Background: an optimization exercise with open tools, aiming at small area. Do not read the settings as production practice.
At most, simulation tests tie the RTL to the original design; equivalence was not proved.
Some runs may be left out. An edit can pass the tests and still lose a function that they never use.
The RTL of run 2 was laid out without a check of its function.
The clock port is modelled as an ideal driver, which makes a skipped or thinned clock tree look cheaper than it is; a real chip needs a root buffer or a tree.

Figure 1. Met1 routing (run 1).
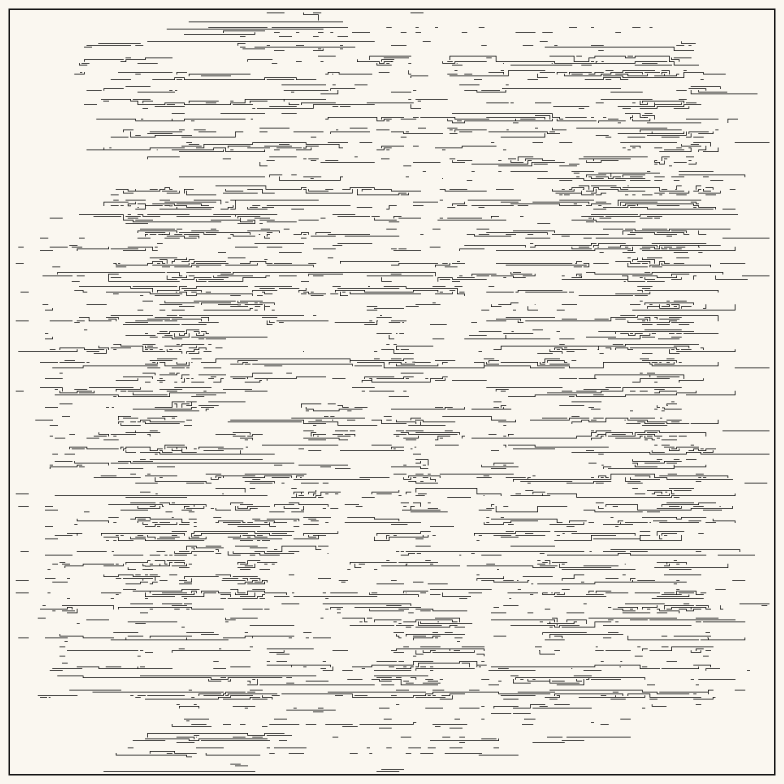
Figure 2. Signal wires on met2 (run 1).
Bar = 50 um.
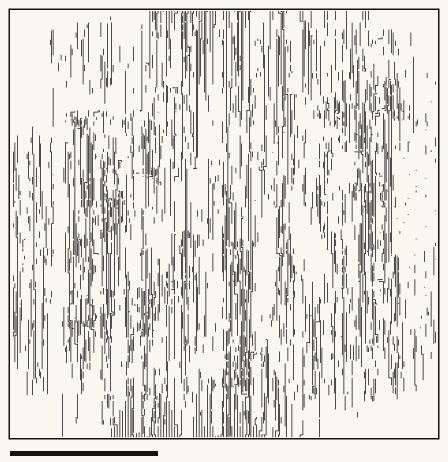
Figure 3. Signal wires on met3 (run 1).
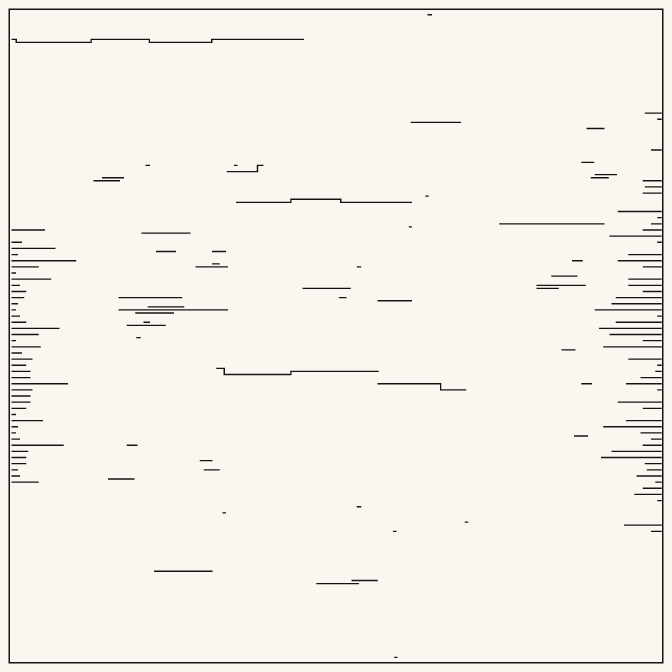
==> design.v <==
module buck_v1_0 #(
  parameter model_data_width = 25,
  parameter model_decimal_width = 16
)(
  input aclk,
  input resetn,
  input clock_enable,
  input pwm,
  input signed [model_data_width-1:0] input_voltage,
  input signed [model_data_width-1:0] period_inductor,
  input signed [model_data_width-1:0] period_capacitor,
  input signed [model_data_width-1:0] inverse_resistor,
  output reg signed [model_data_width-1:0] inductor_current,
  output signed [model_data_width-1:0] capacitor_current,
  output reg signed [model_data_width-1:0] output_current,
  output reg signed [model_data_width-1:0] output_voltage
);
  reg        busy;
  reg  [1:0] ph;
  reg  [5:0] it;
  reg        p;
  reg [24:0] acc;
  reg        c1;    
  reg        c2;    
  wire it_last = it[5] & it[3];           
  wire it_hi   = it[5] | it[4];           
  wire it_lo   = ~it[5] & ~(it[4] & it[3]);  
  wire [4:0] vidx = it_lo ? it[4:0] : 5'd24;
  wire a2  = p & input_voltage[vidx];
  wire b2  = ~output_voltage[0];
  wire dv  = a2 ^ b2 ^ c2;
  wire x = (ph == 2'd1) ? dv : (ph == 2'd2) ? output_current[0] : output_voltage[0];
  wire [24:0] y  = (ph == 2'd1) ? period_inductor :
                   (ph == 2'd2) ? period_capacitor : inverse_resistor;
  wire [24:0] pp = x ? y : 25'd0;
  wire [25:0] s  = {acc[24], acc} + {pp[24], pp};
  wire ob = s[0];
  wire a1 = (ph == 2'd2) ? output_voltage[0] : inductor_current[0];
  wire b1 = ob ^ (ph == 2'd0);
  wire sum1 = a1 ^ b1 ^ c1;
  always @(posedge aclk) begin
    if (!resetn) begin
      busy <= 1'b0;
    end else if (clock_enable) begin
      busy <= 1'b1;
      ph <= 2'd0;
      it <= 6'd0;
      p <= pwm;
    end else if (busy) begin
      it <= it_last ? 6'd0 : it + 6'd1;
      if (it_last) begin
        ph <= ph + 2'd1;
        if (ph == 2'd3) busy <= 1'b0;
      end
    end
  end
  always @(posedge aclk)
    acc <= (busy & ~it_last) ? s[25:1] : 25'd0;
  always @(posedge aclk)
    c1 <= it_hi ? ((a1 & b1) | (a1 & c1) | (b1 & c1)) : (ph == 2'd0);
  always @(posedge aclk)
    if (ph != 2'd1)
      c2 <= 1'b1;
    else if (it_lo)
      c2 <= (a2 & b2) | (a2 & c2) | (b2 & c2);
  always @(posedge aclk)
    if (!resetn)
      inductor_current <= 0;
    else if (busy & it_hi & ~ph[1])
      inductor_current <= {(ph[0] ? sum1 : inductor_current[0]), inductor_current[24:1]};
  always @(posedge aclk)
    if (!resetn)
      output_voltage <= 0;
    else if (busy & ((ph == 2'd2) ? it_hi : (it_lo | it_last)))
      output_voltage <= {((ph == 2'd2) ? sum1 : output_voltage[0]), output_voltage[24:1]};
  always @(posedge aclk)
    if (!resetn)
      output_current <= 0;
    else if (busy & ((ph == 2'd2) | (it_hi & (ph != 2'd1))))
      output_current <= {((ph == 2'd0) ? sum1 : (ph == 2'd2) ? output_current[24] : ob),
                         output_current[24:1]};
  assign capacitor_current = inductor_current - output_current;
endmodule
==> run.sh <==
#!/bin/bash
# synth_recipe.tcl (not shown) runs the flow's synth.tcl, then flattens the netlist and writes it again
# the make line also repeats each setting of config.mk as NAME=value (left out here)
make -C /OpenROAD-flow-scripts/flow DESIGN_CONFIG=/design/flow/config.mk WORK_HOME=/design/flow/orfs CLKGATE_MAP_FILE= SYNTH_SCRIPT=/design/flow/synth_recipe.tcl finish
==> config.mk <==
export PLATFORM = sky130hd
export DESIGN_NAME = buck_v1_0
export DESIGN_NICKNAME = buck_v1_0
export VERILOG_FILES = /design/flow/design.v
export SDC_FILE = /design/flow/constraint.sdc
export NUM_CORES = 4
export LEC_CHECK = 0
export CAP_MARGIN = 20
export CORE_MARGIN = 2
export CORE_UTILIZATION = 40
export SLEW_MARGIN = 20
==> constraint.sdc <==
create_clock -name core_clock -period 28.0 [get_ports {aclk}]
set_input_delay 5.6000 -clock core_clock [delete_from_list [all_inputs] [get_ports {aclk}]]
set_output_delay 5.6000 -clock core_clock [all_outputs]
set_load 0.01 [all_outputs]
==> summary.txt, run 1 <==
WL/cell=15.2 um; Die ar.=20800 um2; CTS Root Cell=clkbuf_16; fraction of area in registers=22.4%; Critical Path End=acc[14]$_SDFF_PN0_; # clk buffers=9; R2R cell count=19; Most Crowded Layer GR=met2; routed length on met3=881 um; Synth top cells by count=nand2_1, dfxtp_1, nor2_1, a21oi_1, mux2i_1; pin count of the biggest net entering global routing=79; CP required=around 28000 ps; slowest stage delay, CP=approximately 570 ps; postcts setup bufs=0; clock transition at the registers of the reported paths=around 80 ps; post-place setup slack=17850 ps; DRC=0; fin crit share=34.4%; FF+latch count, synth=112; PnR worst setup slack=18370 ps; DRT iter0 DRCs=slightly above 400; CTS tree=built; Setup-failing EPs final=0; HPWL after DPL=16600 um; dpl cells=roughly 1.4k; cell count after synthesis=985; R2R Path Start=it[5]$_SDFFCE_PN0P_; TNS Setup=0 ps; Post-synth EDFFs=9; status=timing/DRC/antenna clean; Startpoint Class=input pin; first-pass GRT wire length=34800 um; Max Slew Vio Count=0; Layout Cells excl Fill=1426; commonest non-fill, non-tap cells in the layout=clkdlybuf4s50_1, nand2_1, dfxtp_1; dominant cell type by area after synthesis=dfxtp_1; post_cts resized=0; final hold vios=0; multi-input combinational area share=roughly half; Post-Synth XOR/XNOR Area=3.23%; largest class=multi-input gates; Placer Congestion=0.884; # IOs=204; Crit. Startpoint=input_voltage[8]; Die X=144 um; ys flop type=dfxtp_1; Seq/Total Area, Yosys=a little under 30%; Seq Cell Count=112; worst hold path cell count=2; Setup CP Type=input pin to flip-flop; crit end category=flip-flop; CTS Sinks=112; Crit Path Max Fanout=25; Mapped Nets=1147; simple-gate share of the synthesized area=21.5%; worst-path cell chain=clkdlybuf4s50_1 > inv_1 > mux2_1 > a221oi_1 > a31oi_1 > o21ai_1 > a41oi_1 > fa_1 > nand2_1 > o21ai_4 > nand2b_1 > inv_1 > ha_1 > a21oi_1 > nor2_1 > o2111ai_1 > a31oi_1 > xnor2_1 > nor2_1; RSZ-0062 raised after global routing=false; Yosys cell types=between 70 and 80; Clock Tree Buf Depth=2; tap cells=265; mux cell area share after synthesis=8.98%; Fin Clk Skew=8.60 ps
About Figure 1:
The layer holds 46% of the routed length. The longest straight run is 42.8 um.
final WL: 21700 um
met1 Use GR: 26.8%
DR vias: 7393

About Figure 2:
The layer carries 10300 um of wire. The wires run mostly vertical. 1049 nets have wire on it.
met2 Track Usage GR: 36.4%

About Figure 3:
The wires run mostly horizontal. The layer carries 882 um of wire.
GRT met3 Usage: 3.18%

Figure 4. Track usage over the die (run 1).
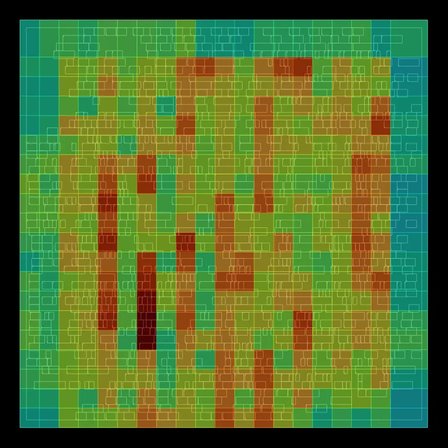

==> inputs of run 2 (changes only) <==
==> design.v (replaced) <==
module buck_v1_0 #(
  parameter model_data_width = 25,
  parameter model_decimal_width = 16
)(
  input aclk, 
  input resetn, 
  input clock_enable,
  input pwm, 
  input signed [model_data_width-1:0] input_voltage,
  input signed [model_data_width-1:0] period_inductor,
  input signed [model_data_width-1:0] period_capacitor,
  input signed [model_data_width-1:0] inverse_resistor,
  output reg signed [model_data_width-1:0] inductor_current,
  output signed [model_data_width-1:0] capacitor_current,
  output signed [model_data_width-1:0] output_current,
  output reg signed [model_data_width-1:0] output_voltage  
);
  wire signed [model_data_width-1:0] voltage_diff;  
  wire signed [(model_data_width*2)-1:0] voltage_diff_intl_2width;  
  wire signed [model_data_width-1:0] voltage_diff_intl;  
  wire signed [(model_data_width*2)-1:0] capacitor_current_intc_2width;  
  wire signed [model_data_width-1:0] capacitor_current_intc;  
  wire signed [(model_data_width*2)-1:0] output_current_2width;  
  assign voltage_diff = pwm? input_voltage - output_voltage: -output_voltage;
  assign voltage_diff_intl_2width = voltage_diff * period_inductor;
  assign voltage_diff_intl = voltage_diff_intl_2width >>> model_decimal_width;
  always @(posedge aclk)
    if (!resetn)
      inductor_current <= 0;
    else 
      if (clock_enable)
        inductor_current <= inductor_current + voltage_diff_intl;
  assign capacitor_current = inductor_current - output_current;
  assign capacitor_current_intc_2width = capacitor_current * period_capacitor;
  assign capacitor_current_intc = capacitor_current_intc_2width >>> model_decimal_width;
  always @(posedge aclk)
    if (!resetn)
      output_voltage <= 0;
    else 
      if (clock_enable)
        output_voltage <= output_voltage + capacitor_current_intc;
  assign output_current_2width = output_voltage * inverse_resistor;
  assign output_current = output_current_2width >>> model_decimal_width;
endmodule
Figure 5. Track usage over the die (run 2).
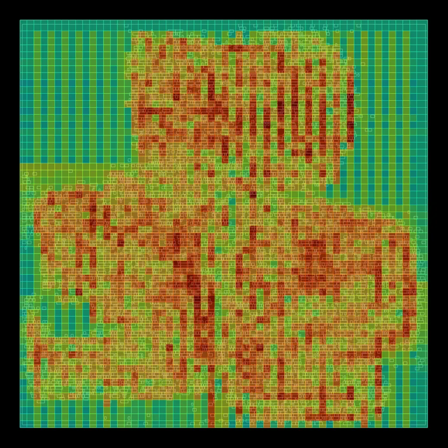
final core occ: 43.3%
WL/cell: 20.2 um
met2 Track Usage GR: 37.9%
GRT met3 Usage: 5.19%
Global Route Usage Sum: 23.8%

==> run 2 against run 1 <==
Still clean on timing, DRC and antenna. Flip-flop and latch count decreased by 62. Final cell count increased to 6.5 times the previous value. Routed wire length increased to 8.7 times the previous value.
==> summary.txt, run 2 <==
Setup CP Type=input pin to flip-flop; area of the multi-input gates=55000 um2; commonest non-fill, non-tap cells in the layout=inv_1, fa_1, nand2_1; most common cell in the netlist=inv_1; routed length on met3=16900 um (+1800%); Antenna Nets Post-Route=0; clock transition at the registers of the reported paths=80 ps (about the same); CTS tree=built; Yosys cell types=74 (+4.2%); CP top delay family=adder cells; # clk buffers=5 (-4); Die ar.=163000 um2 (+690%); std cell rows=146; post-place setup slack=2730 ps (-15120 ps); Placer Congestion=0.911 (+3.0%); first-pass GRT wire length=301000 um (+760%); DRT iter0 DRCs=2729 (+560%); TNS Setup=0 ps (unchanged); Most Crowded Layer GR=met2; tap cells=2072 (+680%); Setup-failing EPs final=0 (unchanged); slowest stage delay, CP=850 ps (+280 ps); Max Clock Freq=about 40 MHz; Seq Cell Count=50 (-55%); fin crit share=89.3% (+55 points); # IOs=204 (unchanged); HPWL after DPL=151000 um (+810%); final net count=about 9.5k; worst path buffer plus inverter count=9; Die Span Y=404 um; first-pass iteration count of the detailed router=6; Final Instance Area=68800 um2; biggest regs=inductor_current x25, output_voltage x25; Max Slew Vio Count=0 (unchanged); ys flop type=dfxtp_1; Mapped Nets=9456 (+720%); FF+latch count, synth=50 (-55%); PnR worst setup slack=2990 ps (-15380 ps); CP required=28240 ps (about the same); vias in the first global route=51.8k; main combinational cell family by area after synthesis=adder cells; status=timing/DRC/antenna clean; met1 Use GR=33.5% (+6.7 points); RSZ-0062 raised after global routing=false; simple-gate share of the synthesized area=16.4% (-5.1 points); R2R cell count=70 (+51); Clock Tree Buf Depth=2 (unchanged); pin count of the biggest net entering global routing=51 (-35%); dominant cell type by area after synthesis=fa_1; Layout Cells excl Fill=9289 (+550%); Crit. Startpoint=inverse_resistor[1]; Die X=404 um (+180%); Seq/Total Area, Yosys=1.56% (-28 points); Crit Path Max Fanout=24 (-4.0%); final hold vios=0 (unchanged); Min Clock Period, post-route=25010 ps; Synth top cells by count=inv_1, fa_1, nand2_1, and2_1, ha_1; PortBufs=203; Post-Synth XOR/XNOR Area=3.23% (about the same); post_cts resized=0 (unchanged); cell count after synthesis=7210 (+630%); worst hold path cell count=2 (unchanged); CTS Root Cell=clkbuf_16; adder-cell share of the synthesized area=61.3%; Fin Clk Skew=12.6 ps (+3.96 ps); Startpoint Class=input pin; Worst Hold End=output_voltage[22]$_SDFFE_PN0P_; R2R Path Start=output_voltage[6]$_SDFFE_PN0P_; crit end category=flip-flop; mux cell area share after synthesis=0.520% (-8.5 points); fraction of area in registers=1.46% (-21 points); DRC=0 (unchanged); Area Overhead vs Synth=7.39%; CTS Sinks=50 (-55%); postcts setup bufs=0 (unchanged); Critical Path End=output_voltage[24]$_SDFFE_PN0P_; Post-synth EDFFs=0 (-9); largest class=multi-input gates; dpl cells=9279 (+560%); Core Area=159000 um2; multi-input combinational area share=79.9% (+30 points)
Figure 6. Signal wires on met2 (run 2).
Bar = 100 um.
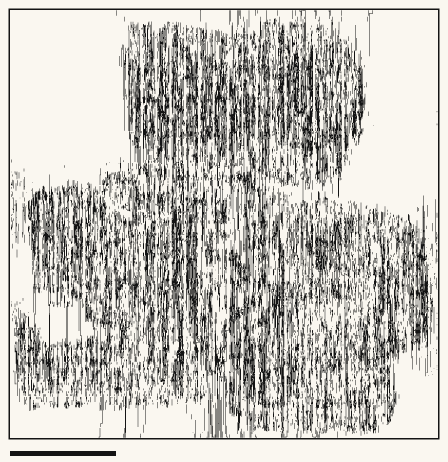
The longest straight run is 106 um. The wires run mostly vertical. The layer carries 85.2 mm of wire. 8043 nets have wire on it. The layer holds 45% of the routed length.
DR vias: 47.2k
final WL: 188000 um

Figure 7. Cell placement (run 2).
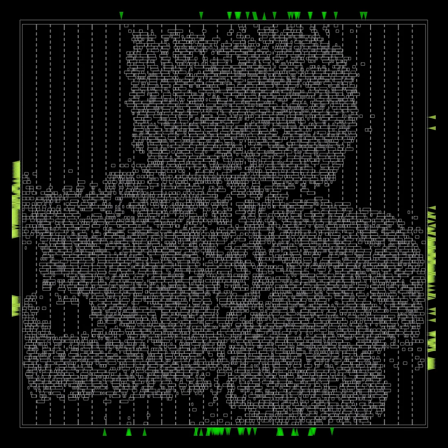

==> run 3: a larger rewrite; changed files in full <==
removed: run.sh
==> design.v <==
module buck_v1_0 #(
  parameter model_data_width = 25,
  parameter model_decimal_width = 16
)(
  input aclk,
  input resetn,
  input clock_enable,
  input pwm,
  input signed [model_data_width-1:0] input_voltage,
  input signed [model_data_width-1:0] period_inductor,
  input signed [model_data_width-1:0] period_capacitor,
  input signed [model_data_width-1:0] inverse_resistor,
  output reg signed [model_data_width-1:0] inductor_current,
  output reg signed [model_data_width-1:0] capacitor_current,
  output reg signed [model_data_width-1:0] output_current,
  output reg signed [model_data_width-1:0] output_voltage
);
  reg  [2:0] ph;    
  reg  [5:0] it;    
  reg        p;     
  reg        c1;    
  reg        c2;    
  wire idle = ph[2] & (ph[1] | ph[0]);
  wire run  = ~idle;
  wire ph0 = (ph == 3'd0);
  wire ph1 = (ph == 3'd1);
  wire ph2 = (ph == 3'd2);
  wire ph3 = (ph == 3'd3);
  wire ph4 = (ph == 3'd4);
  wire it_last = it[5] & it[3];               
  wire it_hi   = it[5] | it[4];               
  wire it_lo   = ~it[5] & ~(it[4] & it[3]);   
  always @(posedge aclk)
    if (!resetn)
      ph <= 3'd7;
    else if (clock_enable) begin
      ph <= 3'd0;
      it <= 6'd0;
      p <= pwm;
    end else if (run) begin
      if (it_last) begin
        ph <= ph + 3'd1;
        it <= ph3 ? 6'd16 : 6'd0;
      end else
        it <= it + 6'd1;
    end
  wire [4:0] vidx = it_lo ? it[4:0] : 5'd24;
  wire a2 = p & input_voltage[vidx];
  wire b2 = ~output_voltage[0];
  wire dv = a2 ^ b2 ^ c2;
  always @(posedge aclk)
    if (!ph1)
      c2 <= 1'b1;
    else if (it_lo)
      c2 <= (a2 & b2) | (a2 & c2) | (b2 & c2);
  wire x  = ph1 ? dv : ph2 ? output_current[0] : output_voltage[0];
  wire gx = x & (ph0 | ph3);
  wire lx = x & ph1;
  wire cx = x & ph2;
  wire [24:0] ppn = ~((inverse_resistor & {25{gx}}) |
                      (period_inductor  & {25{lx}}) |
                      (period_capacitor & {25{cx}}));
  wire [24:0] q = capacitor_current;
  wire [24:0] fo;
  wire [25:0] cn;
  assign cn[0] = 1'b1;
  genvar k;
  generate
    for (k = 0; k < 25; k = k + 1) begin : g_add
      assign fo[k] = q[k] ^ ppn[k] ^ cn[k];
      assign cn[k+1] = (q[k] & ppn[k]) | (q[k] & cn[k]) | (ppn[k] & cn[k]);
    end
  endgenerate
  wire fo25 = q[24] ^ ppn[24] ^ cn[25];
  wire ob = ~fo[0];    
  wire sub = ph0 | ph4;
  wire a1 = ph2 ? output_voltage[0] : inductor_current[0];
  wire b1 = (ph4 ? output_current[0] : ob) ^ sub;
  wire sum1 = a1 ^ b1 ^ c1;
  always @(posedge aclk)
    c1 <= (it_hi & ~it_last) ? ((a1 & b1) | (a1 & c1) | (b1 & c1)) : (ph0 | ph3);
  wire acc_clr = clock_enable | (run & it_last & ~ph[2] & ~(ph[1] & ph[0]));
  wire ic_set  = resetn & acc_clr;
  wire ic_hold = resetn & ~clock_enable & idle;
  wire ic_load = resetn & ~acc_clr & run;
  wire [24:0] ic_next = {(ph4 ? sum1 : fo25), fo[24:1]};
  always @(posedge aclk)
    capacitor_current <= {25{ic_set}} | ({25{ic_hold}} & capacitor_current) |
                         ({25{ic_load}} & ic_next);
  wire il_en = run & it_hi & (ph0 | ph1 | ph4);
  wire il_in = ph1 ? sum1 : inductor_current[0];
  always @(posedge aclk)
    inductor_current <= ({25{resetn & ~il_en}} & inductor_current) |
                        ({25{resetn & il_en}} & {il_in, inductor_current[24:1]});
  wire vo_en = run & (ph2 ? it_hi : (~ph[2] & (it_lo | it_last)));
  wire vo_in = ph2 ? sum1 : output_voltage[0];
  always @(posedge aclk)
    output_voltage <= ({25{resetn & ~vo_en}} & output_voltage) |
                      ({25{resetn & vo_en}} & {vo_in, output_voltage[24:1]});
  wire io_en = run & (ph2 | (it_hi & ~ph1));
  wire io_in = ph0 ? sum1 : ph2 ? output_current[24] : ph3 ? ob : output_current[0];
  always @(posedge aclk)
    output_current <= ({25{resetn & ~io_en}} & output_current) |
                      ({25{resetn & io_en}} & {io_in, output_current[24:1]});
endmodule
==> flow/run.sh <==
#!/bin/bash
# Standard ORFS layout; the only change is that ports are buffered with the
# smallest buffer cell instead of the one buffer_ports picks by default.
set -euo pipefail
export BUFFER_PORTS_ARGS="-buffer_cell sky130_fd_sc_hd__buf_1"
bash standard.sh finish > standard_finish.log 2>&1
==> standard.sh <==
#!/bin/bash
# synth_recipe.tcl (not shown) runs the flow's synth.tcl, then flattens the netlist and writes it again
# the make line also repeats each setting of config.mk as NAME=value (left out here)
make -C /OpenROAD-flow-scripts/flow DESIGN_CONFIG=/design/flow/config.mk WORK_HOME=/design/flow/orfs CLKGATE_MAP_FILE= SYNTH_SCRIPT=/design/flow/synth_recipe.tcl "${@:-finish}"
==> config.mk <==
export PLATFORM = sky130hd
export DESIGN_NAME = buck_v1_0
export DESIGN_NICKNAME = buck_v1_0
export VERILOG_FILES = /design/flow/design.v
export SDC_FILE = /design/flow/constraint.sdc
export NUM_CORES = 4
export LEC_CHECK = 0
export ABC_AREA = 1
export CAP_MARGIN = 20
export CORE_MARGIN = 2
export CORE_UTILIZATION = 40
export SLEW_MARGIN = 20
Figure 8. Cell placement (run 3).
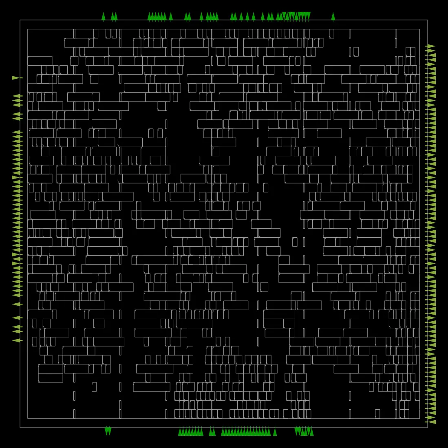
final core occ: 49.0%
number of fill cells: 1416
Seq Cell Count: 112

Figure 9. Track usage over the die (run 3).
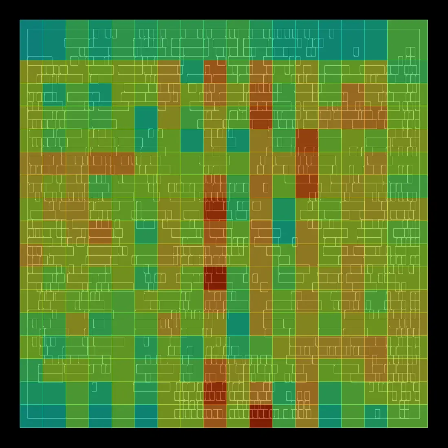
GRT met3 Usage: 5.48%
Global Route Usage Sum: 18.8%

==> run 3 against run 2 <==
Via count decreased by 89%. Worst hold slack got worse by 36 ps. Cell area decreased by 90%. Largest cell class unchanged. Core utilization grew 5.7 points. Area after synthesis fell by 91%. Clock skew is 3.2 ps lower. Worst setup slack improved by 7300 ps.
==> summary.txt, run 3 <==
mux cell area share after synthesis=0% (-0.52 points); Worst Hold End=c2$_SDFFE_PN1N_; ys async rst share=0%; # IOs=204 (unchanged); max_slew headroom=35.1%; DR vias=4962 (-89%); Placer Congestion=0.860 (-5.6%); postcts setup bufs=0 (unchanged); met2 wire len=6210 um; first-pass GRT wire length=22600 um (-92%); Mapped Nets=792 (-92%); FF+latch count, synth=112 (+120%); final WL=13800 um (-93%); Die ar.=15000 um2 (-91%); pin count of the biggest net entering global routing=26 (-49%); slowest CP cell=or2_2; fin crit share=63.1% (-26 points); HPWL after DPL=10400 um (-93%); clock transition at the registers of the reported paths=70 ps (about the same); CTS tree=built; Max Clock Freq=56.6 MHz (+42%); Setup CP Type=input pin to flip-flop; DRT iter0 DRCs=204 (-93%); Synth top cells by count=inv_1, dfxtp_1, o22ai_1, nand2_1, o221ai_1; Die Span Y=122 um (-70%); most common cell in the netlist=inv_1; Final Instance Area=6750 um2 (-90%); Critical Path End=capacitor_current[23]$_DFF_P_; worst hold path cell count=2 (unchanged); Critical Path AT=17870 ps; dominant cell type by area after synthesis=dfxtp_1; final hold vios=0 (unchanged); simple-gate share of the synthesized area=12.8% (-3.6 points); CP top delay family=adder cells; Layout Cells excl Fill=1023 (-89%); CP required=28190 ps (-50 ps); std cell rows=43 (-71%); PortBufs=203 (unchanged); CTS Root Cell=clkbuf_16; worst path buffer plus inverter count=5 (-4); met1 Use GR=23.9% (-9.6 points); routed length on met3=1320 um (-92%); Max Slew Vio Count=0 (unchanged); sequential cell area=roughly 2300 um2; main combinational cell family by area after synthesis=compound AO/OA/AOI/OAI gates; met2 Track Usage GR=31.0% (-6.9 points); final net count=975 (-90%); Clock Tree Buf Depth=2 (unchanged); crit end category=flip-flop; slowest stage delay, CP=530 ps (-320 ps); Yosys warnings=1; RSZ-0062 raised after global routing=false; area of the multi-input gates=2460 um2 (-96%); tap cells=180 (-91%); top-area cell type share of the netlist area=37.5%; PnR worst setup slack=10330 ps (+7340 ps); post_cts resized=0 (unchanged); TNS Setup=0 ps (unchanged); ys flop type=dfxtp_1; vias per cell=4.85; Seq/Total Area, Yosys=41.2% (+40 points); # clk buffers=11 (+6); dpl cells=1007 (-89%); Stages on worst setup path=43; Post-synth EDFFs=7 (+7); post-place setup slack=9840 ps (+7110 ps); maxcap violations=0; syn avg cell area=~8.6 um2; Most Crowded Layer GR=met2; R2R cell count=41 (-41%); Yosys cell types=38 (-49%); R2R Path Start=it[3]$_SDFFCE_PP0P_; status=timing/DRC/antenna clean; Die X=122 um (-70%); adder-cell share of the synthesized area=10.8% (-50 points); Tightest Hold Check Type=flip-flop to flip-flop; Crit. Startpoint=input_voltage[19]; multi-input combinational area share=36.4% (-44 points); commonest non-fill, non-tap cells in the layout=buf_1, inv_1, dfxtp_1; largest class=multi-input gates; Startpoint Class=input pin; fraction of area in registers=34.3% (+33 points); layout cells sized above 1=6.05%; vias in the first global route=4841 (-91%); Antenna Nets Post-Route=0 (unchanged); Area Overhead vs Synth=20.2%; Core Area=13800 um2 (-91%); CTS Sinks=112 (+120%); Fin Clk Skew=9.33 ps (-3.24 ps); Post-Synth XOR/XNOR Area=0.156% (-3.1 points); Min Clock Period, post-route=17670 ps (-7340 ps); DRC=0 (unchanged); Crit Path Max Fanout=25 (+4.2%); first-pass iteration count of the detailed router=5 (-1); cell count after synthesis=655 (-91%); WL/cell=13.5 um (-33%); Setup-failing EPs final=0 (unchanged)
Figure 10. Signal wires on met3 (run 3).
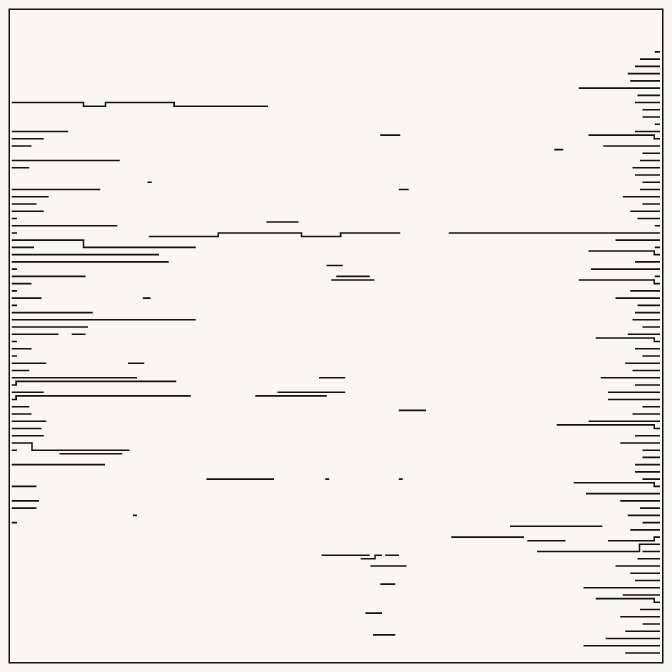

==> inputs of run 4 (changes only) <==
--- a/design.v
+++ b/design.v
@@ -62,29 +62,35 @@
                       (period_capacitor & {25{cx}}));
   wire [24:0] q = capacitor_current;
-  wire [24:0] fo;
-  wire [25:0] cn;
-  assign cn[0] = 1'b1;
+  wire [24:0] s;
+  wire [25:0] cy;
+  assign cy[0] = 1'b1;
   genvar k;
   generate
     for (k = 0; k < 25; k = k + 1) begin : g_add
-      assign fo[k] = q[k] ^ ppn[k] ^ cn[k];
-      assign cn[k+1] = (q[k] & ppn[k]) | (q[k] & cn[k]) | (ppn[k] & cn[k]);
+      assign s[k] = q[k] ^ ppn[k] ^ cy[k];
+      assign cy[k+1] = (q[k] & ppn[k]) | (q[k] & cy[k]) | (ppn[k] & cy[k]);
     end
   endgenerate
-  wire fo25 = q[24] ^ ppn[24] ^ cn[25];
-  wire ob = ~fo[0];    
-  wire sub = ph0 | ph4;
-  wire a1 = ph2 ? output_voltage[0] : inductor_current[0];
+  wire s25 = q[24] ^ ppn[24] ^ cy[25];
+  wire ob = s[0];    
+  wire sub = ~ph0;
+  wire a1 = ph2 ? output_voltage[0] : ph3 ? 1'b0 : inductor_current[0];
   wire b1 = (ph4 ? output_current[0] : ob) ^ sub;
   wire sum1 = a1 ^ b1 ^ c1;
   always @(posedge aclk)
-    c1 <= (it_hi & ~it_last) ? ((a1 & b1) | (a1 & c1) | (b1 & c1)) : (ph0 | ph3);
+    if (clock_enable)
+      c1 <= 1'b0;
+    else if (it_last)
+      c1 <= 1'b1;
+    else if (it_hi)
+      c1 <= (a1 & b1) | (a1 & c1) | (b1 & c1);
+    else
+      c1 <= ((c1 ^ sub) | ob) ^ sub;
   wire acc_clr = clock_enable | (run & it_last & ~ph[2] & ~(ph[1] & ph[0]));
-  wire ic_set  = resetn & acc_clr;
   wire ic_hold = resetn & ~clock_enable & idle;
   wire ic_load = resetn & ~acc_clr & run;
-  wire [24:0] ic_next = {(ph4 ? sum1 : fo25), fo[24:1]};
+  wire [24:0] ic_next = {(ph4 ? sum1 : s25), s[24:1]};
   always @(posedge aclk)
-    capacitor_current <= {25{ic_set}} | ({25{ic_hold}} & capacitor_current) |
+    capacitor_current <= ({25{ic_hold}} & capacitor_current) |
                          ({25{ic_load}} & ic_next);
   wire il_en = run & it_hi & (ph0 | ph1 | ph4);
@@ -99,5 +105,5 @@
                       ({25{resetn & vo_en}} & {vo_in, output_voltage[24:1]});
   wire io_en = run & (ph2 | (it_hi & ~ph1));
-  wire io_in = ph0 ? sum1 : ph2 ? output_current[24] : ph3 ? ob : output_current[0];
+  wire io_in = (ph0 | ph3) ? sum1 : ph2 ? output_current[24] : output_current[0];
   always @(posedge aclk)
     output_current <= ({25{resetn & ~io_en}} & output_current) |
==> flow/run.sh (replaced) <==
#!/bin/bash
# Layout flow: the standard ORFS flow with three changes that only affect
# how cells are chosen, not the design or its constraints:
#  1. synthesis maps the combinational logic with an area-oriented ABC script
#     (flow/abc_area.script); flip-flops are mapped by the standard steps;
#  2. ports are buffered with the smallest buffer (buf_1);
#  3. CTS uses small clock buffers and no dummy loads.
set -euo pipefail
W=$PWD
rm -rf "$W/scripts_area"
cp -r "$FLOW_HOME/scripts" "$W/scripts_area"
cp "$W/flow/abc_area.script" "$W/scripts_area/abc_area.script"
bash standard.sh SCRIPTS_DIR="$W/scripts_area" synth > "$W/log_synth.txt" 2>&1
export BUFFER_PORTS_ARGS="-buffer_cell sky130_fd_sc_hd__buf_1"
export CTS_ARGS="-sink_clustering_enable -repair_clock_nets -dont_use_dummy_load -buf_list {sky130_fd_sc_hd__clkbuf_4 sky130_fd_sc_hd__clkbuf_8}"
bash standard.sh finish > "$W/log_finish.txt" 2>&1
==> flow/abc_area.script (new file) <==
strash
&get -n
&dch -f
&nf -a -R 1000
&put
topo
--- a/config.mk
+++ b/config.mk
@@ -9,4 +9,4 @@
 export CAP_MARGIN = 20
 export CORE_MARGIN = 2
-export CORE_UTILIZATION = 40
+export CORE_UTILIZATION = 65
 export SLEW_MARGIN = 20
Figure 11. Signal wires on met3 (run 4).
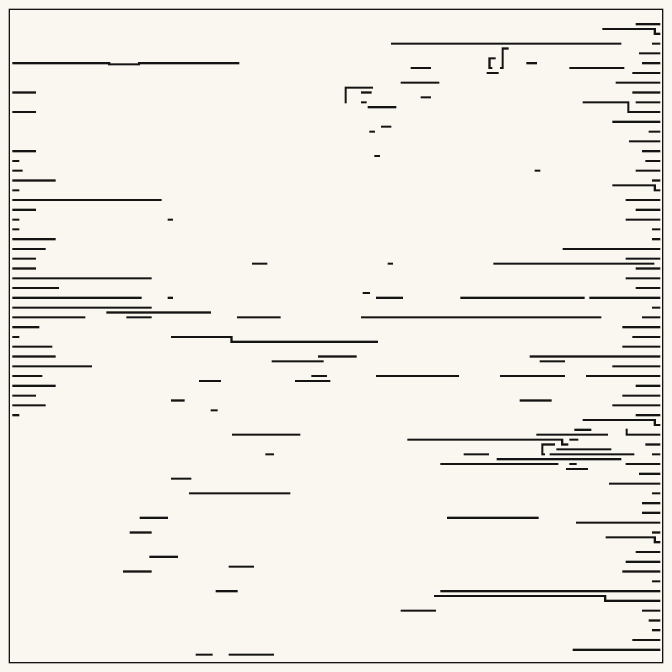
The wires run mostly horizontal. The layer carries 971 um of wire. 138 nets have wire on it. The layer holds 7.6% of the routed length.
GRT met3 Usage: 6.51%
final WL: 12700 um
DR vias: 4558

==> run 4 against run 3 <==
Routed wire length shrank 8.0%. Final cell count decreased by 24%. Non-clock buffer count up 8. Clock skew is 41 ps higher. Still clean. Flip-flop and latch count is the same. Area after synthesis is 13% lower. Worst setup slack lost 260 ps.
==> summary.txt, run 4 <==
status=timing/DRC/antenna clean; CTS Sinks=112 (unchanged); adder-cell share of the synthesized area=12.4% (+1.6 points); number of fill cells=487 (-66%); HPWL after DPL=9220 um (-11%); Layout Cells excl Fill=779 (-24%); routed length on met3=971 um (-26%); post_cts resized=0 (unchanged); crit end category=flip-flop; worst path buffer plus inverter count=7 (+2); sequential cell area=2310 um2 (unchanged); fraction of area in registers=38.7% (+4.5 points); commonest non-fill, non-tap cells in the layout=buf_1, dfxtp_1, a22o_1; Tightest Hold Check Type=flip-flop to flip-flop; DRT iter0 DRCs=299 (+47%); vias per cell=5.85 (+21%); PnR worst setup slack=10070 ps (-258 ps); Die ar.=8230 um2 (-45%); top-area cell type share of the netlist area=43.0% (+5.6 points); vias in the first global route=4276 (-12%); Setup CP Type=input pin to flip-flop; Critical Path End=capacitor_current[23]$_DFF_P_; Fin Clk Skew=50.7 ps (+41.4 ps); layout cells sized above 1=3.24% (-2.8 points); R2R cell count=46 (+12%); worst hold path cell count=2 (unchanged); Startpoint Class=input pin; tap cells=99 (-45%); TNS Setup=0 ps (unchanged); fin crit share=64.0% (+0.92 points); Yosys cell types=34 (-11%); ys async rst share=0% (unchanged); Max Clock Freq=55.8 MHz (-1.4%); simple-gate share of the synthesized area=7.71% (-5.1 points); met1 Use GR=38.1% (+14 points); R2R Path Start=it[3]$_SDFFCE_PP0P_; Antenna Nets Post-Route=0 (unchanged); FF+latch count, synth=112 (unchanged); slowest stage delay, CP=510 ps (-20 ps); Stages on worst setup path=46 (+7.0%); CP required=28230 ps (+40 ps); main combinational cell family by area after synthesis=compound AO/OA/AOI/OAI gates; Min Clock Period, post-route=17930 ps (+258 ps); pin count of the biggest net entering global routing=27 (+3.8%); Post-Synth XOR/XNOR Area=0.359% (+0.20 points); Max Slew Vio Count=0 (unchanged); postcts setup bufs=0 (unchanged); Mapped Nets=597 (-25%)
Figure 12. Signal wires on met2 (run 4).
Bar = 20 um.
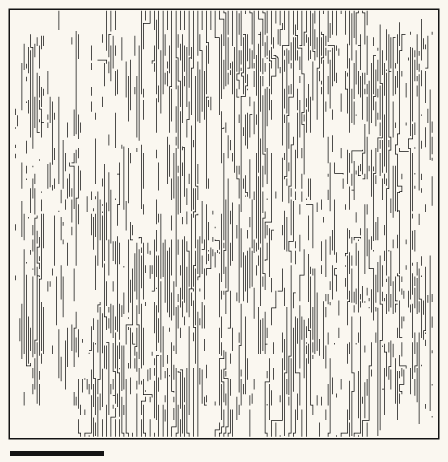
The layer carries 6490 um of wire. The wires run mostly vertical.
met2 Track Usage GR: 53.9%

Figure 13. Cell placement (run 4).
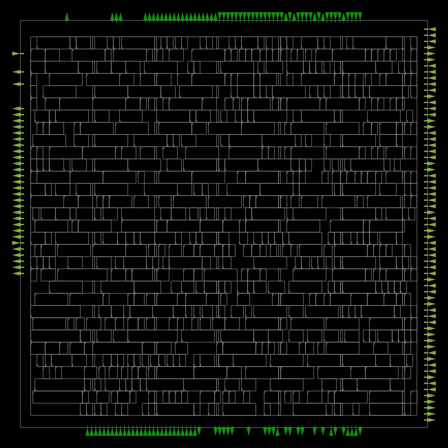

==> inputs of run 5 (changes only) <==
--- a/config.mk
+++ b/config.mk
@@ -9,4 +9,4 @@
 export CAP_MARGIN = 20
 export CORE_MARGIN = 2
-export CORE_UTILIZATION = 65
+export CORE_UTILIZATION = 40
 export SLEW_MARGIN = 20
Figure 14. Cell placement (run 5).
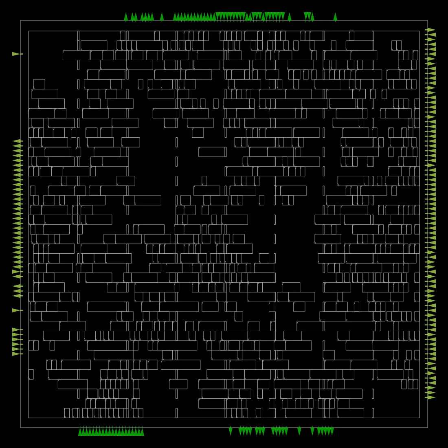
number of fill cells: 1216
final core occ: 50.5%
std cell rows: 40

Figure 15. Signal wires on met2 (run 5).
Bar = 20 um.
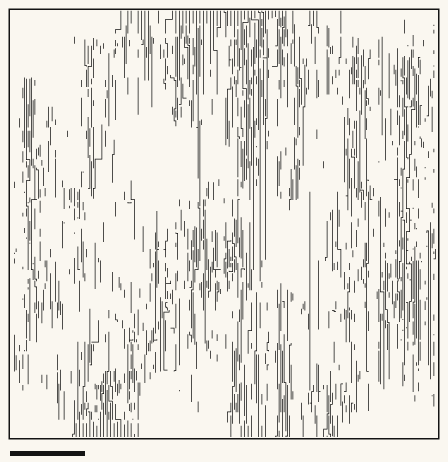
The layer holds 46% of the routed length. 690 nets have wire on it. The wires run mostly vertical. The longest straight run is 59.5 um.
met2 Track Usage GR: 31.2%
final WL: 12600 um
DR vias: 4365

==> run 5 against run 4 <==
Still clean. Core utilization decreased by 32 points. Routed wire length decreased by 0.35%. Cell area rose by 1.3%. Area after synthesis did not move. Via count down 4.2%. Critical endpoint unchanged.
==> summary.txt, run 5 <==
R2R Path Start=it[3]$_SDFFCE_PP0P_; Mapped Nets=597 (unchanged); fin crit share=64.1% (about the same); slowest stage delay, CP=530 ps (+20 ps); dpl cells=817; R2R cell count=45 (-2.2%); Yosys cell types=34 (unchanged); clock insertion delay at the later pin of the skew report=390 ps; CTS Sinks=112 (unchanged); main combinational cell family by area after synthesis=compound AO/OA/AOI/OAI gates; R2R setup slack=~14000 ps; status=timing/DRC/antenna clean; vias in the first global route=4140 (-3.2%); simple-gate share of the synthesized area=7.71% (unchanged); multi-input gates=291; DRC=0; sequential cell area=2310 um2 (unchanged); post_cts resized=0 (unchanged); TNS Setup=0 ps (unchanged); crit end category=flip-flop; RSZ-0062 raised after global routing=false; worst path buffer plus inverter count=6 (-1); layout cells sized above 1=3.68% (+0.44 points); HPWL after DPL=9360 um (+1.5%); Plain + repair buffers=211; tap cells=147 (+48%); Critical Path AT=approximately 18000 ps; met1 Use GR=24.1% (-14 points); largest class=multi-input gates; Fin Clk Skew=54.4 ps (+3.77 ps); Critical Path End=capacitor_current[23]$_DFF_P_; commonest non-fill, non-tap cells in the layout=buf_1, dfxtp_1, a22o_1; Die Span Y=115 um; Setup CP Type=input pin to flip-flop; pin count of the biggest net entering global routing=27 (unchanged); Antenna Nets Post-Route=0 (unchanged); Die ar.=13100 um2 (+59%); FF+latch count, synth=112 (unchanged); Most Crowded Layer GR=met2; initial antenna violation count=0; met2 wire len=around 5900 um; worst hold path cell count=2 (unchanged); clock-cell share of area=just over 2%; Max Clock Freq=55.7 MHz (about the same); ys flop type=dfxtp_1; Post-Synth XOR/XNOR Area=0.359% (unchanged); cell count after synthesis=460; PnR worst setup slack=10050 ps (-15.0 ps); Core Area=12000 um2; Metal-1 WL=5620 um; vias per cell=5.28 (-9.8%); H-tree lvl count=3; Reg2Reg Capture Point=capacitor_current[23]$_DFF_P_; Startpoint Class=input pin; initial core utilization=between 40% and 50%; ys async rst share=0% (unchanged); slowest CP cell=fa_1; DRT iter0 DRCs=266 (-11%); Setup-failing EPs final=0; mux cell area share after synthesis=1.59%; Synth Area in Compound Gates=26.2%; adder-cell share of the synthesized area=12.4% (unchanged); Antenna diodes=0; # clk buffers=9; hold path startpoint=output_voltage[24]$_DFF_P_; WHS=472 ps; CP required=28240 ps (about the same); Max Slew Vio Count=0 (unchanged); Synth top cells by count=dfxtp_1, a22o_1, clkinv_1, nand2_1, o21ai_0; Layout Cells excl Fill=827 (+6.2%); most frequent CP cell=fa_1; Min Clock Period, post-route=17950 ps (+15.0 ps); post-place setup slack=between 9000 and 10000 ps; routed length on met3=966 um (-0.51%); worst slew pin tran=1110 ps; GRT met3 Usage=4.92% (-1.6 points); Stages on worst setup path=45 (-2.2%); mapped cell area=between 4000 and 5000 um2; postcts setup bufs=0 (unchanged); Top Metal Used=met4; number of non-clock inverters=57; Die X=roughly 110 um; top-area cell type share of the netlist area=43.0% (unchanged); clock transition at the registers of the reported paths=70 ps; fraction of area in registers=38.3% (-0.48 points); Post-synth EDFFs=7; PortBufs=203; Tightest Hold Check Type=flip-flop to flip-flop
Figure 16. Track usage over the die (run 5).
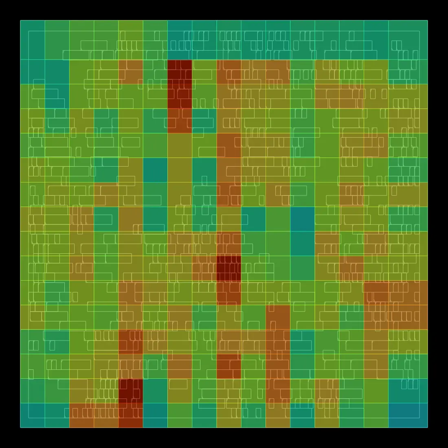

==> inputs of run 6 (changes only) <==
--- a/flow/run.sh
+++ b/flow/run.sh
@@ -13,4 +13,4 @@
 bash standard.sh SCRIPTS_DIR="$W/scripts_area" synth > "$W/log_synth.txt" 2>&1
 export BUFFER_PORTS_ARGS="-buffer_cell sky130_fd_sc_hd__buf_1"
-export CTS_ARGS="-sink_clustering_enable -repair_clock_nets -dont_use_dummy_load -buf_list {sky130_fd_sc_hd__clkbuf_4 sky130_fd_sc_hd__clkbuf_8}"
+export CTS_ARGS="-sink_clustering_enable -repair_clock_nets -dont_use_dummy_load -buf_list {sky130_fd_sc_hd__clkbuf_16}"
 bash standard.sh finish > "$W/log_finish.txt" 2>&1
--- a/config.mk
+++ b/config.mk
@@ -9,4 +9,4 @@
 export CAP_MARGIN = 20
 export CORE_MARGIN = 2
-export CORE_UTILIZATION = 40
+export CORE_UTILIZATION = 65
 export SLEW_MARGIN = 20
Figure 17. Track usage over the die (run 6).
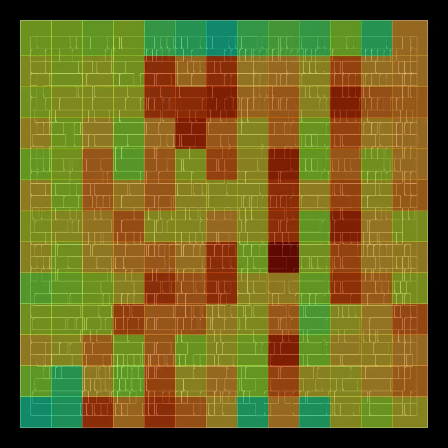
Most Crowded Layer GR: met2
met2 Track Usage GR: 55.4%
WL/cell: 16.6 um
met1 Use GR: 38.6%
GRT met3 Usage: 6.26%

==> run 6 against run 5 <==
Still clean on timing, DRC and antenna. Count of clock-buffer cells in the layout did not move. Area after synthesis is the same. Fmax down 0.34%. Non-clock buffer count stayed put. Largest cell class unchanged.
==> summary.txt, run 6 <==
status=timing/DRC/antenna clean; worst path buffer plus inverter count=7 (+1); crit end category=flip-flop; HPWL after DPL=9220 um (-1.5%); largest class=multi-input gates; fin crit share=64.3% (+0.22 points); post_cts resized=0 (unchanged); Core Area=7250 um2 (-39%); met2 wire len=6640 um (+13%); layout cells sized above 1=3.24% (-0.44 points); worst slew pin tran=895 ps (-216 ps); initial antenna violation count=0 (unchanged); Setup-failing EPs final=0 (unchanged); Startpoint Class=input pin; cell count after synthesis=460 (unchanged); Synth Area in Compound Gates=26.2% (unchanged); Die Span Y=90.7 um (-21%); Yosys cell types=34 (unchanged); TNS Setup=0 ps (unchanged); Max Slew Vio Count=0 (unchanged); vias in the first global route=4379 (+5.8%); # clk buffers=9 (unchanged); postcts setup bufs=0 (unchanged); Fin Clk Skew=31.2 ps (-23.3 ps); Critical Path End=capacitor_current[23]$_DFF_P_; number of non-clock inverters=57 (unchanged); Critical Path AT=18220 ps (+40 ps); tap cells=99 (-33%); Post-Synth XOR/XNOR Area=0.359% (unchanged); PortBufs=203 (unchanged); RSZ-0062 raised after global routing=false; maxcap violations=0; Max Clock Freq=55.5 MHz (-0.34%); PnR worst setup slack=9990 ps (-61.8 ps); Antenna Nets Post-Route=0 (unchanged); multi-input gates=291 (unchanged); main combinational cell family by area after synthesis=compound AO/OA/AOI/OAI gates; Die X=90.7 um (-21%); ys async rst share=0% (unchanged); Post-synth EDFFs=7 (unchanged); most frequent CP cell=fa_1; slowest stage delay, CP=510 ps (-20 ps); Layout Cells excl Fill=779 (-5.8%); mux cell area share after synthesis=1.59% (unchanged); DRT iter0 DRCs=320 (+20%); std cell rows=31 (-23%); clock-cell share of area=3.71% (+1.7 points); commonest non-fill, non-tap cells in the layout=buf_1, dfxtp_1, a22o_1; hold path startpoint=output_voltage[24]$_DFF_P_; vias per cell=5.92 (+12%); top-area cell type share of the netlist area=43.0% (unchanged); R2R Path Start=it[3]$_SDFFCE_PP0P_; commonest non-fill, non-tap cell in the layout=buf_1; FF+latch count, synth=112 (unchanged); dpl cells=770 (-5.8%); R2R setup slack=13850 ps (-120 ps); clock insertion delay at the later pin of the skew report=350 ps (-40 ps); simple-gate share of the synthesized area=7.71% (unchanged); Seq Cell Count=112; Min Clock Period, post-route=18010 ps (+61.8 ps); CP top delay family=adder cells; sequential cell area=2310 um2 (unchanged); WHS=482 ps (+9.95 ps); Synth top cells by count=dfxtp_1, a22o_1, clkinv_1, nand2_1, o21ai_0; CP required=28210 ps (-30 ps); mapped cell area=4890 um2 (unchanged); initial core utilization=67.4% (+27 points); ys flop type=dfxtp_1; clock transition at the registers of the reported paths=60 ps (about the same); Metal-1 WL=5090 um (-9.5%); R2R cell count=46 (+2.2%); Tightest Hold Check Type=flip-flop to flip-flop; Plain + repair buffers=211 (unchanged); H-tree lvl count=3 (unchanged); final net count=about 820; Reg2Reg Capture Point=capacitor_current[23]$_DFF_P_; pin count of the biggest net entering global routing=27 (unchanged); first-pass iteration count of the detailed router=10; routed length on met3=970 um (+0.41%); worst hold path cell count=2 (unchanged); Setup CP Type=input pin to flip-flop; adder-cell share of the synthesized area=12.4% (unchanged); fraction of area in registers=38.1% (-0.17 points); Seq/Total Area, Yosys=between 40 and 50%; number of fill cells=464 (-62%); Antenna diodes=0 (unchanged); Top Metal Used=met4; post-place setup slack=9660 ps (+32.4 ps); CTS Sinks=112 (unchanged); DRC=0 (unchanged)
Figure 18. Signal wires on met3 (run 6).
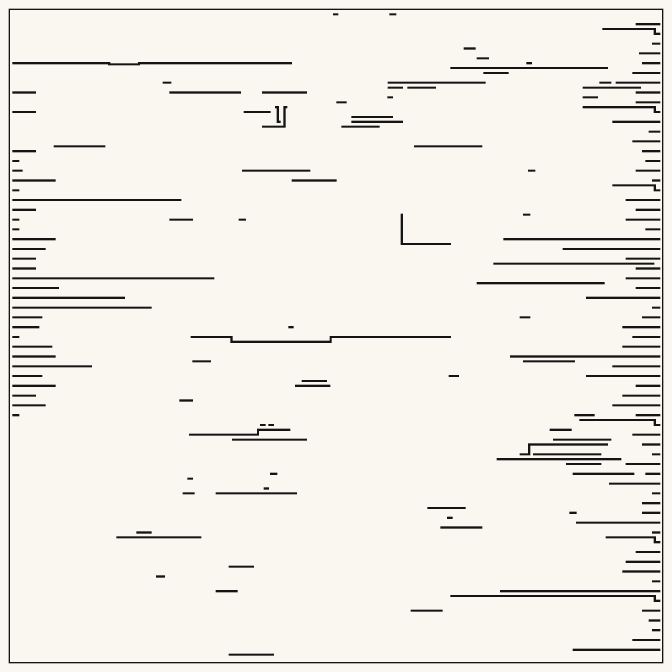
The layer carries 970 um of wire. The longest straight run is 28.3 um. 145 nets have wire on it.
DR vias: 4613
final WL: 12900 um

Figure 19. M4 wires (run 6).
Cells faint in the background.
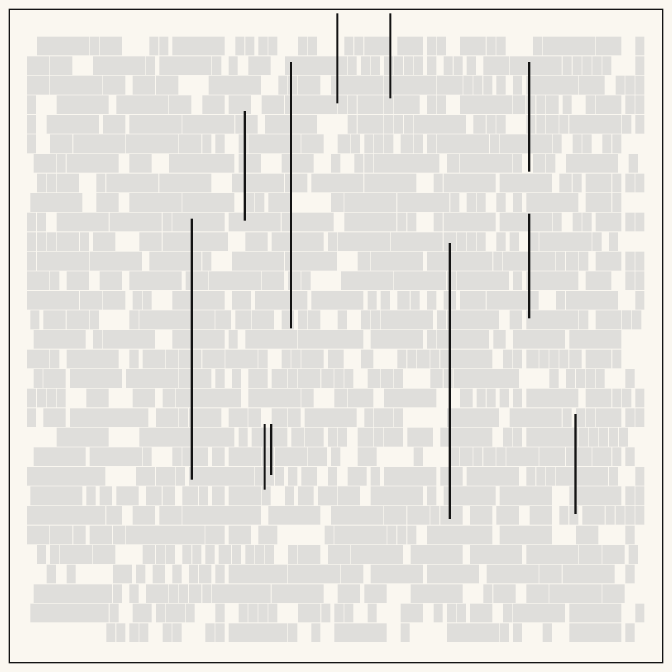

## Run 7: files that changed since run 6, shown whole
==> flow/run.sh <==
#!/bin/bash
# Layout flow: the standard ORFS flow (standard.sh) with changes that only
# affect which cells implement the logic, not the design or its constraints:
#  1. synthesis maps the combinational logic with an area-oriented ABC script
#     (flow/abc_area.script); flip-flops come from the standard steps;
#  2. after synthesis, chains of full adders fed through inverters are
#     flipped to the other polarity (flow/fixfa.py) and the combinational
#     logic around them is re-mapped with ABC (flow/remap.ys); registers,
#     their names and cell types are untouched;
#  3. ports are buffered with the smallest buffer (buf_1);
#  4. CTS uses clkbuf_8 without dummy loads; clock buffers whose sinks see a
#     slow edge are then upsized (flow/post_cts.tcl).
# Each tool's output goes to a log_*.txt file in the work folder.
set -euo pipefail
W=$PWD
R=$W/orfs/results/sky130hd/buck_v1_0/base
YOSYS=$FLOW_HOME/../tools/install/yosys/bin/yosys
rm -rf "$W/scripts_area"
cp -r "$FLOW_HOME/scripts" "$W/scripts_area"
cp "$W/flow/abc_area.script" "$W/scripts_area/abc_area.script"
bash standard.sh SCRIPTS_DIR="$W/scripts_area" "$R/1_2_yosys.v" > "$W/log_synth.txt" 2>&1
cp "$R/1_2_yosys.v" "$W/synth_standard_abc.v"
python3 "$W/flow/fixfa.py" "$R/1_2_yosys.v" "$W/remap_in.v" > "$W/log_fixfa.txt" 2>&1
cp "$W/flow/abc_area.script" "$W/abc_area.script"
"$YOSYS" -s "$W/flow/remap.ys" > "$W/log_remap.txt" 2>&1
cp "$W/remap_out.v" "$R/1_2_yosys.v"
bash standard.sh synth > "$W/log_synth_odb.txt" 2>&1
export BUFFER_PORTS_ARGS="-buffer_cell sky130_fd_sc_hd__buf_1"
export CTS_ARGS="-sink_clustering_enable -repair_clock_nets -dont_use_dummy_load -buf_list {sky130_fd_sc_hd__clkbuf_8}"
export POST_CTS_TCL="$W/flow/post_cts.tcl"
bash standard.sh finish > "$W/log_finish.txt" 2>&1
==> flow/fixfa.py <==
#!/usr/bin/env python3
"""Flip the polarity of chains of sky130 full adders in a Yosys netlist.

A full adder is self-dual: fa(~a, ~b, ~c) = (~sum, ~cout). Synthesis often
feeds a chain of full adders through inverters on most inputs. For each
connected chain (full adders linked cout -> input) this tool feeds every
input in the other polarity (taking the inverter's input where an inverter
drives it, else adding one) and inverts the outputs that leave the chain.
It does so only when that removes more inverters than it adds. Logic
function is unchanged; a later ABC run absorbs the added inverters.
"""
import re, sys, collections

src = open(sys.argv[1]).read()
inst_re = re.compile(r'^(\s*)(sky130_fd_sc_hd__\w+)\s+(\S+)\s*\((.*?)\);\s*$', re.S | re.M)
pin_re = re.compile(r'\.(\w+)\(([^()]*?)\s*\)')
OUTS = {'X', 'Y', 'Q', 'Q_N', 'SUM', 'COUT', 'HI', 'LO'}

insts = []
for m in inst_re.finditer(src):
    pins = [(p, n.strip()) for p, n in pin_re.findall(m.group(4))]
    insts.append({'type': m.group(2), 'name': m.group(3), 'pins': pins, 'span': m.span()})

drv = {}
loads = collections.defaultdict(list)
for i, c in enumerate(insts):
    for p, n in c['pins']:
        if p in OUTS:
            drv[n] = (i, p)
        else:
            loads[n].append((i, p))

def is_inv(i):
    t = insts[i]['type']
    return re.search(r'__(clk)?inv_\d+$', t) is not None

def is_fa(i):
    return re.search(r'__fa_\d+$', insts[i]['type']) is not None

# connected components of fa cells through cout -> fa input
fa_ids = [i for i in range(len(insts)) if is_fa(i)]
parent = {i: i for i in fa_ids}
def find(x):
    while parent[x] != x:
        parent[x] = parent[parent[x]]
        x = parent[x]
    return x
for i in fa_ids:
    cout = dict(insts[i]['pins']).get('COUT')
    for (j, p) in loads.get(cout, []):
        if j in parent:
            parent[find(j)] = find(i)
comps = collections.defaultdict(list)
for i in fa_ids:
    comps[find(i)].append(i)

# existing inverter outputs for each net (to reuse)
inv_of = {}
for i in range(len(insts)):
    if is_inv(i):
        d = dict(insts[i]['pins'])
        inv_of.setdefault(d['A'], d['Y'])

new_cells = []
counter = [0]
def newnet():
    counter[0] += 1
    return '\\fafix_n%d ' % counter[0]
def newinv(a):
    y = newnet()
    counter[0] += 1
    new_cells.append('  sky130_fd_sc_hd__clkinv_1 \\fafix_i%d  (\n    .A(%s),\n    .Y(%s)\n  );\n' % (counter[0], a, y))
    return y

edits = {}  # inst index -> dict pin -> new net
total_gain = 0
for root, comp in comps.items():
    cs = set(comp)
    outnets = set()
    for i in comp:
        d = dict(insts[i]['pins'])
        outnets.add(d['SUM']); outnets.add(d['COUT'])
    # estimate gain
    removed = set(); added = 0
    for i in comp:
        for p, n in insts[i]['pins']:
            if p in ('A', 'B', 'CIN'):
                if n in drv and drv[n][0] in cs:
                    continue
                if n in drv and is_inv(drv[n][0]):
                    removed.add(drv[n][0])
                elif n not in inv_of:
                    added += 1
    # inverters we bypass are only removable if all their loads are comp inputs
    real_removed = 0
    for k in removed:
        y = dict(insts[k]['pins'])['Y']
        if all(j in cs and p in ('A', 'B', 'CIN') for j, p in loads[y]):
            real_removed += 1
    for n in outnets:
        if any(not (j in cs and p in ('A', 'B', 'CIN')) for j, p in loads.get(n, [])) or n not in loads:
            added += 1
    gain = real_removed - added
    sys.stderr.write('chain of %d fa: removes %d inverters, adds %d\n' % (len(comp), real_removed, added))
    if gain <= 0:
        continue
    total_gain += gain
    # apply
    flipped = {}  # original out net -> new net carrying its complement
    for i in comp:
        d = dict(insts[i]['pins'])
        for p in ('SUM', 'COUT'):
            flipped[d[p]] = newnet()
    for i in comp:
        e = {}
        for p, n in insts[i]['pins']:
            if p in ('A', 'B', 'CIN'):
                if n in flipped:
                    e[p] = flipped[n]
                elif n in drv and is_inv(drv[n][0]):
                    e[p] = dict(insts[drv[n][0]]['pins'])['A']
                elif n in inv_of:
                    e[p] = inv_of[n]
                else:
                    e[p] = newinv(n)
                    inv_of[n] = e[p]
            elif p in ('SUM', 'COUT'):
                e[p] = flipped[n]
        edits[i] = e
    for n, nn in flipped.items():
        others = [(j, p) for j, p in loads.get(n, []) if not (j in cs and p in ('A', 'B', 'CIN'))]
        if others or n not in loads:
            # restore the original net from the complement
            counter[0] += 1
            new_cells.append('  sky130_fd_sc_hd__clkinv_1 \\fafix_i%d  (\n    .A(%s),\n    .Y(%s)\n  );\n' % (counter[0], nn, n))

out = []
last = 0
for i, c in enumerate(insts):
    if i not in edits:
        continue
    s, e = c['span']
    out.append(src[last:s])
    body = '  %s %s (\n' % (c['type'], c['name']) + ',\n'.join('    .%s(%s)' % (p, edits[i].get(p, n)) for p, n in c['pins']) + '\n  );'
    out.append(body)
    last = e
out.append(src[last:])
res = ''.join(out)
# declare new nets and add new cells before endmodule
decl = ''.join('  wire \\fafix_n%d ;\n' % k for k in range(1, counter[0] + 1))
idx = res.rindex('endmodule')
res = res[:idx] + decl + ''.join(new_cells) + res[idx:]
open(sys.argv[2], 'w').write(res)
sys.stderr.write('total inverter gain %d\n' % total_gain)
==> flow/post_cts.tcl <==
# After CTS: a clock buffer whose sinks see a slow clock edge is upsized to
# clkbuf_16 (the tree is built with clkbuf_8), then placement is legalized.
set_propagated_clock [all_clocks]
proc my_clk_fix {} {
  estimate_parasitics -placement
  set changed 0
  foreach inst [[ord::get_db_block] getInsts] {
    if {![string match "clkbuf_*" [$inst getName]]} { continue }
    if {[[$inst getMaster] getName] eq "sky130_fd_sc_hd__clkbuf_16"} { continue }
    set onet [[$inst findITerm X] getNet]
    set w 0
    foreach it [$onet getITerms] {
      if {[$it isOutputSignal]} { continue }
      set p [get_pins "[[$it getInst] getName]/[[$it getMTerm] getName]"]
      foreach a {slew_max_rise slew_max_fall} {
        set w [expr {max($w, [sta::time_ui_sta [get_property $p $a]] * 1e12)}]
      }
    }
    puts "clock buffer [$inst getName] [[$inst getMaster] getName]: sink slew $w ps"
    if {$w > 90} {
      replace_cell [get_cells [$inst getName]] sky130_fd_sc_hd__clkbuf_16
      incr changed
    }
  }
  return $changed
}
for {set i 0} {$i < 3} {incr i} {
  if {[my_clk_fix] == 0} { break }
}
detailed_placement
check_placement -verbose
estimate_parasitics -placement
==> flow/remap.ys <==
# Re-map the combinational logic of the synthesized netlist with ABC.
# Flip-flops, full/half adders and tie cells stay as they are (black boxes);
# every other cell is replaced by its function and mapped again.
read_liberty -ignore_miss_func /OpenROAD-flow-scripts/flow/platforms/sky130hd/lib/sky130_fd_sc_hd__tt_025C_1v80.lib
blackbox sky130_fd_sc_hd__dfxtp_* sky130_fd_sc_hd__edfxtp_* sky130_fd_sc_hd__fa_* sky130_fd_sc_hd__ha_* sky130_fd_sc_hd__conb_1
read_verilog remap_in.v
hierarchy -top buck_v1_0
flatten
rename -hide w:*.*
opt_clean -purge
abc -script abc_area.script -liberty /OpenROAD-flow-scripts/flow/platforms/sky130hd/lib/sky130_fd_sc_hd__tt_025C_1v80.lib -dont_use sky130_fd_sc_hd__lpflow_bleeder_1 -dont_use sky130_fd_sc_hd__lpflow_clkbufkapwr_1 -dont_use sky130_fd_sc_hd__lpflow_clkbufkapwr_16 -dont_use sky130_fd_sc_hd__lpflow_clkbufkapwr_2 -dont_use sky130_fd_sc_hd__lpflow_clkbufkapwr_4 -dont_use sky130_fd_sc_hd__lpflow_clkbufkapwr_8 -dont_use sky130_fd_sc_hd__lpflow_clkinvkapwr_1 -dont_use sky130_fd_sc_hd__lpflow_clkinvkapwr_16 -dont_use sky130_fd_sc_hd__lpflow_clkinvkapwr_2 -dont_use sky130_fd_sc_hd__lpflow_clkinvkapwr_4 -dont_use sky130_fd_sc_hd__lpflow_clkinvkapwr_8 -dont_use sky130_fd_sc_hd__lpflow_decapkapwr_12 -dont_use sky130_fd_sc_hd__lpflow_decapkapwr_3 -dont_use sky130_fd_sc_hd__lpflow_decapkapwr_4 -dont_use sky130_fd_sc_hd__lpflow_decapkapwr_6 -dont_use sky130_fd_sc_hd__lpflow_decapkapwr_8 -dont_use sky130_fd_sc_hd__lpflow_inputiso0n_1 -dont_use sky130_fd_sc_hd__lpflow_inputiso0p_1 -dont_use sky130_fd_sc_hd__lpflow_inputiso1n_1 -dont_use sky130_fd_sc_hd__lpflow_inputiso1p_1 -dont_use sky130_fd_sc_hd__lpflow_inputisolatch_1 -dont_use sky130_fd_sc_hd__lpflow_isobufsrc_1 -dont_use sky130_fd_sc_hd__lpflow_isobufsrc_16 -dont_use sky130_fd_sc_hd__lpflow_isobufsrc_2 -dont_use sky130_fd_sc_hd__lpflow_isobufsrc_4 -dont_use sky130_fd_sc_hd__lpflow_isobufsrc_8 -dont_use sky130_fd_sc_hd__lpflow_isobufsrckapwr_16 -dont_use sky130_fd_sc_hd__lpflow_lsbuf_lh_hl_isowell_tap_1 -dont_use sky130_fd_sc_hd__lpflow_lsbuf_lh_hl_isowell_tap_2 -dont_use sky130_fd_sc_hd__lpflow_lsbuf_lh_hl_isowell_tap_4 -dont_use sky130_fd_sc_hd__lpflow_lsbuf_lh_isowell_4 -dont_use sky130_fd_sc_hd__lpflow_lsbuf_lh_isowell_tap_1 -dont_use sky130_fd_sc_hd__lpflow_lsbuf_lh_isowell_tap_2 -dont_use sky130_fd_sc_hd__lpflow_lsbuf_lh_isowell_tap_4 -dont_use sky130_fd_sc_hd__probe_p_8 -dont_use sky130_fd_sc_hd__probec_p_8 -D 28000
opt_clean -purge
hilomap -singleton -hicell sky130_fd_sc_hd__conb_1 HI -locell sky130_fd_sc_hd__conb_1 LO
insbuf -buf sky130_fd_sc_hd__buf_4 A X
opt_clean -purge
check
stat -liberty /OpenROAD-flow-scripts/flow/platforms/sky130hd/lib/sky130_fd_sc_hd__tt_025C_1v80.lib
write_verilog -noattr -nohex -nodec remap_out.v
Figure 20. M4 wires (run 7).
Cells faint in the background.
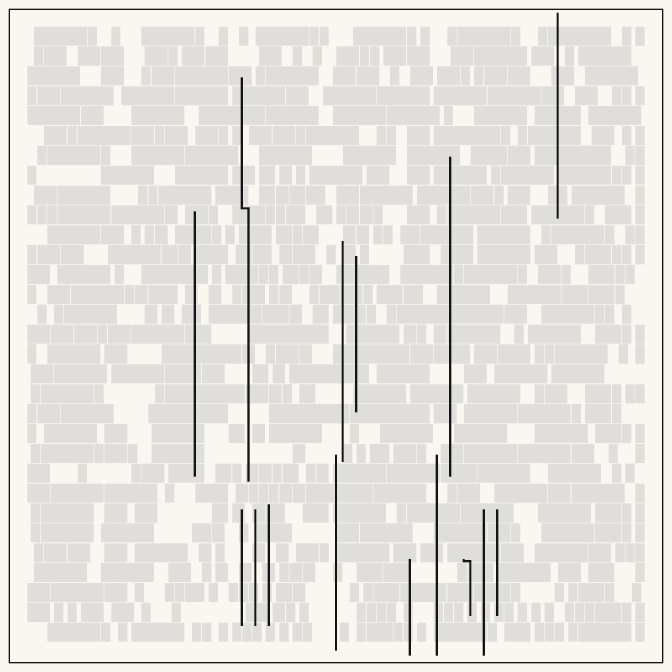
The layer holds 3.1% of the routed length. The layer carries 371 um of wire. The longest straight run is 43.5 um. 14 nets have wire on it. The wires run mostly vertical.
final WL: 11900 um
DR vias: 4336

Figure 21. Track usage over the die (run 7).
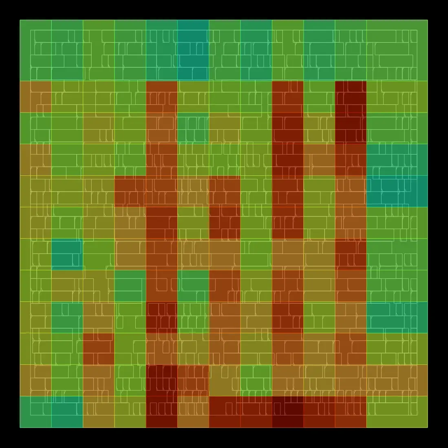
Global Route Usage Sum: 29.1%
met1 Use GR: 37.1%

==> run 7 against run 6 <==
Still clean on timing, DRC and antenna. Core utilization fell by 2.3 points. Worst hold slack better by 8.9 ps. Register-to-register slack worse by 400 ps. First-iteration DRC count fell by 9.4%. Via count decreased by 6.0%. Worst setup slack got worse by 540 ps. Flip-flop and latch count is the same. Critical path type unchanged. Critical endpoint unchanged. Highest routed layer unchanged.
==> summary.txt, run 7 <==
worst hold path cell count=2 (unchanged); most frequent CP cell=fa_1; Max Clock Freq=53.9 MHz (-2.9%); met2 wire len=5750 um (-13%); initial antenna violation count=0 (unchanged); met2 Track Usage GR=47.1% (-8.3 points); dpl cells=709 (-7.9%); R2R setup slack=13450 ps (-400 ps); CTS Sinks=112 (unchanged); CP top delay family=adder cells; number of fill cells=496 (+6.9%); mapped cell area=4720 um2 (-3.3%); Die X=89.3 um (-1.6%); clock transition at the registers of the reported paths=90 ps (+30 ps); Critical Path AT=18800 ps (+580 ps); GRT met3 Usage=5.54% (-0.72 points); std cell rows=31 (unchanged); multi-input gates=278 (-4.5%); vias per cell=6.04 (+2.0%); final net count=758 (-7.4%); DRC=0 (unchanged); pin count of the biggest net entering global routing=27 (unchanged); layout cells sized above 1=2.42% (-0.81 points); Max Slew Vio Count=0 (unchanged); commonest non-fill, non-tap cells in the layout=buf_1, dfxtp_1, a22o_1; routed length on met3=900 um (-7.2%); HPWL after DPL=8810 um (-4.5%); fraction of area in registers=39.8% (+1.7 points); Final Instance Area=5810 um2; Setup CP Type=input pin to flip-flop; clock-cell share of area=2.71% (-1.0 points); Min Clock Period, post-route=18550 ps (+537 ps); R2R Path Start=it[3]$_SDFFCE_PP0P_; Critical Path End=capacitor_current[23]$_DFF_P_; Antenna Nets Post-Route=0 (unchanged); Top Metal Used=met4; sequential cell area=2310 um2 (unchanged); Startpoint Class=input pin; fin crit share=66.2% (+1.9 points); CP required=28250 ps (+40 ps); PnR worst setup slack=9450 ps (-537 ps); Core Area=7140 um2 (-1.6%); vias in the first global route=3928 (-10%); TNS Setup=0 ps (unchanged); status=timing/DRC/antenna clean; commonest non-fill, non-tap cell in the layout=buf_1; Fin Clk Skew=27.0 ps (-4.21 ps); Seq Cell Count=112 (unchanged); Antenna diodes=0 (unchanged); Layout Cells excl Fill=718 (-7.8%); worst path buffer plus inverter count=6 (-1); crit end category=flip-flop; Setup-failing EPs final=0 (unchanged); hold path startpoint=output_voltage[24]$_DFF_P_; # clk buffers=9 (unchanged); maxcap violations=0 (unchanged); Most Crowded Layer GR=met2; WL/cell=16.5 um (-0.17%); first-pass iteration count of the detailed router=6 (-4); tap cells=99 (unchanged); initial core utilization=66.2% (-1.2 points); slowest stage delay, CP=450 ps (-60 ps); Metal-1 WL=4860 um (-4.6%); cell count after synthesis=402 (-13%); RSZ-0062 raised after global routing=false; Plain + repair buffers=208 (-1.4%)
Figure 22. Signal wires on met3 (run 7).
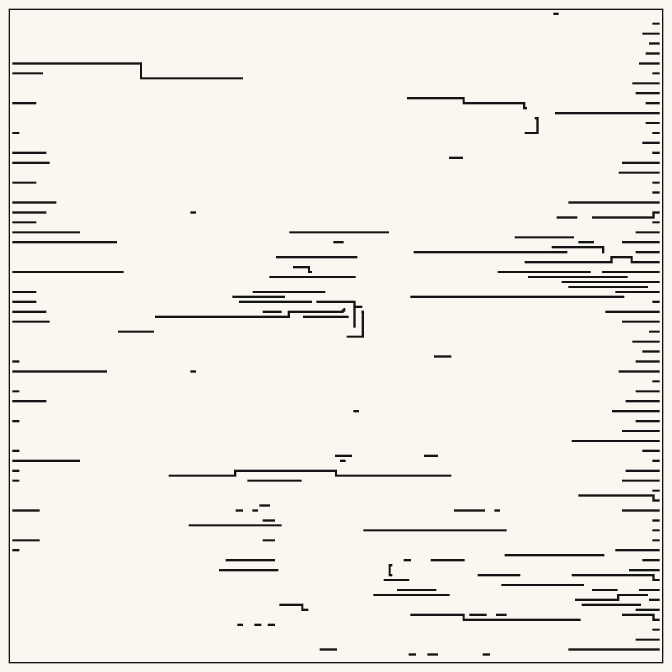

==> inputs of run 8 (changes only) <==
--- a/design.v
+++ b/design.v
@@ -36,15 +36,16 @@
     else if (clock_enable) begin
       ph <= 3'd0;
+      p <= pwm;
+    end else if (run & it_last)
+      ph <= ph + 3'd1;
+  always @(posedge aclk)
+    if (clock_enable)
       it <= 6'd0;
-      p <= pwm;
-    end else if (run) begin
-      if (it_last) begin
-        ph <= ph + 3'd1;
-        it <= ph3 ? 6'd16 : 6'd0;
-      end else
-        it <= it + 6'd1;
-    end
-  wire [4:0] vidx = it_lo ? it[4:0] : 5'd24;
-  wire a2 = p & input_voltage[vidx];
+    else if (it_last)
+      it <= ph3 ? 6'd16 : 6'd0;
+    else
+      it <= it + 6'd1;
+  wire [31:0] vin_ext = {{7{input_voltage[24]}}, input_voltage};
+  wire a2 = p & (it[5] ? input_voltage[24] : vin_ext[it[4:0]]);
   wire b2 = ~output_voltage[0];
   wire dv = a2 ^ b2 ^ c2;
--- a/flow/run.sh
+++ b/flow/run.sh
@@ -9,6 +9,6 @@
 #     their names and cell types are untouched;
 #  3. ports are buffered with the smallest buffer (buf_1);
-#  4. CTS uses clkbuf_8 without dummy loads; clock buffers whose sinks see a
-#     slow edge are then upsized (flow/post_cts.tcl).
+#  4. CTS uses clkbuf_8 without dummy loads; each clock buffer is then sized
+#     to the smallest clkbuf that keeps the clock edge fast (flow/post_cts.tcl).
 # Each tool's output goes to a log_*.txt file in the work folder.
 set -euo pipefail
==> flow/post_cts.tcl (replaced) <==
# After CTS: size each clock buffer to the smallest clkbuf that keeps the
# clock edge at its sinks fast (placement-based estimate), then legalize.
set_propagated_clock [all_clocks]
set my_clk_sizes {sky130_fd_sc_hd__clkbuf_2 sky130_fd_sc_hd__clkbuf_4 sky130_fd_sc_hd__clkbuf_8 sky130_fd_sc_hd__clkbuf_16}
set my_clk_limit_ps 95
proc my_clk_bufs {} {
  set r {}
  foreach inst [[ord::get_db_block] getInsts] {
    if {[string match "clkbuf_*" [$inst getName]]} { lappend r $inst }
  }
  return $r
}
proc my_sink_slew {inst} {
  set w 0
  foreach it [[[$inst findITerm X] getNet] getITerms] {
    if {[$it isOutputSignal]} { continue }
    set p [get_pins "[[$it getInst] getName]/[[$it getMTerm] getName]"]
    foreach a {slew_max_rise slew_max_fall slew_min_rise slew_min_fall} {
      set w [expr {max($w, [sta::time_ui_sta [get_property $p $a]] * 1e12)}]
    }
  }
  return $w
}
foreach inst [my_clk_bufs] {
  replace_cell [get_cells [$inst getName]] [lindex $my_clk_sizes 0]
}
for {set i 0} {$i < 12} {incr i} {
  estimate_parasitics -placement
  set changed 0
  foreach inst [my_clk_bufs] {
    set m [[$inst getMaster] getName]
    set k [lsearch $my_clk_sizes $m]
    set w [my_sink_slew $inst]
    puts "clock buffer [$inst getName] $m: sink slew $w ps"
    if {$w > $my_clk_limit_ps && $k >= 0 && $k < [llength $my_clk_sizes] - 1} {
      replace_cell [get_cells [$inst getName]] [lindex $my_clk_sizes [expr {$k + 1}]]
      incr changed
    }
  }
  if {$changed == 0} { break }
}
detailed_placement
check_placement -verbose
estimate_parasitics -placement
--- a/flow/remap.ys
+++ b/flow/remap.ys
@@ -3,5 +3,5 @@
 # every other cell is replaced by its function and mapped again.
 read_liberty -ignore_miss_func /OpenROAD-flow-scripts/flow/platforms/sky130hd/lib/sky130_fd_sc_hd__tt_025C_1v80.lib
-blackbox sky130_fd_sc_hd__dfxtp_* sky130_fd_sc_hd__edfxtp_* sky130_fd_sc_hd__fa_* sky130_fd_sc_hd__ha_* sky130_fd_sc_hd__conb_1
+blackbox sky130_fd_sc_hd__dfxtp_* sky130_fd_sc_hd__edfxtp_* sky130_fd_sc_hd__fa_* sky130_fd_sc_hd__conb_1
 read_verilog remap_in.v
 hierarchy -top buck_v1_0
Figure 23. Signal wires on met3 (run 8).
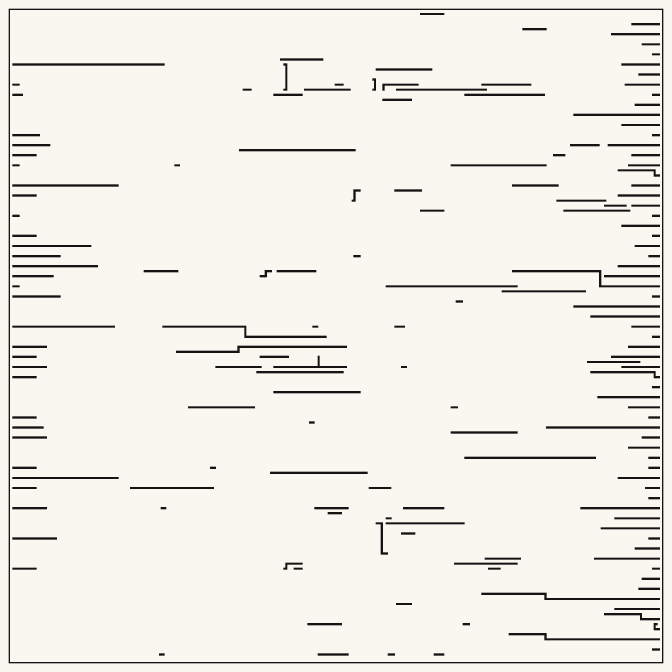
The layer holds 7.3% of the routed length. 141 nets have wire on it.
DR vias: 4316
GRT met3 Usage: 5.37%
final WL: 12300 um

Figure 24. M4 wires (run 8).
Cells faint in the background.
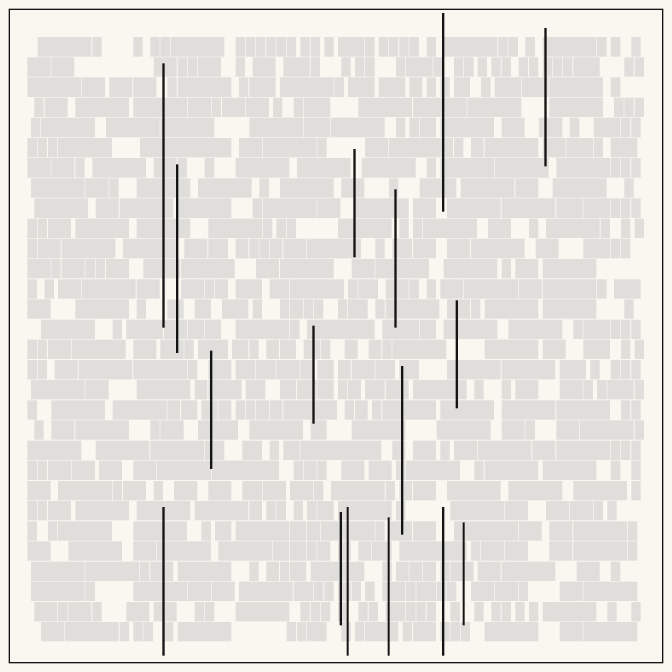
The wires run mostly vertical. The layer holds 2.5% of the routed length. The layer carries 309 um of wire. The longest straight run is 35.4 um.

==> run 8 against run 7 <==
Flip-flop and latch count stayed put. Critical path type unchanged. Critical path depth shrank 2. Sequential share of layout area shrank 0.27 points.
==> summary.txt, run 8 <==
status=timing/DRC/antenna clean; mapped cell area=4580 um2 (-3.1%); cell count after synthesis=388 (-3.5%); Startpoint Class=input pin; Fin Clk Skew=22.6 ps (-4.33 ps); fin crit share=67.0% (+0.78 points); pin count of the biggest net entering global routing=28 (+3.7%); HPWL after DPL=8840 um (+0.38%); Core Area=6790 um2 (-4.8%); Top Metal Used=met4; initial antenna violation count=0 (unchanged); number of fill cells=425 (-14%); vias per cell=6.13 (+1.5%); final net count=740 (-2.4%); met2 Track Usage GR=54.3% (+7.1 points); fraction of area in registers=39.5% (-0.27 points); RSZ-0062 raised after global routing=false; Metal-1 WL=4780 um (-1.5%); maxcap violations=0 (unchanged); TNS Setup=0 ps (unchanged); commonest non-fill, non-tap cells in the layout=buf_1, dfxtp_1, a22o_1; DRC=0 (unchanged); Max Slew Vio Count=0 (unchanged); PortBufs=203; clock transition at the registers of the reported paths=100 ps (about the same); # clk buffers=9 (unchanged); R2R setup slack=13990 ps (+540 ps); worst path buffer plus inverter count=4 (-2); Global Route Usage Sum=30.8% (+1.7 points); WL/cell=17.5 um (+5.8%); routed length on met3=896 um (-0.44%); Min Clock Period, post-route=18760 ps (+218 ps); WHS=481 ps; Antenna Nets Post-Route=0 (unchanged); R2R Path Start=it[0]$_SDFF_PP0_; Setup CP Type=input pin to flip-flop; Critical Path AT=19030 ps (+230 ps); worst hold path cell count=1 (-1); multi-input gates=272 (-2.2%); CP required=28260 ps (about the same); Antenna diodes=0 (unchanged); Max Clock Freq=53.3 MHz (-1.2%); sequential cell area=2250 um2 (-2.6%); CTS Sinks=112 (unchanged); met1 Use GR=37.6% (+0.49 points); first-pass iteration count of the detailed router=6 (unchanged); PnR worst setup slack=9240 ps (-218 ps); Yosys warnings=1; Plain + repair buffers=211 (+1.4%); tap cells=96 (-3.0%); met2 wire len=6320 um (+10%); Seq Cell Count=112 (unchanged); most frequent CP cell=fa_1; slowest stage delay, CP=480 ps (+30 ps); std cell rows=30 (-3.2%); Critical Path End=capacitor_current[23]$_DFF_P_; Layout Cells excl Fill=704 (-1.9%); Most Crowded Layer GR=met2; Die X=87.9 um (-1.5%); Setup-failing EPs final=0 (unchanged); R2R cell count=41; commonest non-fill, non-tap cell in the layout=buf_1; clock-cell share of area=2.86% (+0.14 points); hold path startpoint=it[0]$_SDFF_PP0_; crit end category=flip-flop; CP top delay family=adder cells; layout cells sized above 1=3.29% (+0.87 points); vias in the first global route=3975 (+1.2%); initial core utilization=67.4% (+1.2 points); dpl cells=695 (-2.0%); Final Instance Area=5700 um2 (-1.9%)
==> inputs of run 9 (changes only) <==
--- a/config.mk
+++ b/config.mk
@@ -9,4 +9,5 @@
 export CAP_MARGIN = 20
 export CORE_MARGIN = 2
-export CORE_UTILIZATION = 65
+export CORE_UTILIZATION = 75
+export PLACE_DENSITY = 0.85
 export SLEW_MARGIN = 20
==> run 9 against run 8 <==
Synthesized cell count unchanged. The run now fails in global routing (5_1_grt). Area after synthesis unchanged.
==> summary.txt, run 9 <==
met2 Track Usage GR=between 80% and 90%; Yosys warnings=1 (unchanged); std cell rows=28 (-6.7%); syn avg cell area=11.8 um2; Last stage=global routing (5_1_grt); Run Error=[ERROR GRT-0116] Global routing finished with congestion. Check the congestion regions in the DRC Viewer.; post-place setup slack=8980 ps; # IOs=approximately 200; Placer Congestion=0.861; Mapped Nets=about 520; PortBufs=203 (unchanged); met1 Use GR=69.0%; first-pass GRT wire length=33600 um; cell count after synthesis=388 (unchanged); mapped cell area=4580 um2 (unchanged); GRT met3 Usage=52.0%; dpl cells=674 (-3.0%); initial core utilization=77.3% (+9.9 points); HPWL after DPL=10300 um (+16%); total grt overflow=4; Global Route Usage Sum=between 60% and 70%; vias in the first global route=5948; Die X=82.1 um (-6.6%); status=did not finish; placed inst area=5510 um2; Most Crowded Layer GR=met2; pin count of the biggest net entering global routing=28; Die Span Y=82.1 um
==> inputs of run 10 (changes only) <==
--- a/design.v
+++ b/design.v
@@ -105,6 +105,6 @@
     output_voltage <= ({25{resetn & ~vo_en}} & output_voltage) |
                       ({25{resetn & vo_en}} & {vo_in, output_voltage[24:1]});
-  wire io_en = run & (ph2 | (it_hi & ~ph1));
-  wire io_in = (ph0 | ph3) ? sum1 : ph2 ? output_current[24] : output_current[0];
+  wire io_en = run & (ph2 ? it_lo : (it_hi & ~ph1));
+  wire io_in = (ph0 | ph3) ? sum1 : output_current[0];
   always @(posedge aclk)
     output_current <= ({25{resetn & ~io_en}} & output_current) |
==> flow/abc_area.script (replaced) <==
strash
&get -n
&dch -f
&nf -a -R 1000
&put
strash
&get -n
&dch -f
&nf -a -R 1000
&put
topo
==> flow/post_cts.tcl (replaced) <==
# After CTS: size each clock buffer, from the root of the tree down, to the
# smallest clkbuf that keeps the clock edge at its sinks fast (placement-based
# estimate), then legalize the placement.
set_propagated_clock [all_clocks]
set my_clk_sizes {sky130_fd_sc_hd__clkbuf_2 sky130_fd_sc_hd__clkbuf_4 sky130_fd_sc_hd__clkbuf_8 sky130_fd_sc_hd__clkbuf_16}
set my_clk_limit_ps 95
proc my_sink_slew {inst} {
  set w 0
  foreach it [[[$inst findITerm X] getNet] getITerms] {
    if {[$it isOutputSignal]} { continue }
    set p [get_pins "[[$it getInst] getName]/[[$it getMTerm] getName]"]
    foreach a {slew_max_rise slew_max_fall slew_min_rise slew_min_fall} {
      set w [expr {max($w, [sta::time_ui_sta [get_property $p $a]] * 1e12)}]
    }
  }
  return $w
}
# clock buffers level by level, starting from those the clock port drives
set my_levels {}
set frontier {}
foreach bt [[[ord::get_db_block] findNet aclk] getITerms] {
  if {[string match "clkbuf_*" [[$bt getInst] getName]]} { lappend frontier [$bt getInst] }
}
while {[llength $frontier]} {
  lappend my_levels $frontier
  set next {}
  foreach inst $frontier {
    foreach it [[[$inst findITerm X] getNet] getITerms] {
      if {[$it isOutputSignal]} { continue }
      if {[string match "clkbuf_*" [[$it getInst] getName]]} { lappend next [$it getInst] }
    }
  }
  set frontier $next
}
foreach level $my_levels {
  foreach inst $level {
    replace_cell [get_cells [$inst getName]] [lindex $my_clk_sizes 0]
  }
  for {set i 0} {$i < [llength $my_clk_sizes]} {incr i} {
    estimate_parasitics -placement
    set changed 0
    foreach inst $level {
      set m [[$inst getMaster] getName]
      set k [lsearch $my_clk_sizes $m]
      set w [my_sink_slew $inst]
      puts "clock buffer [$inst getName] $m: sink slew $w ps"
      if {$w > $my_clk_limit_ps && $k >= 0 && $k < [llength $my_clk_sizes] - 1} {
        replace_cell [get_cells [$inst getName]] [lindex $my_clk_sizes [expr {$k + 1}]]
        incr changed
      }
    }
    if {$changed == 0} { break }
  }
}
detailed_placement
check_placement -verbose
estimate_parasitics -placement
--- a/config.mk
+++ b/config.mk
@@ -7,7 +7,7 @@
 export LEC_CHECK = 0
 export ABC_AREA = 1
-export CAP_MARGIN = 20
+export CAP_MARGIN = 5
 export CORE_MARGIN = 2
-export CORE_UTILIZATION = 75
-export PLACE_DENSITY = 0.85
-export SLEW_MARGIN = 20
+export CORE_UTILIZATION = 65
+export GPL_TIMING_DRIVEN = 0
+export SLEW_MARGIN = 5
Figure 25. Track usage over the die (run 10).
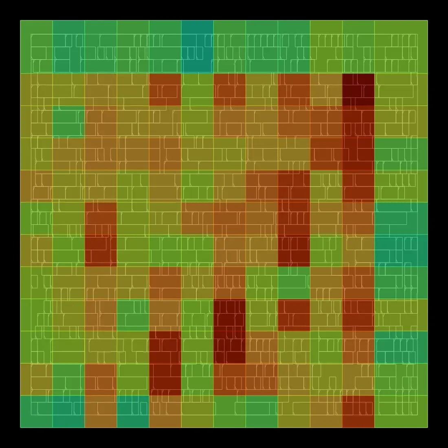
WL/cell: 18.7 um
met1 Use GR: 39.8%

Figure 26. Met1 routing (run 10).
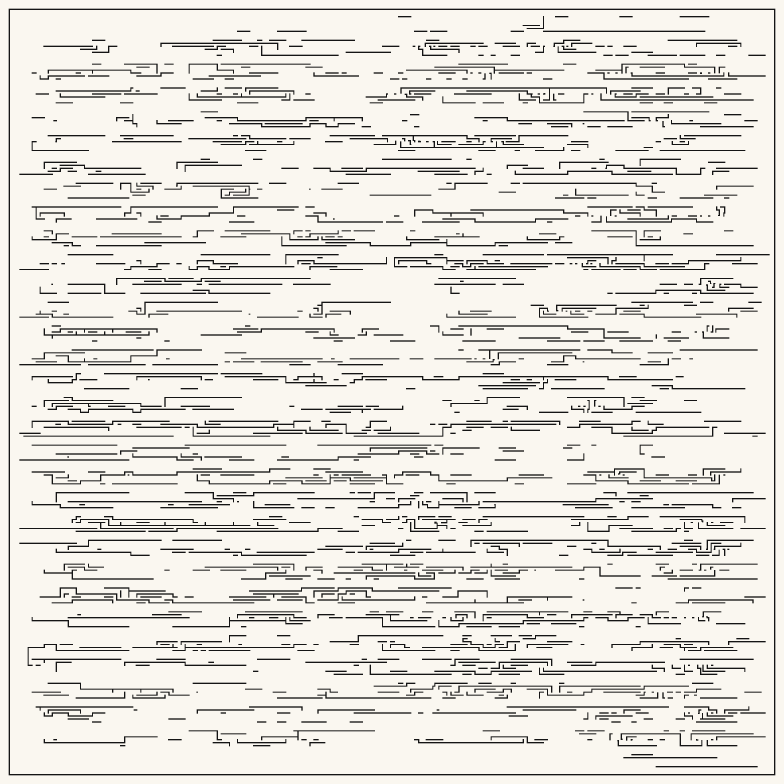
The longest straight run is 23.5 um. The wires run mostly horizontal. 635 nets have wire on it. The layer carries 4980 um of wire. The layer holds 40% of the routed length.
final WL: 12500 um
DR vias: 4260

==> run 10 against run 9 <==
The run now finishes clean. Synthesized cell count down 3.4%. Area after synthesis decreased by 1.5%.
==> summary.txt, run 10 <==
Reg2Reg Capture Point=capacitor_current[23]$_DFF_P_; area of the multi-input gates=around 2300 um2; Global Route Usage Sum=slightly above 30%; placed inst area=5460 um2 (-0.93%); Most Crowded Layer GR=met2; Die X=87.3 um (+6.3%); Final Instance Area=5630 um2; dpl cells=663 (-1.6%); vias in the first global route=3808; cell count after synthesis=375 (-3.4%); Placer Congestion=0.904 (+5.0%); total grt overflow=0; initial core utilization=66.7% (-11 points); vias per cell=~6.3; HPWL after DPL=8900 um (-13%); met2 Track Usage GR=52.1%; PortBufs=203 (unchanged); mapped cell area=4510 um2 (-1.5%); # IOs=204 (unchanged); Startpoint Class=input pin; layout cells sized above 1=3.89%; syn avg cell area=12.0 um2 (+1.9%); pin count of the biggest net entering global routing=26; Die Span Y=87.3 um (+6.3%); fraction of area in registers=40.0%; std cell rows=30 (+7.1%); Stages on worst setup path=38; CP required=28250 ps; status=timing/DRC/antenna clean; RSZ-0062 raised after global routing=false; Yosys warnings=1 (unchanged); max_slew headroom=~18%; initial antenna violation count=0; Layout Cells excl Fill=672; Area Overhead vs Synth=24.8%; first-pass GRT wire length=18500 um; post-place setup slack=8580 ps (-403 ps); Mapped Nets=505 (-2.5%); GRT met3 Usage=7.11%
Figure 27. M4 wires (run 10).
Cells faint in the background.
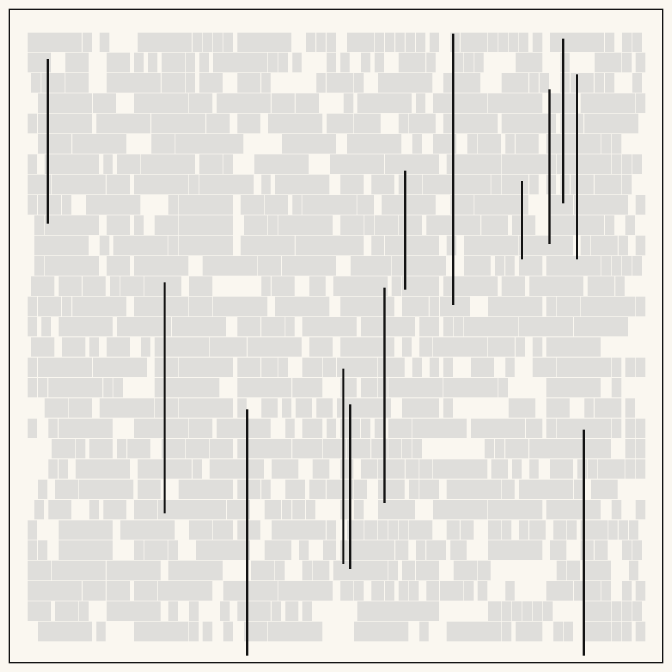

==> inputs of run 11 (changes only) <==
--- a/config.mk
+++ b/config.mk
@@ -7,7 +7,6 @@
 export LEC_CHECK = 0
 export ABC_AREA = 1
-export CAP_MARGIN = 5
+export CAP_MARGIN = 20
 export CORE_MARGIN = 2
 export CORE_UTILIZATION = 65
-export GPL_TIMING_DRIVEN = 0
-export SLEW_MARGIN = 5
+export SLEW_MARGIN = 20
Figure 28. M4 wires (run 11).
Cells faint in the background.
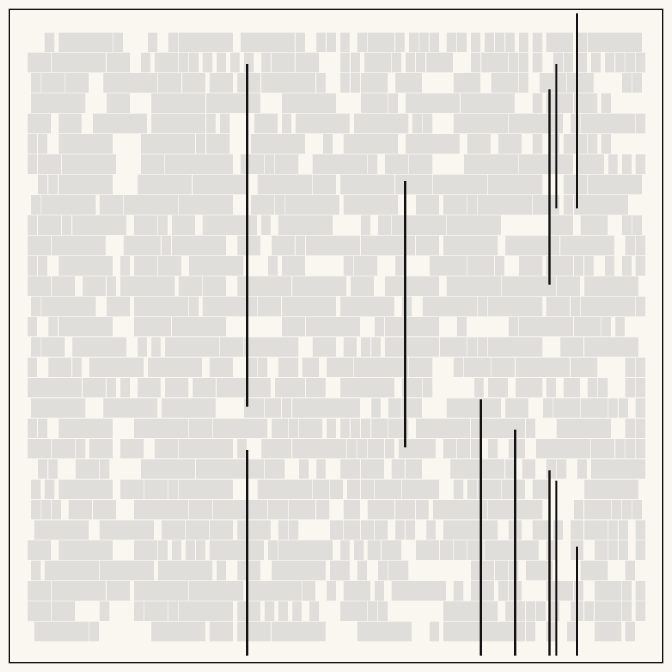
11 nets have wire on it. The wires run mostly vertical. The layer carries 305 um of wire. The layer holds 2.5% of the routed length. The longest straight run is 45.6 um.
DR vias: 4248
final WL: 12100 um

Figure 29. Cell placement (run 11).
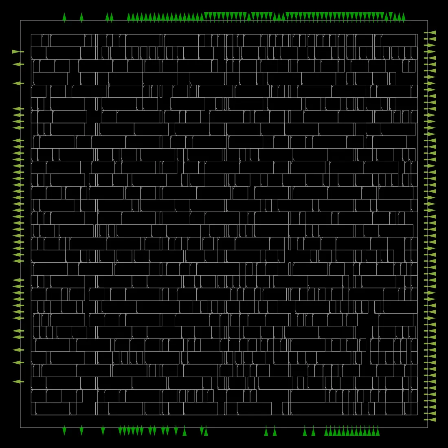
number of fill cells: 444
Core Area: 6760 um2
tap cells: 80
fraction of area in registers: 40.1%
final core occ: 83.0%

==> run 11 against run 10 <==
Core utilization fell by 0.22 points. Critical endpoint unchanged. Flip-flop and latch count unchanged. Still clean. Largest cell class is now registers.
==> summary.txt, run 11 <==
R2R Path Start=it[0]$_SDFF_PP0_; Layout Cells excl Fill=676 (+0.60%); worst slew pin tran=between 800 and 900 ps; Stages on worst setup path=40 (+5.3%); hold path startpoint=output_voltage[24]$_DFF_P_; Die Span Y=87.3 um (unchanged); area of the multi-input gates=2240 um2 (-0.66%); status=timing/DRC/antenna clean; DRT iter0 DRCs=463; mapped cell area=4510 um2 (unchanged); Yosys warnings=1 (unchanged); Plain + repair buffers=212; met1 Use GR=39.3% (-0.51 points); Setup CP Type=input pin to flip-flop; commonest non-fill, non-tap cell in the layout=buf_1; PnR worst setup slack=9310 ps; Antenna Nets Post-Route=0; Die X=87.3 um (unchanged); Tightest Hold Check Type=flip-flop to flip-flop; slowest stage delay, CP=440 ps; # IOs=204 (unchanged); first-pass iteration count of the detailed router=9; Min Clock Period, post-route=18690 ps; multi-input combinational area share=40.0%; Critical Path AT=18920 ps; GRT met3 Usage=6.73% (-0.38 points); Startpoint Class=input pin; Fin Clk Skew=approximately 22 ps; clock transition at the registers of the reported paths=80 ps; std cell rows=30 (unchanged); Mapped Nets=505 (unchanged); clock insertion delay at the later pin of the skew report=330 ps; Max Clock Freq=53.5 MHz; CP required=28230 ps (-20 ps); Seq Cell Count=112; # clk buffers=9; HPWL after DPL=8800 um (-1.2%); max_slew headroom=42.8% (+25 points); first-pass GRT wire length=17900 um (-2.8%); Crit. Startpoint=input_voltage[13]; dpl cells=667 (+0.60%); clock-cell share of area=2.81%; post-place setup slack=9110 ps (+533 ps); maxcap violations=0; met2 wire len=slightly below 6000 um; number of non-clock inverters=7; met2 Track Usage GR=49.5% (-2.6 points); most frequent CP cell=fa_1; layout cells sized above 1=3.52% (-0.36 points); DRC=0; Placer Congestion=0.930 (+2.8%); crit end category=flip-flop; Antenna diodes=0; Top Metal Used=met4; sequential cell area=2250 um2; WHS=475 ps; Most Crowded Layer GR=met2; initial core utilization=66.7% (unchanged); routed length on met3=roughly 1000 um; CTS Sinks=112; Max Slew Vio Count=0; total grt overflow=0 (unchanged); Global Route Usage Sum=30.4% (-0.72 points); final net count=about 730; placed inst area=5450 um2 (about the same); initial antenna violation count=0 (unchanged); cell count after synthesis=375 (unchanged); R2R cell count=40; commonest non-fill, non-tap cells in the layout=buf_1, dfxtp_1, a22o_1; buffering overhead=14.8%; Setup-failing EPs final=0; Area Overhead vs Synth=24.5%; pin count of the biggest net entering global routing=27 (+3.8%); slowest CP cell=fa_1; final hold vios=0; fin crit share=roughly two thirds; RSZ-0062 raised after global routing=false; vias per cell=6.28 (-0.87%); Crit Path Max Fanout=26; Final Instance Area=5610 um2 (-0.27%); WL/cell=17.9 um (-4.1%); PortBufs=203 (unchanged); largest class=registers; syn avg cell area=12.0 um2 (unchanged); Die ar.=7620 um2; Reg2Reg Capture Point=capacitor_current[23]$_DFF_P_; vias in the first global route=3757 (-1.3%)
Figure 30. Track usage over the die (run 11).
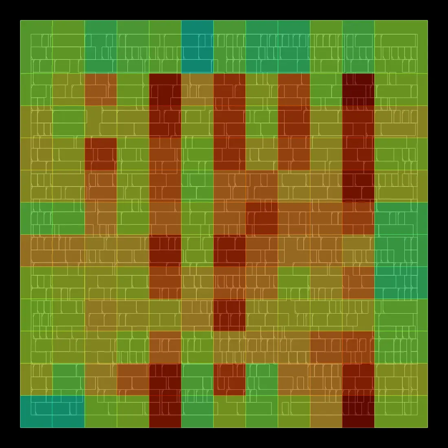

==> inputs of run 12 (changes only) <==
--- a/design.v
+++ b/design.v
@@ -105,6 +105,6 @@
     output_voltage <= ({25{resetn & ~vo_en}} & output_voltage) |
                       ({25{resetn & vo_en}} & {vo_in, output_voltage[24:1]});
-  wire io_en = run & (ph2 ? it_lo : (it_hi & ~ph1));
-  wire io_in = (ph0 | ph3) ? sum1 : output_current[0];
+  wire io_en = run & (ph2 | (it_hi & ~ph1));
+  wire io_in = (ph0 | ph3) ? sum1 : ph2 ? output_current[24] : output_current[0];
   always @(posedge aclk)
     output_current <= ({25{resetn & ~io_en}} & output_current) |
==> flow/abc_area.script (replaced) <==
strash
&get -n
&dch -f
&nf -a -R 1000
&put
topo
Figure 31. Track usage over the die (run 12).
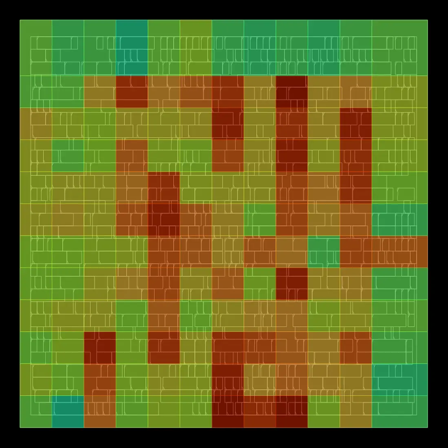
WL/cell: 17.5 um
final core occ: 83.8%
Global Route Usage Sum: 30.8%
met2 Track Usage GR: 54.3%
met1 Use GR: 37.6%

==> run 12 against run 11 <==
Clock skew hardly changed. Still clean. Synthesized cell count is 3.5% higher. First-iteration DRC count is 33% lower. Register-to-register slack better by 200 ps.
==> summary.txt, run 12 <==
Placer Congestion=0.901 (-3.2%); total grt overflow=0 (unchanged); clock-cell share of area=2.86% (+0.045 points); Startpoint Class=input pin; Max Slew Vio Count=0 (unchanged); DR vias=4316 (+1.6%); worst slew pin tran=894 ps (+35.8 ps); # clk buffers=9 (unchanged); R2R Path Start=it[0]$_SDFF_PP0_; commonest non-fill, non-tap cells in the layout=buf_1, dfxtp_1, a22o_1; Top Metal Used=met4; clock insertion delay at the later pin of the skew report=330 ps (about the same); most frequent CP cell=fa_1; PortBufs=203 (unchanged); status=timing/DRC/antenna clean; Crit Path Max Fanout=27 (+3.8%); PnR worst setup slack=9240 ps (-71.4 ps); mapped cell area=4580 um2 (+1.6%); Die Span Y=87.9 um (+0.74%); Most Crowded Layer GR=met2; cell count after synthesis=388 (+3.5%); pin count of the biggest net entering global routing=28 (+3.7%); first-pass iteration count of the detailed router=6 (-3); slowest stage delay, CP=480 ps (+40 ps); clock transition at the registers of the reported paths=100 ps (+20 ps); Reg2Reg Capture Point=capacitor_current[23]$_DFF_P_; Setup-failing EPs final=0 (unchanged); HPWL after DPL=8840 um (+0.48%); initial core utilization=67.4% (+0.66 points); vias per cell=6.13 (-2.4%); Final Instance Area=5700 um2 (+1.5%); GRT met3 Usage=5.37% (-1.4 points); final net count=740 (+1.6%); Tightest Hold Check Type=flip-flop to flip-flop
Figure 32. Cell placement (run 12).
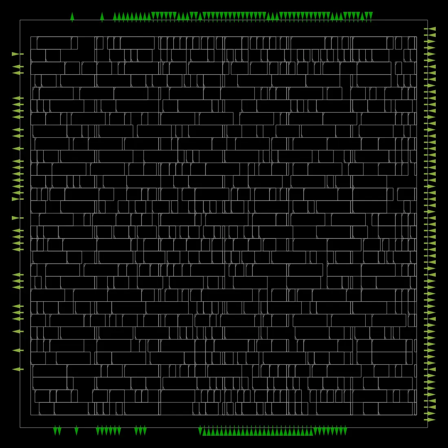
Layout Cells excl Fill: 704
tap cells: 96
number of fill cells: 425
fraction of area in registers: 39.5%

Figure 33. Signal wires on met2 (run 12).
Bar = 20 um.
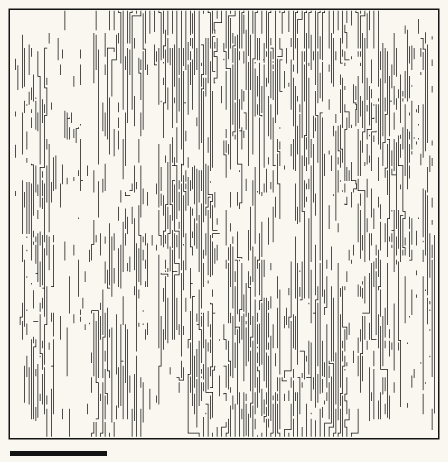

==> inputs of run 13 (changes only) <==
--- a/design.v
+++ b/design.v
@@ -105,6 +105,6 @@
     output_voltage <= ({25{resetn & ~vo_en}} & output_voltage) |
                       ({25{resetn & vo_en}} & {vo_in, output_voltage[24:1]});
-  wire io_en = run & (ph2 | (it_hi & ~ph1));
-  wire io_in = (ph0 | ph3) ? sum1 : ph2 ? output_current[24] : output_current[0];
+  wire io_en = run & (ph2 ? it_lo : (it_hi & ~ph1));
+  wire io_in = (ph0 | ph3) ? sum1 : output_current[0];
   always @(posedge aclk)
     output_current <= ({25{resetn & ~io_en}} & output_current) |
--- a/flow/run.sh
+++ b/flow/run.sh
@@ -9,6 +9,7 @@
 #     their names and cell types are untouched;
 #  3. ports are buffered with the smallest buffer (buf_1);
-#  4. CTS uses clkbuf_8 without dummy loads; each clock buffer is then sized
-#     to the smallest clkbuf that keeps the clock edge fast (flow/post_cts.tcl).
+#  4. CTS uses clkbuf_8 without dummy loads; the registers are then regrouped
+#     into 4 balanced clusters, each with one leaf buffer driven by the clock
+#     port and sized to keep the clock edge fast (flow/post_cts.tcl).
 # Each tool's output goes to a log_*.txt file in the work folder.
 set -euo pipefail
==> flow/abc_area.script (replaced) <==
strash
&get -n
&dch -f
&nf -a -R 1000
&put
strash
&get -n
&dch -f
&nf -a -R 1000
&put
topo
==> flow/post_cts.tcl (replaced) <==
set_propagated_clock [all_clocks]
set my_clk_sizes {sky130_fd_sc_hd__clkbuf_2 sky130_fd_sc_hd__clkbuf_4 sky130_fd_sc_hd__clkbuf_8 sky130_fd_sc_hd__clkbuf_16}
set my_clk_limit_ps 95
set my_max_leaves 4
set block [ord::get_db_block]
set clknet [$block findNet aclk]

proc my_is_clkbuf {inst} { return [string match "clkbuf_*" [$inst getName]] }
proc my_out_net {inst} { return [[$inst findITerm X] getNet] }
proc my_center {inst} {
  set b [$inst getBBox]
  return [list [expr {([$b xMin] + [$b xMax]) / 2.0}] [expr {([$b yMin] + [$b yMax]) / 2.0}]]
}
proc my_sinks {net} {
  set r {}
  foreach it [$net getITerms] { if {![$it isOutputSignal]} { lappend r $it } }
  return $r
}
proc my_sink_slew {inst} {
  set w 0
  foreach it [my_sinks [my_out_net $inst]] {
    set p [get_pins "[[$it getInst] getName]/[[$it getMTerm] getName]"]
    foreach a {slew_max_rise slew_max_fall slew_min_rise slew_min_fall} {
      set w [expr {max($w, [sta::time_ui_sta [get_property $p $a]] * 1e12)}]
    }
  }
  return $w
}

# leaves: clock buffers that drive registers
set leaves {}
set inner {}
foreach inst [$block getInsts] {
  if {![my_is_clkbuf $inst]} { continue }
  set drives_buf 0
  foreach it [my_sinks [my_out_net $inst]] {
    if {[my_is_clkbuf [$it getInst]]} { set drives_buf 1 }
  }
  if {$drives_buf} { lappend inner $inst } else { lappend leaves $inst }
}
# regroup the registers into at most my_max_leaves clusters (k-means on
# their positions); each cluster gets one leaf buffer at its centroid
set sinks {}
foreach inst $leaves { foreach it [my_sinks [my_out_net $inst]] { lappend sinks $it } }
set pos {}
foreach it $sinks { lappend pos [my_center [$it getInst]] }
set nk [expr {min($my_max_leaves, [llength $leaves])}]
# initial centers: the first nk leaves, ordered by sink count
set seeds [lsort -decreasing -command {apply {{a b} {
  expr {[llength [my_sinks [my_out_net $a]]] - [llength [my_sinks [my_out_net $b]]]}}}} $leaves]
set centers {}
foreach inst [lrange $seeds 0 [expr {$nk - 1}]] {
  set sx 0.0; set sy 0.0; set sn 0
  foreach it [my_sinks [my_out_net $inst]] {
    lassign [my_center [$it getInst]] x y
    set sx [expr {$sx + $x}]; set sy [expr {$sy + $y}]; incr sn
  }
  lappend centers [list [expr {$sx / $sn}] [expr {$sy / $sn}]]
}
for {set iter 0} {$iter < 50} {incr iter} {
  # balanced assignment: closest (register, center) pairs first, each
  # center taking at most cap registers
  set cap [expr {([llength $pos] + $nk - 1) / $nk + 1}]
  set pairs {}
  set i 0
  foreach p $pos {
    lassign $p x y
    for {set k 0} {$k < $nk} {incr k} {
      lassign [lindex $centers $k] cx cy
      lappend pairs [list [expr {abs($x - $cx) + abs($y - $cy)}] $i $k]
    }
    incr i
  }
  set assign [lrepeat [llength $pos] -1]
  set fill [lrepeat $nk 0]
  foreach pr [lsort -real -index 0 $pairs] {
    lassign $pr d i k
    if {[lindex $assign $i] >= 0 || [lindex $fill $k] >= $cap} { continue }
    lset assign $i $k
    lset fill $k [expr {[lindex $fill $k] + 1}]
  }
  set newc {}
  for {set k 0} {$k < $nk} {incr k} {
    set sx 0.0; set sy 0.0; set sn 0
    foreach p $pos a $assign {
      if {$a == $k} { lassign $p x y; set sx [expr {$sx + $x}]; set sy [expr {$sy + $y}]; incr sn }
    }
    if {$sn == 0} { lappend newc [lindex $centers $k] } else { lappend newc [list [expr {$sx / $sn}] [expr {$sy / $sn}]] }
  }
  if {$newc eq $centers} { break }
  set centers $newc
}
set keep [lrange $seeds 0 [expr {$nk - 1}]]
foreach it $sinks a $assign {
  $it disconnect
  $it connect [my_out_net [lindex $keep $a]]
}
for {set k 0} {$k < $nk} {incr k} {
  lassign [lindex $centers $k] cx cy
  [lindex $keep $k] setLocation [expr {int($cx)}] [expr {int($cy)}]
}
foreach inst [lrange $seeds $nk end] {
  set onet [my_out_net $inst]
  foreach it [$inst getITerms] { $it disconnect }
  odb::dbInst_destroy $inst
  if {[llength [$onet getITerms]] == 0} { odb::dbNet_destroy $onet }
}
set leaves $keep
# the clock port drives the leaves directly
foreach inst $leaves {
  [$inst findITerm A] disconnect
  [$inst findITerm A] connect $clknet
}
foreach inst $inner {
  set onet [my_out_net $inst]
  foreach it [$inst getITerms] { $it disconnect }
  odb::dbInst_destroy $inst
  if {[llength [$onet getITerms]] == 0} { odb::dbNet_destroy $onet }
}
foreach inst $leaves {
  replace_cell [get_cells [$inst getName]] [lindex $my_clk_sizes 0]
}
for {set i 0} {$i < [llength $my_clk_sizes]} {incr i} {
  estimate_parasitics -placement
  set changed 0
  foreach inst $leaves {
    set m [[$inst getMaster] getName]
    set k [lsearch $my_clk_sizes $m]
    set w [my_sink_slew $inst]
    puts "clock buffer [$inst getName] $m: [llength [my_sinks [my_out_net $inst]]] sinks, sink slew $w ps"
    if {$w > $my_clk_limit_ps && $k >= 0 && $k < [llength $my_clk_sizes] - 1} {
      replace_cell [get_cells [$inst getName]] [lindex $my_clk_sizes [expr {$k + 1}]]
      incr changed
    }
  }
  if {$changed == 0} { break }
}
detailed_placement
check_placement -verbose
estimate_parasitics -placement
--- a/config.mk
+++ b/config.mk
@@ -7,6 +7,6 @@
 export LEC_CHECK = 0
 export ABC_AREA = 1
-export CAP_MARGIN = 20
+export CAP_MARGIN = 0
 export CORE_MARGIN = 2
 export CORE_UTILIZATION = 65
-export SLEW_MARGIN = 20
+export SLEW_MARGIN = 0
Figure 34. Signal wires on met2 (run 13).
Bar = 20 um.
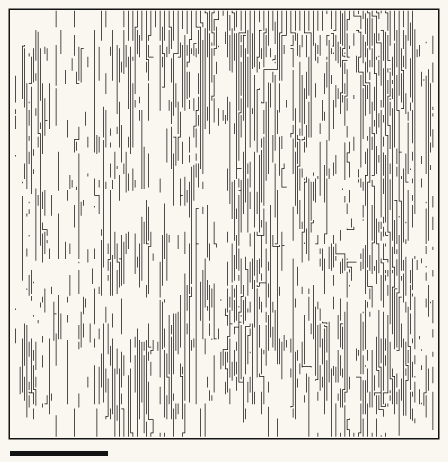
The longest straight run is 39.8 um. The wires run mostly vertical. 664 nets have wire on it. The layer carries 5900 um of wire.
final WL: 12000 um
met2 Track Usage GR: 50.7%
DR vias: 4185

Figure 35. Met1 routing (run 13).
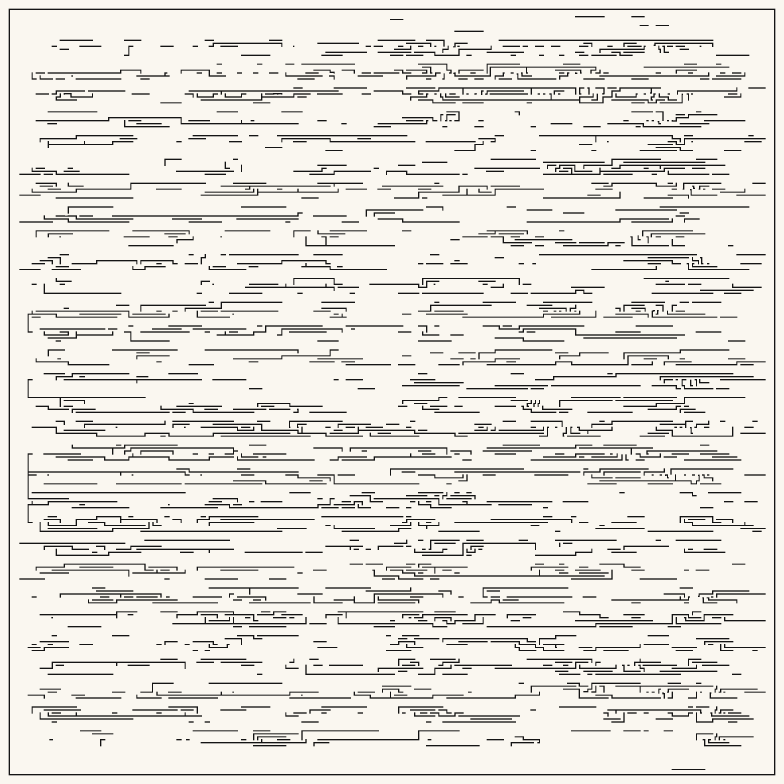
The layer holds 40% of the routed length. The layer carries 4830 um of wire. The wires run mostly horizontal. The longest straight run is 24.4 um.
met1 Use GR: 38.7%

==> run 13 against run 12 <==
Core utilization down 1.7 points. Critical path depth shrank 2. Fmax is 0.15% lower. Global-route usage decreased by 1.1 points. Worst setup slack got worse by 28 ps. Non-clock buffer count rose by 1. Flip-flop and latch count unchanged.
==> summary.txt, run 13 <==
first-pass iteration count of the detailed router=9 (+3); Yosys warnings=1; Max Clock Freq=53.2 MHz; initial antenna violation count=0; slowest stage delay, CP=440 ps (-40 ps); Placer Congestion=0.930 (+3.3%); CP required=28090 ps; Tightest Hold Check Type=flip-flop to flip-flop; fraction of area in registers=40.6% (+1.0 points); Reg2Reg Capture Point=capacitor_current[23]$_DFF_P_; clock transition at the registers of the reported paths=110 ps (about the same); WHS=481 ps; Final Instance Area=5550 um2 (-2.5%); first-pass GRT wire length=roughly 18000 um; buffering overhead=14.9%; status=timing/DRC/antenna clean; Mapped Nets=505; GRT met3 Usage=5.31% (-0.064 points); placed inst area=5450 um2; Worst Hold End=output_voltage[24]$_DFF_P_; final hold vios=0; Crit. Startpoint=input_voltage[13]; worst hold path cell count=2; cell count after synthesis=375 (-3.4%); Fin Clk Skew=about 14 ps; # clk buffers=4 (-5); R2R Path Start=it[0]$_SDFF_PP0_; Min Clock Period, post-route=18790 ps; tap cells=80 (-17%); sequential cell area=2250 um2; Startpoint Class=input pin; post-place setup slack=9110 ps; worst path buffer plus inverter count=4; vias in the first global route=3713; dpl cells=667; CTS Sinks=112; final net count=723 (-2.3%); Max Slew Vio Count=0 (unchanged); PortBufs=203 (unchanged); mapped cell area=4510 um2 (-1.5%); pin count of the biggest net entering global routing=30 (+7.1%); number of non-clock inverters=7; vias per cell=6.24 (+1.7%); initial core utilization=66.7% (-0.66 points); Antenna diodes=0; worst slew pin tran=1220 ps (+328 ps); number of fill cells=447 (+5.2%); Crit Path Max Fanout=26 (-3.7%); final core occ=82.2% (-1.7 points); multi-input combinational area share=40.4%; Die X=87.3 um; commonest non-fill, non-tap cell in the layout=buf_1; Plain + repair buffers=212; Core Area=6760 um2; Critical Path End=capacitor_current[23]$_DFF_P_; total grt overflow=0 (unchanged); Seq Cell Count=roughly 110; R2R cell count=40; Area Overhead vs Synth=23.2%; DRT iter0 DRCs=406; maxcap violations=0; PnR worst setup slack=9210 ps (-28.1 ps); Die ar.=7620 um2; WL/cell=17.9 um (+2.2%); commonest non-fill, non-tap cells in the layout=buf_1, dfxtp_1, a22o_1; TNS Setup=0 ps; Stages on worst setup path=40; Setup CP Type=input pin to flip-flop; max_slew headroom=roughly 19%; Layout Cells excl Fill=671 (-4.7%); slowest CP cell=fa_1; layout cells sized above 1=2.71%; clock-cell share of area=1.80% (-1.1 points); Metal-1 WL=a little under 5000 um; syn avg cell area=12.0 um2; DRC=0; area of the multi-input gates=between 2000 and 2500 um2; clock insertion delay at the later pin of the skew report=170 ps (-160 ps); met2 wire len=5900 um; crit end category=flip-flop; Most Crowded Layer GR=met2; fin crit share=between 60% and 70%; Antenna Nets Post-Route=0; Setup-failing EPs final=0 (unchanged); R2R setup slack=13850 ps; Die Span Y=87.3 um (-0.73%); most frequent CP cell=fa_1; routed length on met3=958 um; hold path startpoint=output_voltage[24]$_DFF_P_; Global Route Usage Sum=29.7% (-1.1 points); Critical Path AT=18890 ps; CP top delay family=adder cells; Top Metal Used=met4; RSZ-0062 raised after global routing=false; multi-input gates=between 200 and 300; HPWL after DPL=8800 um (-0.48%)
Figure 36. Signal wires on met3 (run 13).
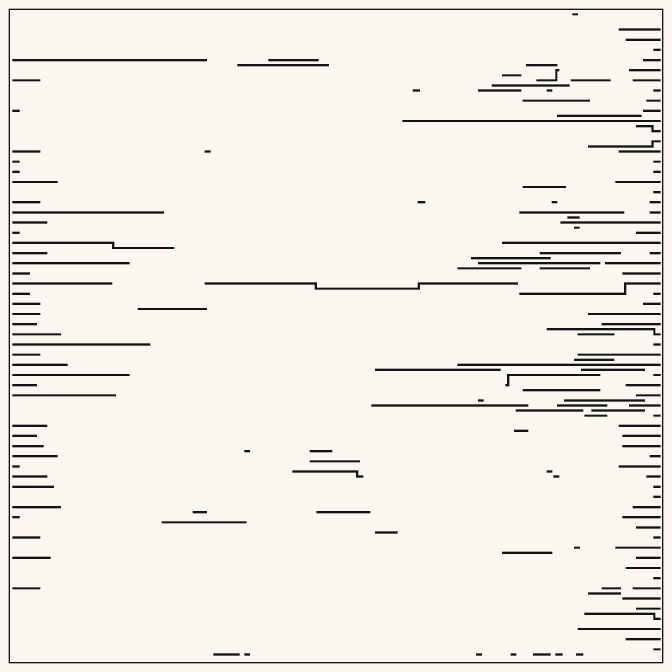

==> inputs of run 14 (changes only) <==
--- a/config.mk
+++ b/config.mk
@@ -7,6 +7,6 @@
 export LEC_CHECK = 0
 export ABC_AREA = 1
-export CAP_MARGIN = 0
+export CAP_MARGIN = 20
 export CORE_MARGIN = 2
 export CORE_UTILIZATION = 65
-export SLEW_MARGIN = 0
+export SLEW_MARGIN = 20
Figure 37. Signal wires on met3 (run 14).
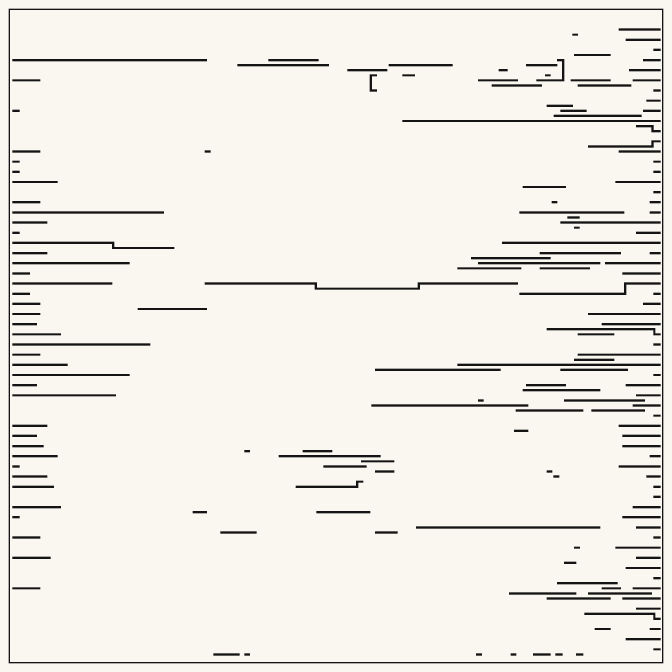
The longest straight run is 34.3 um. The layer holds 8.5% of the routed length. The wires run mostly horizontal. The layer carries 1020 um of wire.
GRT met3 Usage: 5.31%
final WL: 12000 um
DR vias: 4212

==> run 14 against run 13 <==
Routed wire length about the same. First-iteration DRC count is 2.0% higher. Cell area is the same. Critical path depth stayed put. Non-clock buffer count unchanged. Final cell count unchanged. Clock skew is 1.1 ps lower.
==> summary.txt, run 14 <==
Max Slew Vio Count=0 (unchanged); multi-input gates=256 (unchanged); Critical Path End=capacitor_current[23]$_DFF_P_; CTS Sinks=112 (unchanged); Placer Congestion=0.930 (unchanged); R2R setup slack=13870 ps (+20 ps); buffering overhead=14.9% (unchanged); vias in the first global route=3713 (unchanged); Yosys warnings=1 (unchanged); status=timing/DRC/antenna clean; TNS Setup=0 ps (unchanged); DRC=0 (unchanged); WHS=481 ps (-0.0240 ps); Global Route Usage Sum=29.7% (unchanged); clock insertion delay at the later pin of the skew report=170 ps (about the same); fraction of area in registers=40.6% (unchanged); slowest CP cell=fa_1; initial antenna violation count=0 (unchanged); Final Instance Area=5550 um2 (unchanged); number of non-clock inverters=7 (unchanged); mapped cell area=4510 um2 (unchanged); max_slew headroom=43.2% (+25 points); layout cells sized above 1=2.71% (unchanged); Layout Cells excl Fill=671 (unchanged); Min Clock Period, post-route=18780 ps (-11.3 ps); commonest non-fill, non-tap cell in the layout=buf_1; Die X=87.3 um (unchanged); Max Clock Freq=53.2 MHz (about the same); WL/cell=17.9 um (about the same); PortBufs=203 (unchanged); worst path buffer plus inverter count=4 (unchanged); DRT iter0 DRCs=414 (+2.0%); tap cells=80 (unchanged); R2R cell count=40 (unchanged); Metal-1 WL=4780 um (-1.1%); area of the multi-input gates=2240 um2 (unchanged); Mapped Nets=505 (unchanged); vias per cell=6.28 (+0.65%); first-pass iteration count of the detailed router=9 (unchanged); Antenna Nets Post-Route=0 (unchanged); Tightest Hold Check Type=flip-flop to flip-flop; Die ar.=7620 um2 (unchanged); sequential cell area=2250 um2 (unchanged); Fin Clk Skew=13.1 ps (-1.12 ps); largest class=registers; Most Crowded Layer GR=met2; Startpoint Class=input pin; CP top delay family=adder cells; worst hold path cell count=2 (unchanged); syn avg cell area=12.0 um2 (unchanged); PnR worst setup slack=9220 ps (+11.3 ps); met2 Track Usage GR=50.7% (unchanged); clock transition at the registers of the reported paths=110 ps (about the same); Top Metal Used=met4; HPWL after DPL=8800 um (unchanged); R2R Path Start=it[0]$_SDFF_PP0_; commonest non-fill, non-tap cells in the layout=buf_1, dfxtp_1, a22o_1; number of fill cells=447 (unchanged); clock-cell share of area=1.80% (unchanged); Stages on worst setup path=40 (unchanged); Crit. Startpoint=input_voltage[13]; final hold vios=0 (unchanged); first-pass GRT wire length=17900 um (unchanged); Die Span Y=87.3 um (unchanged); cell count after synthesis=375 (unchanged); slowest stage delay, CP=450 ps (about the same); most frequent CP cell=fa_1; Worst Hold End=output_voltage[24]$_DFF_P_; final core occ=82.2% (unchanged); pin count of the biggest net entering global routing=30 (unchanged); Crit Path Max Fanout=26 (unchanged); multi-input combinational area share=40.4% (unchanged); Critical Path AT=18870 ps (-20 ps); hold path startpoint=output_voltage[24]$_DFF_P_; Seq Cell Count=112 (unchanged); dpl cells=667 (unchanged); # clk buffers=4 (unchanged); total grt overflow=0 (unchanged); met1 Use GR=38.7% (unchanged); Reg2Reg Capture Point=capacitor_current[23]$_DFF_P_; maxcap violations=0 (unchanged); met2 wire len=5910 um (+0.19%); worst slew pin tran=853 ps (-369 ps); routed length on met3=1020 um (+6.2%); initial core utilization=66.7% (unchanged); fin crit share=67.1% (about the same); Antenna diodes=0 (unchanged)
Figure 38. Met1 routing (run 14).
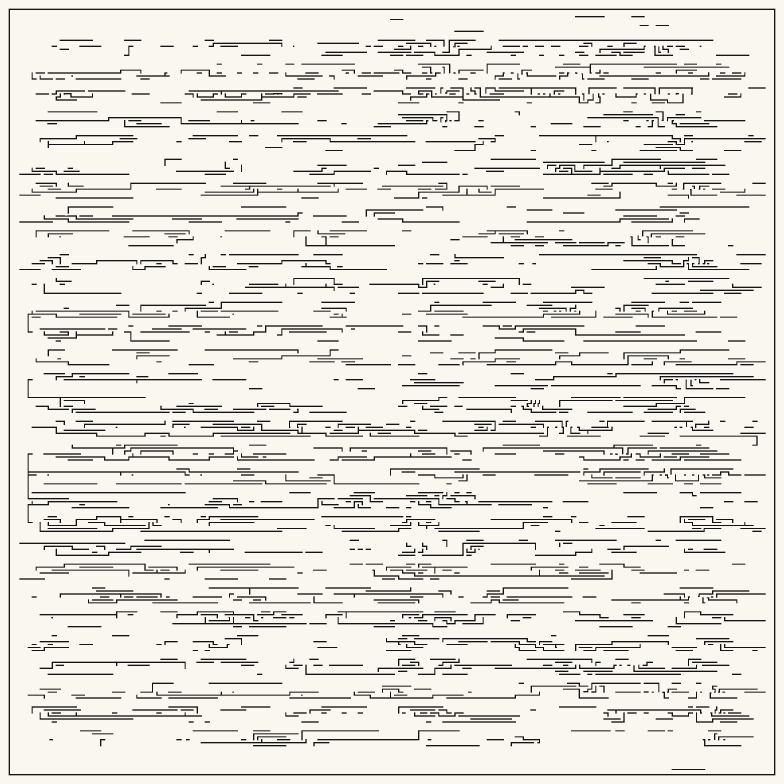
The longest straight run is 24.4 um. The layer holds 40% of the routed length. The layer carries 4780 um of wire.

what the ideal ports hide:
In the flow no input, the clock included, has a driving cell. The finished layouts below were timed again as built, in two steps.
Step 1: set_driving_cell puts a clkbuf_16 on aclk and a buf_2 on each other input, an assumption about the parent block.
Step 2 times the ports against the registers' clock, not the clock port: input delays grow and output delays shrink by t, the midpoint of the rising clock arrivals with the driver on.
Three values: no drivers, after step 1, after step 2; two values: the first two.
| run | t (ns) | setup WS [ns] | worst register clock-pin slew, ns | worst data-port slew with drivers (ns) | cell pins on the clock port's net |
|---|---|---|---|---|---|
| run 1 | 0.406 | 18.371 / 18.392 / 17.985 | 0.08 / 0.08 | 0.05 | 1 |
| run 2 | 0.359 | 2.989 / 3.017 / 2.658 | 0.08 / 0.08 | 0.07 | 1 |
| run 3 | 0.378 | 10.326 / 10.338 / 9.961 | 0.08 / 0.08 | 0.05 | 1 |
| run 4 | 0.385 | 10.068 / 10.069 / 9.684 | 0.12 / 0.12 | 0.07 | 1 |
| run 5 | 0.394 | 10.052 / 10.062 / 9.667 | 0.13 / 0.13 | 0.05 | 1 |
| run 6 | 0.371 | 9.991 / 10.000 / 9.629 | 0.08 / 0.08 | 0.06 | 1 |
| run 7 | 0.356 | 9.454 / 9.475 / 9.119 | 0.09 / 0.09 | 0.05 | 1 |
| run 8 | 0.359 | 9.236 / 9.249 / 8.890 | 0.10 / 0.10 | 0.05 | 1 |
| run 10 | 0.355 | 8.771 / 8.783 / 8.428 | 0.09 / 0.09 | 0.07 | 1 |
| run 11 | 0.356 | 9.307 / 9.325 / 8.969 | 0.10 / 0.10 | 0.07 | 1 |
| run 12 | 0.359 | 9.236 / 9.249 / 8.890 | 0.10 / 0.10 | 0.05 | 1 |
| run 13 | 0.235 | 9.207 / 9.260 / 9.025 | 0.11 / 0.11 | 0.07 | 4 |
| run 14 | 0.234 | 9.219 / 9.271 / 9.037 | 0.11 / 0.11 | 0.07 | 4 |
After both steps every run listed still meets setup and hold. For run 1, which loses most, drivers alone change the setup slack by +0.021 ns; drivers and shift together by -0.386 ns.
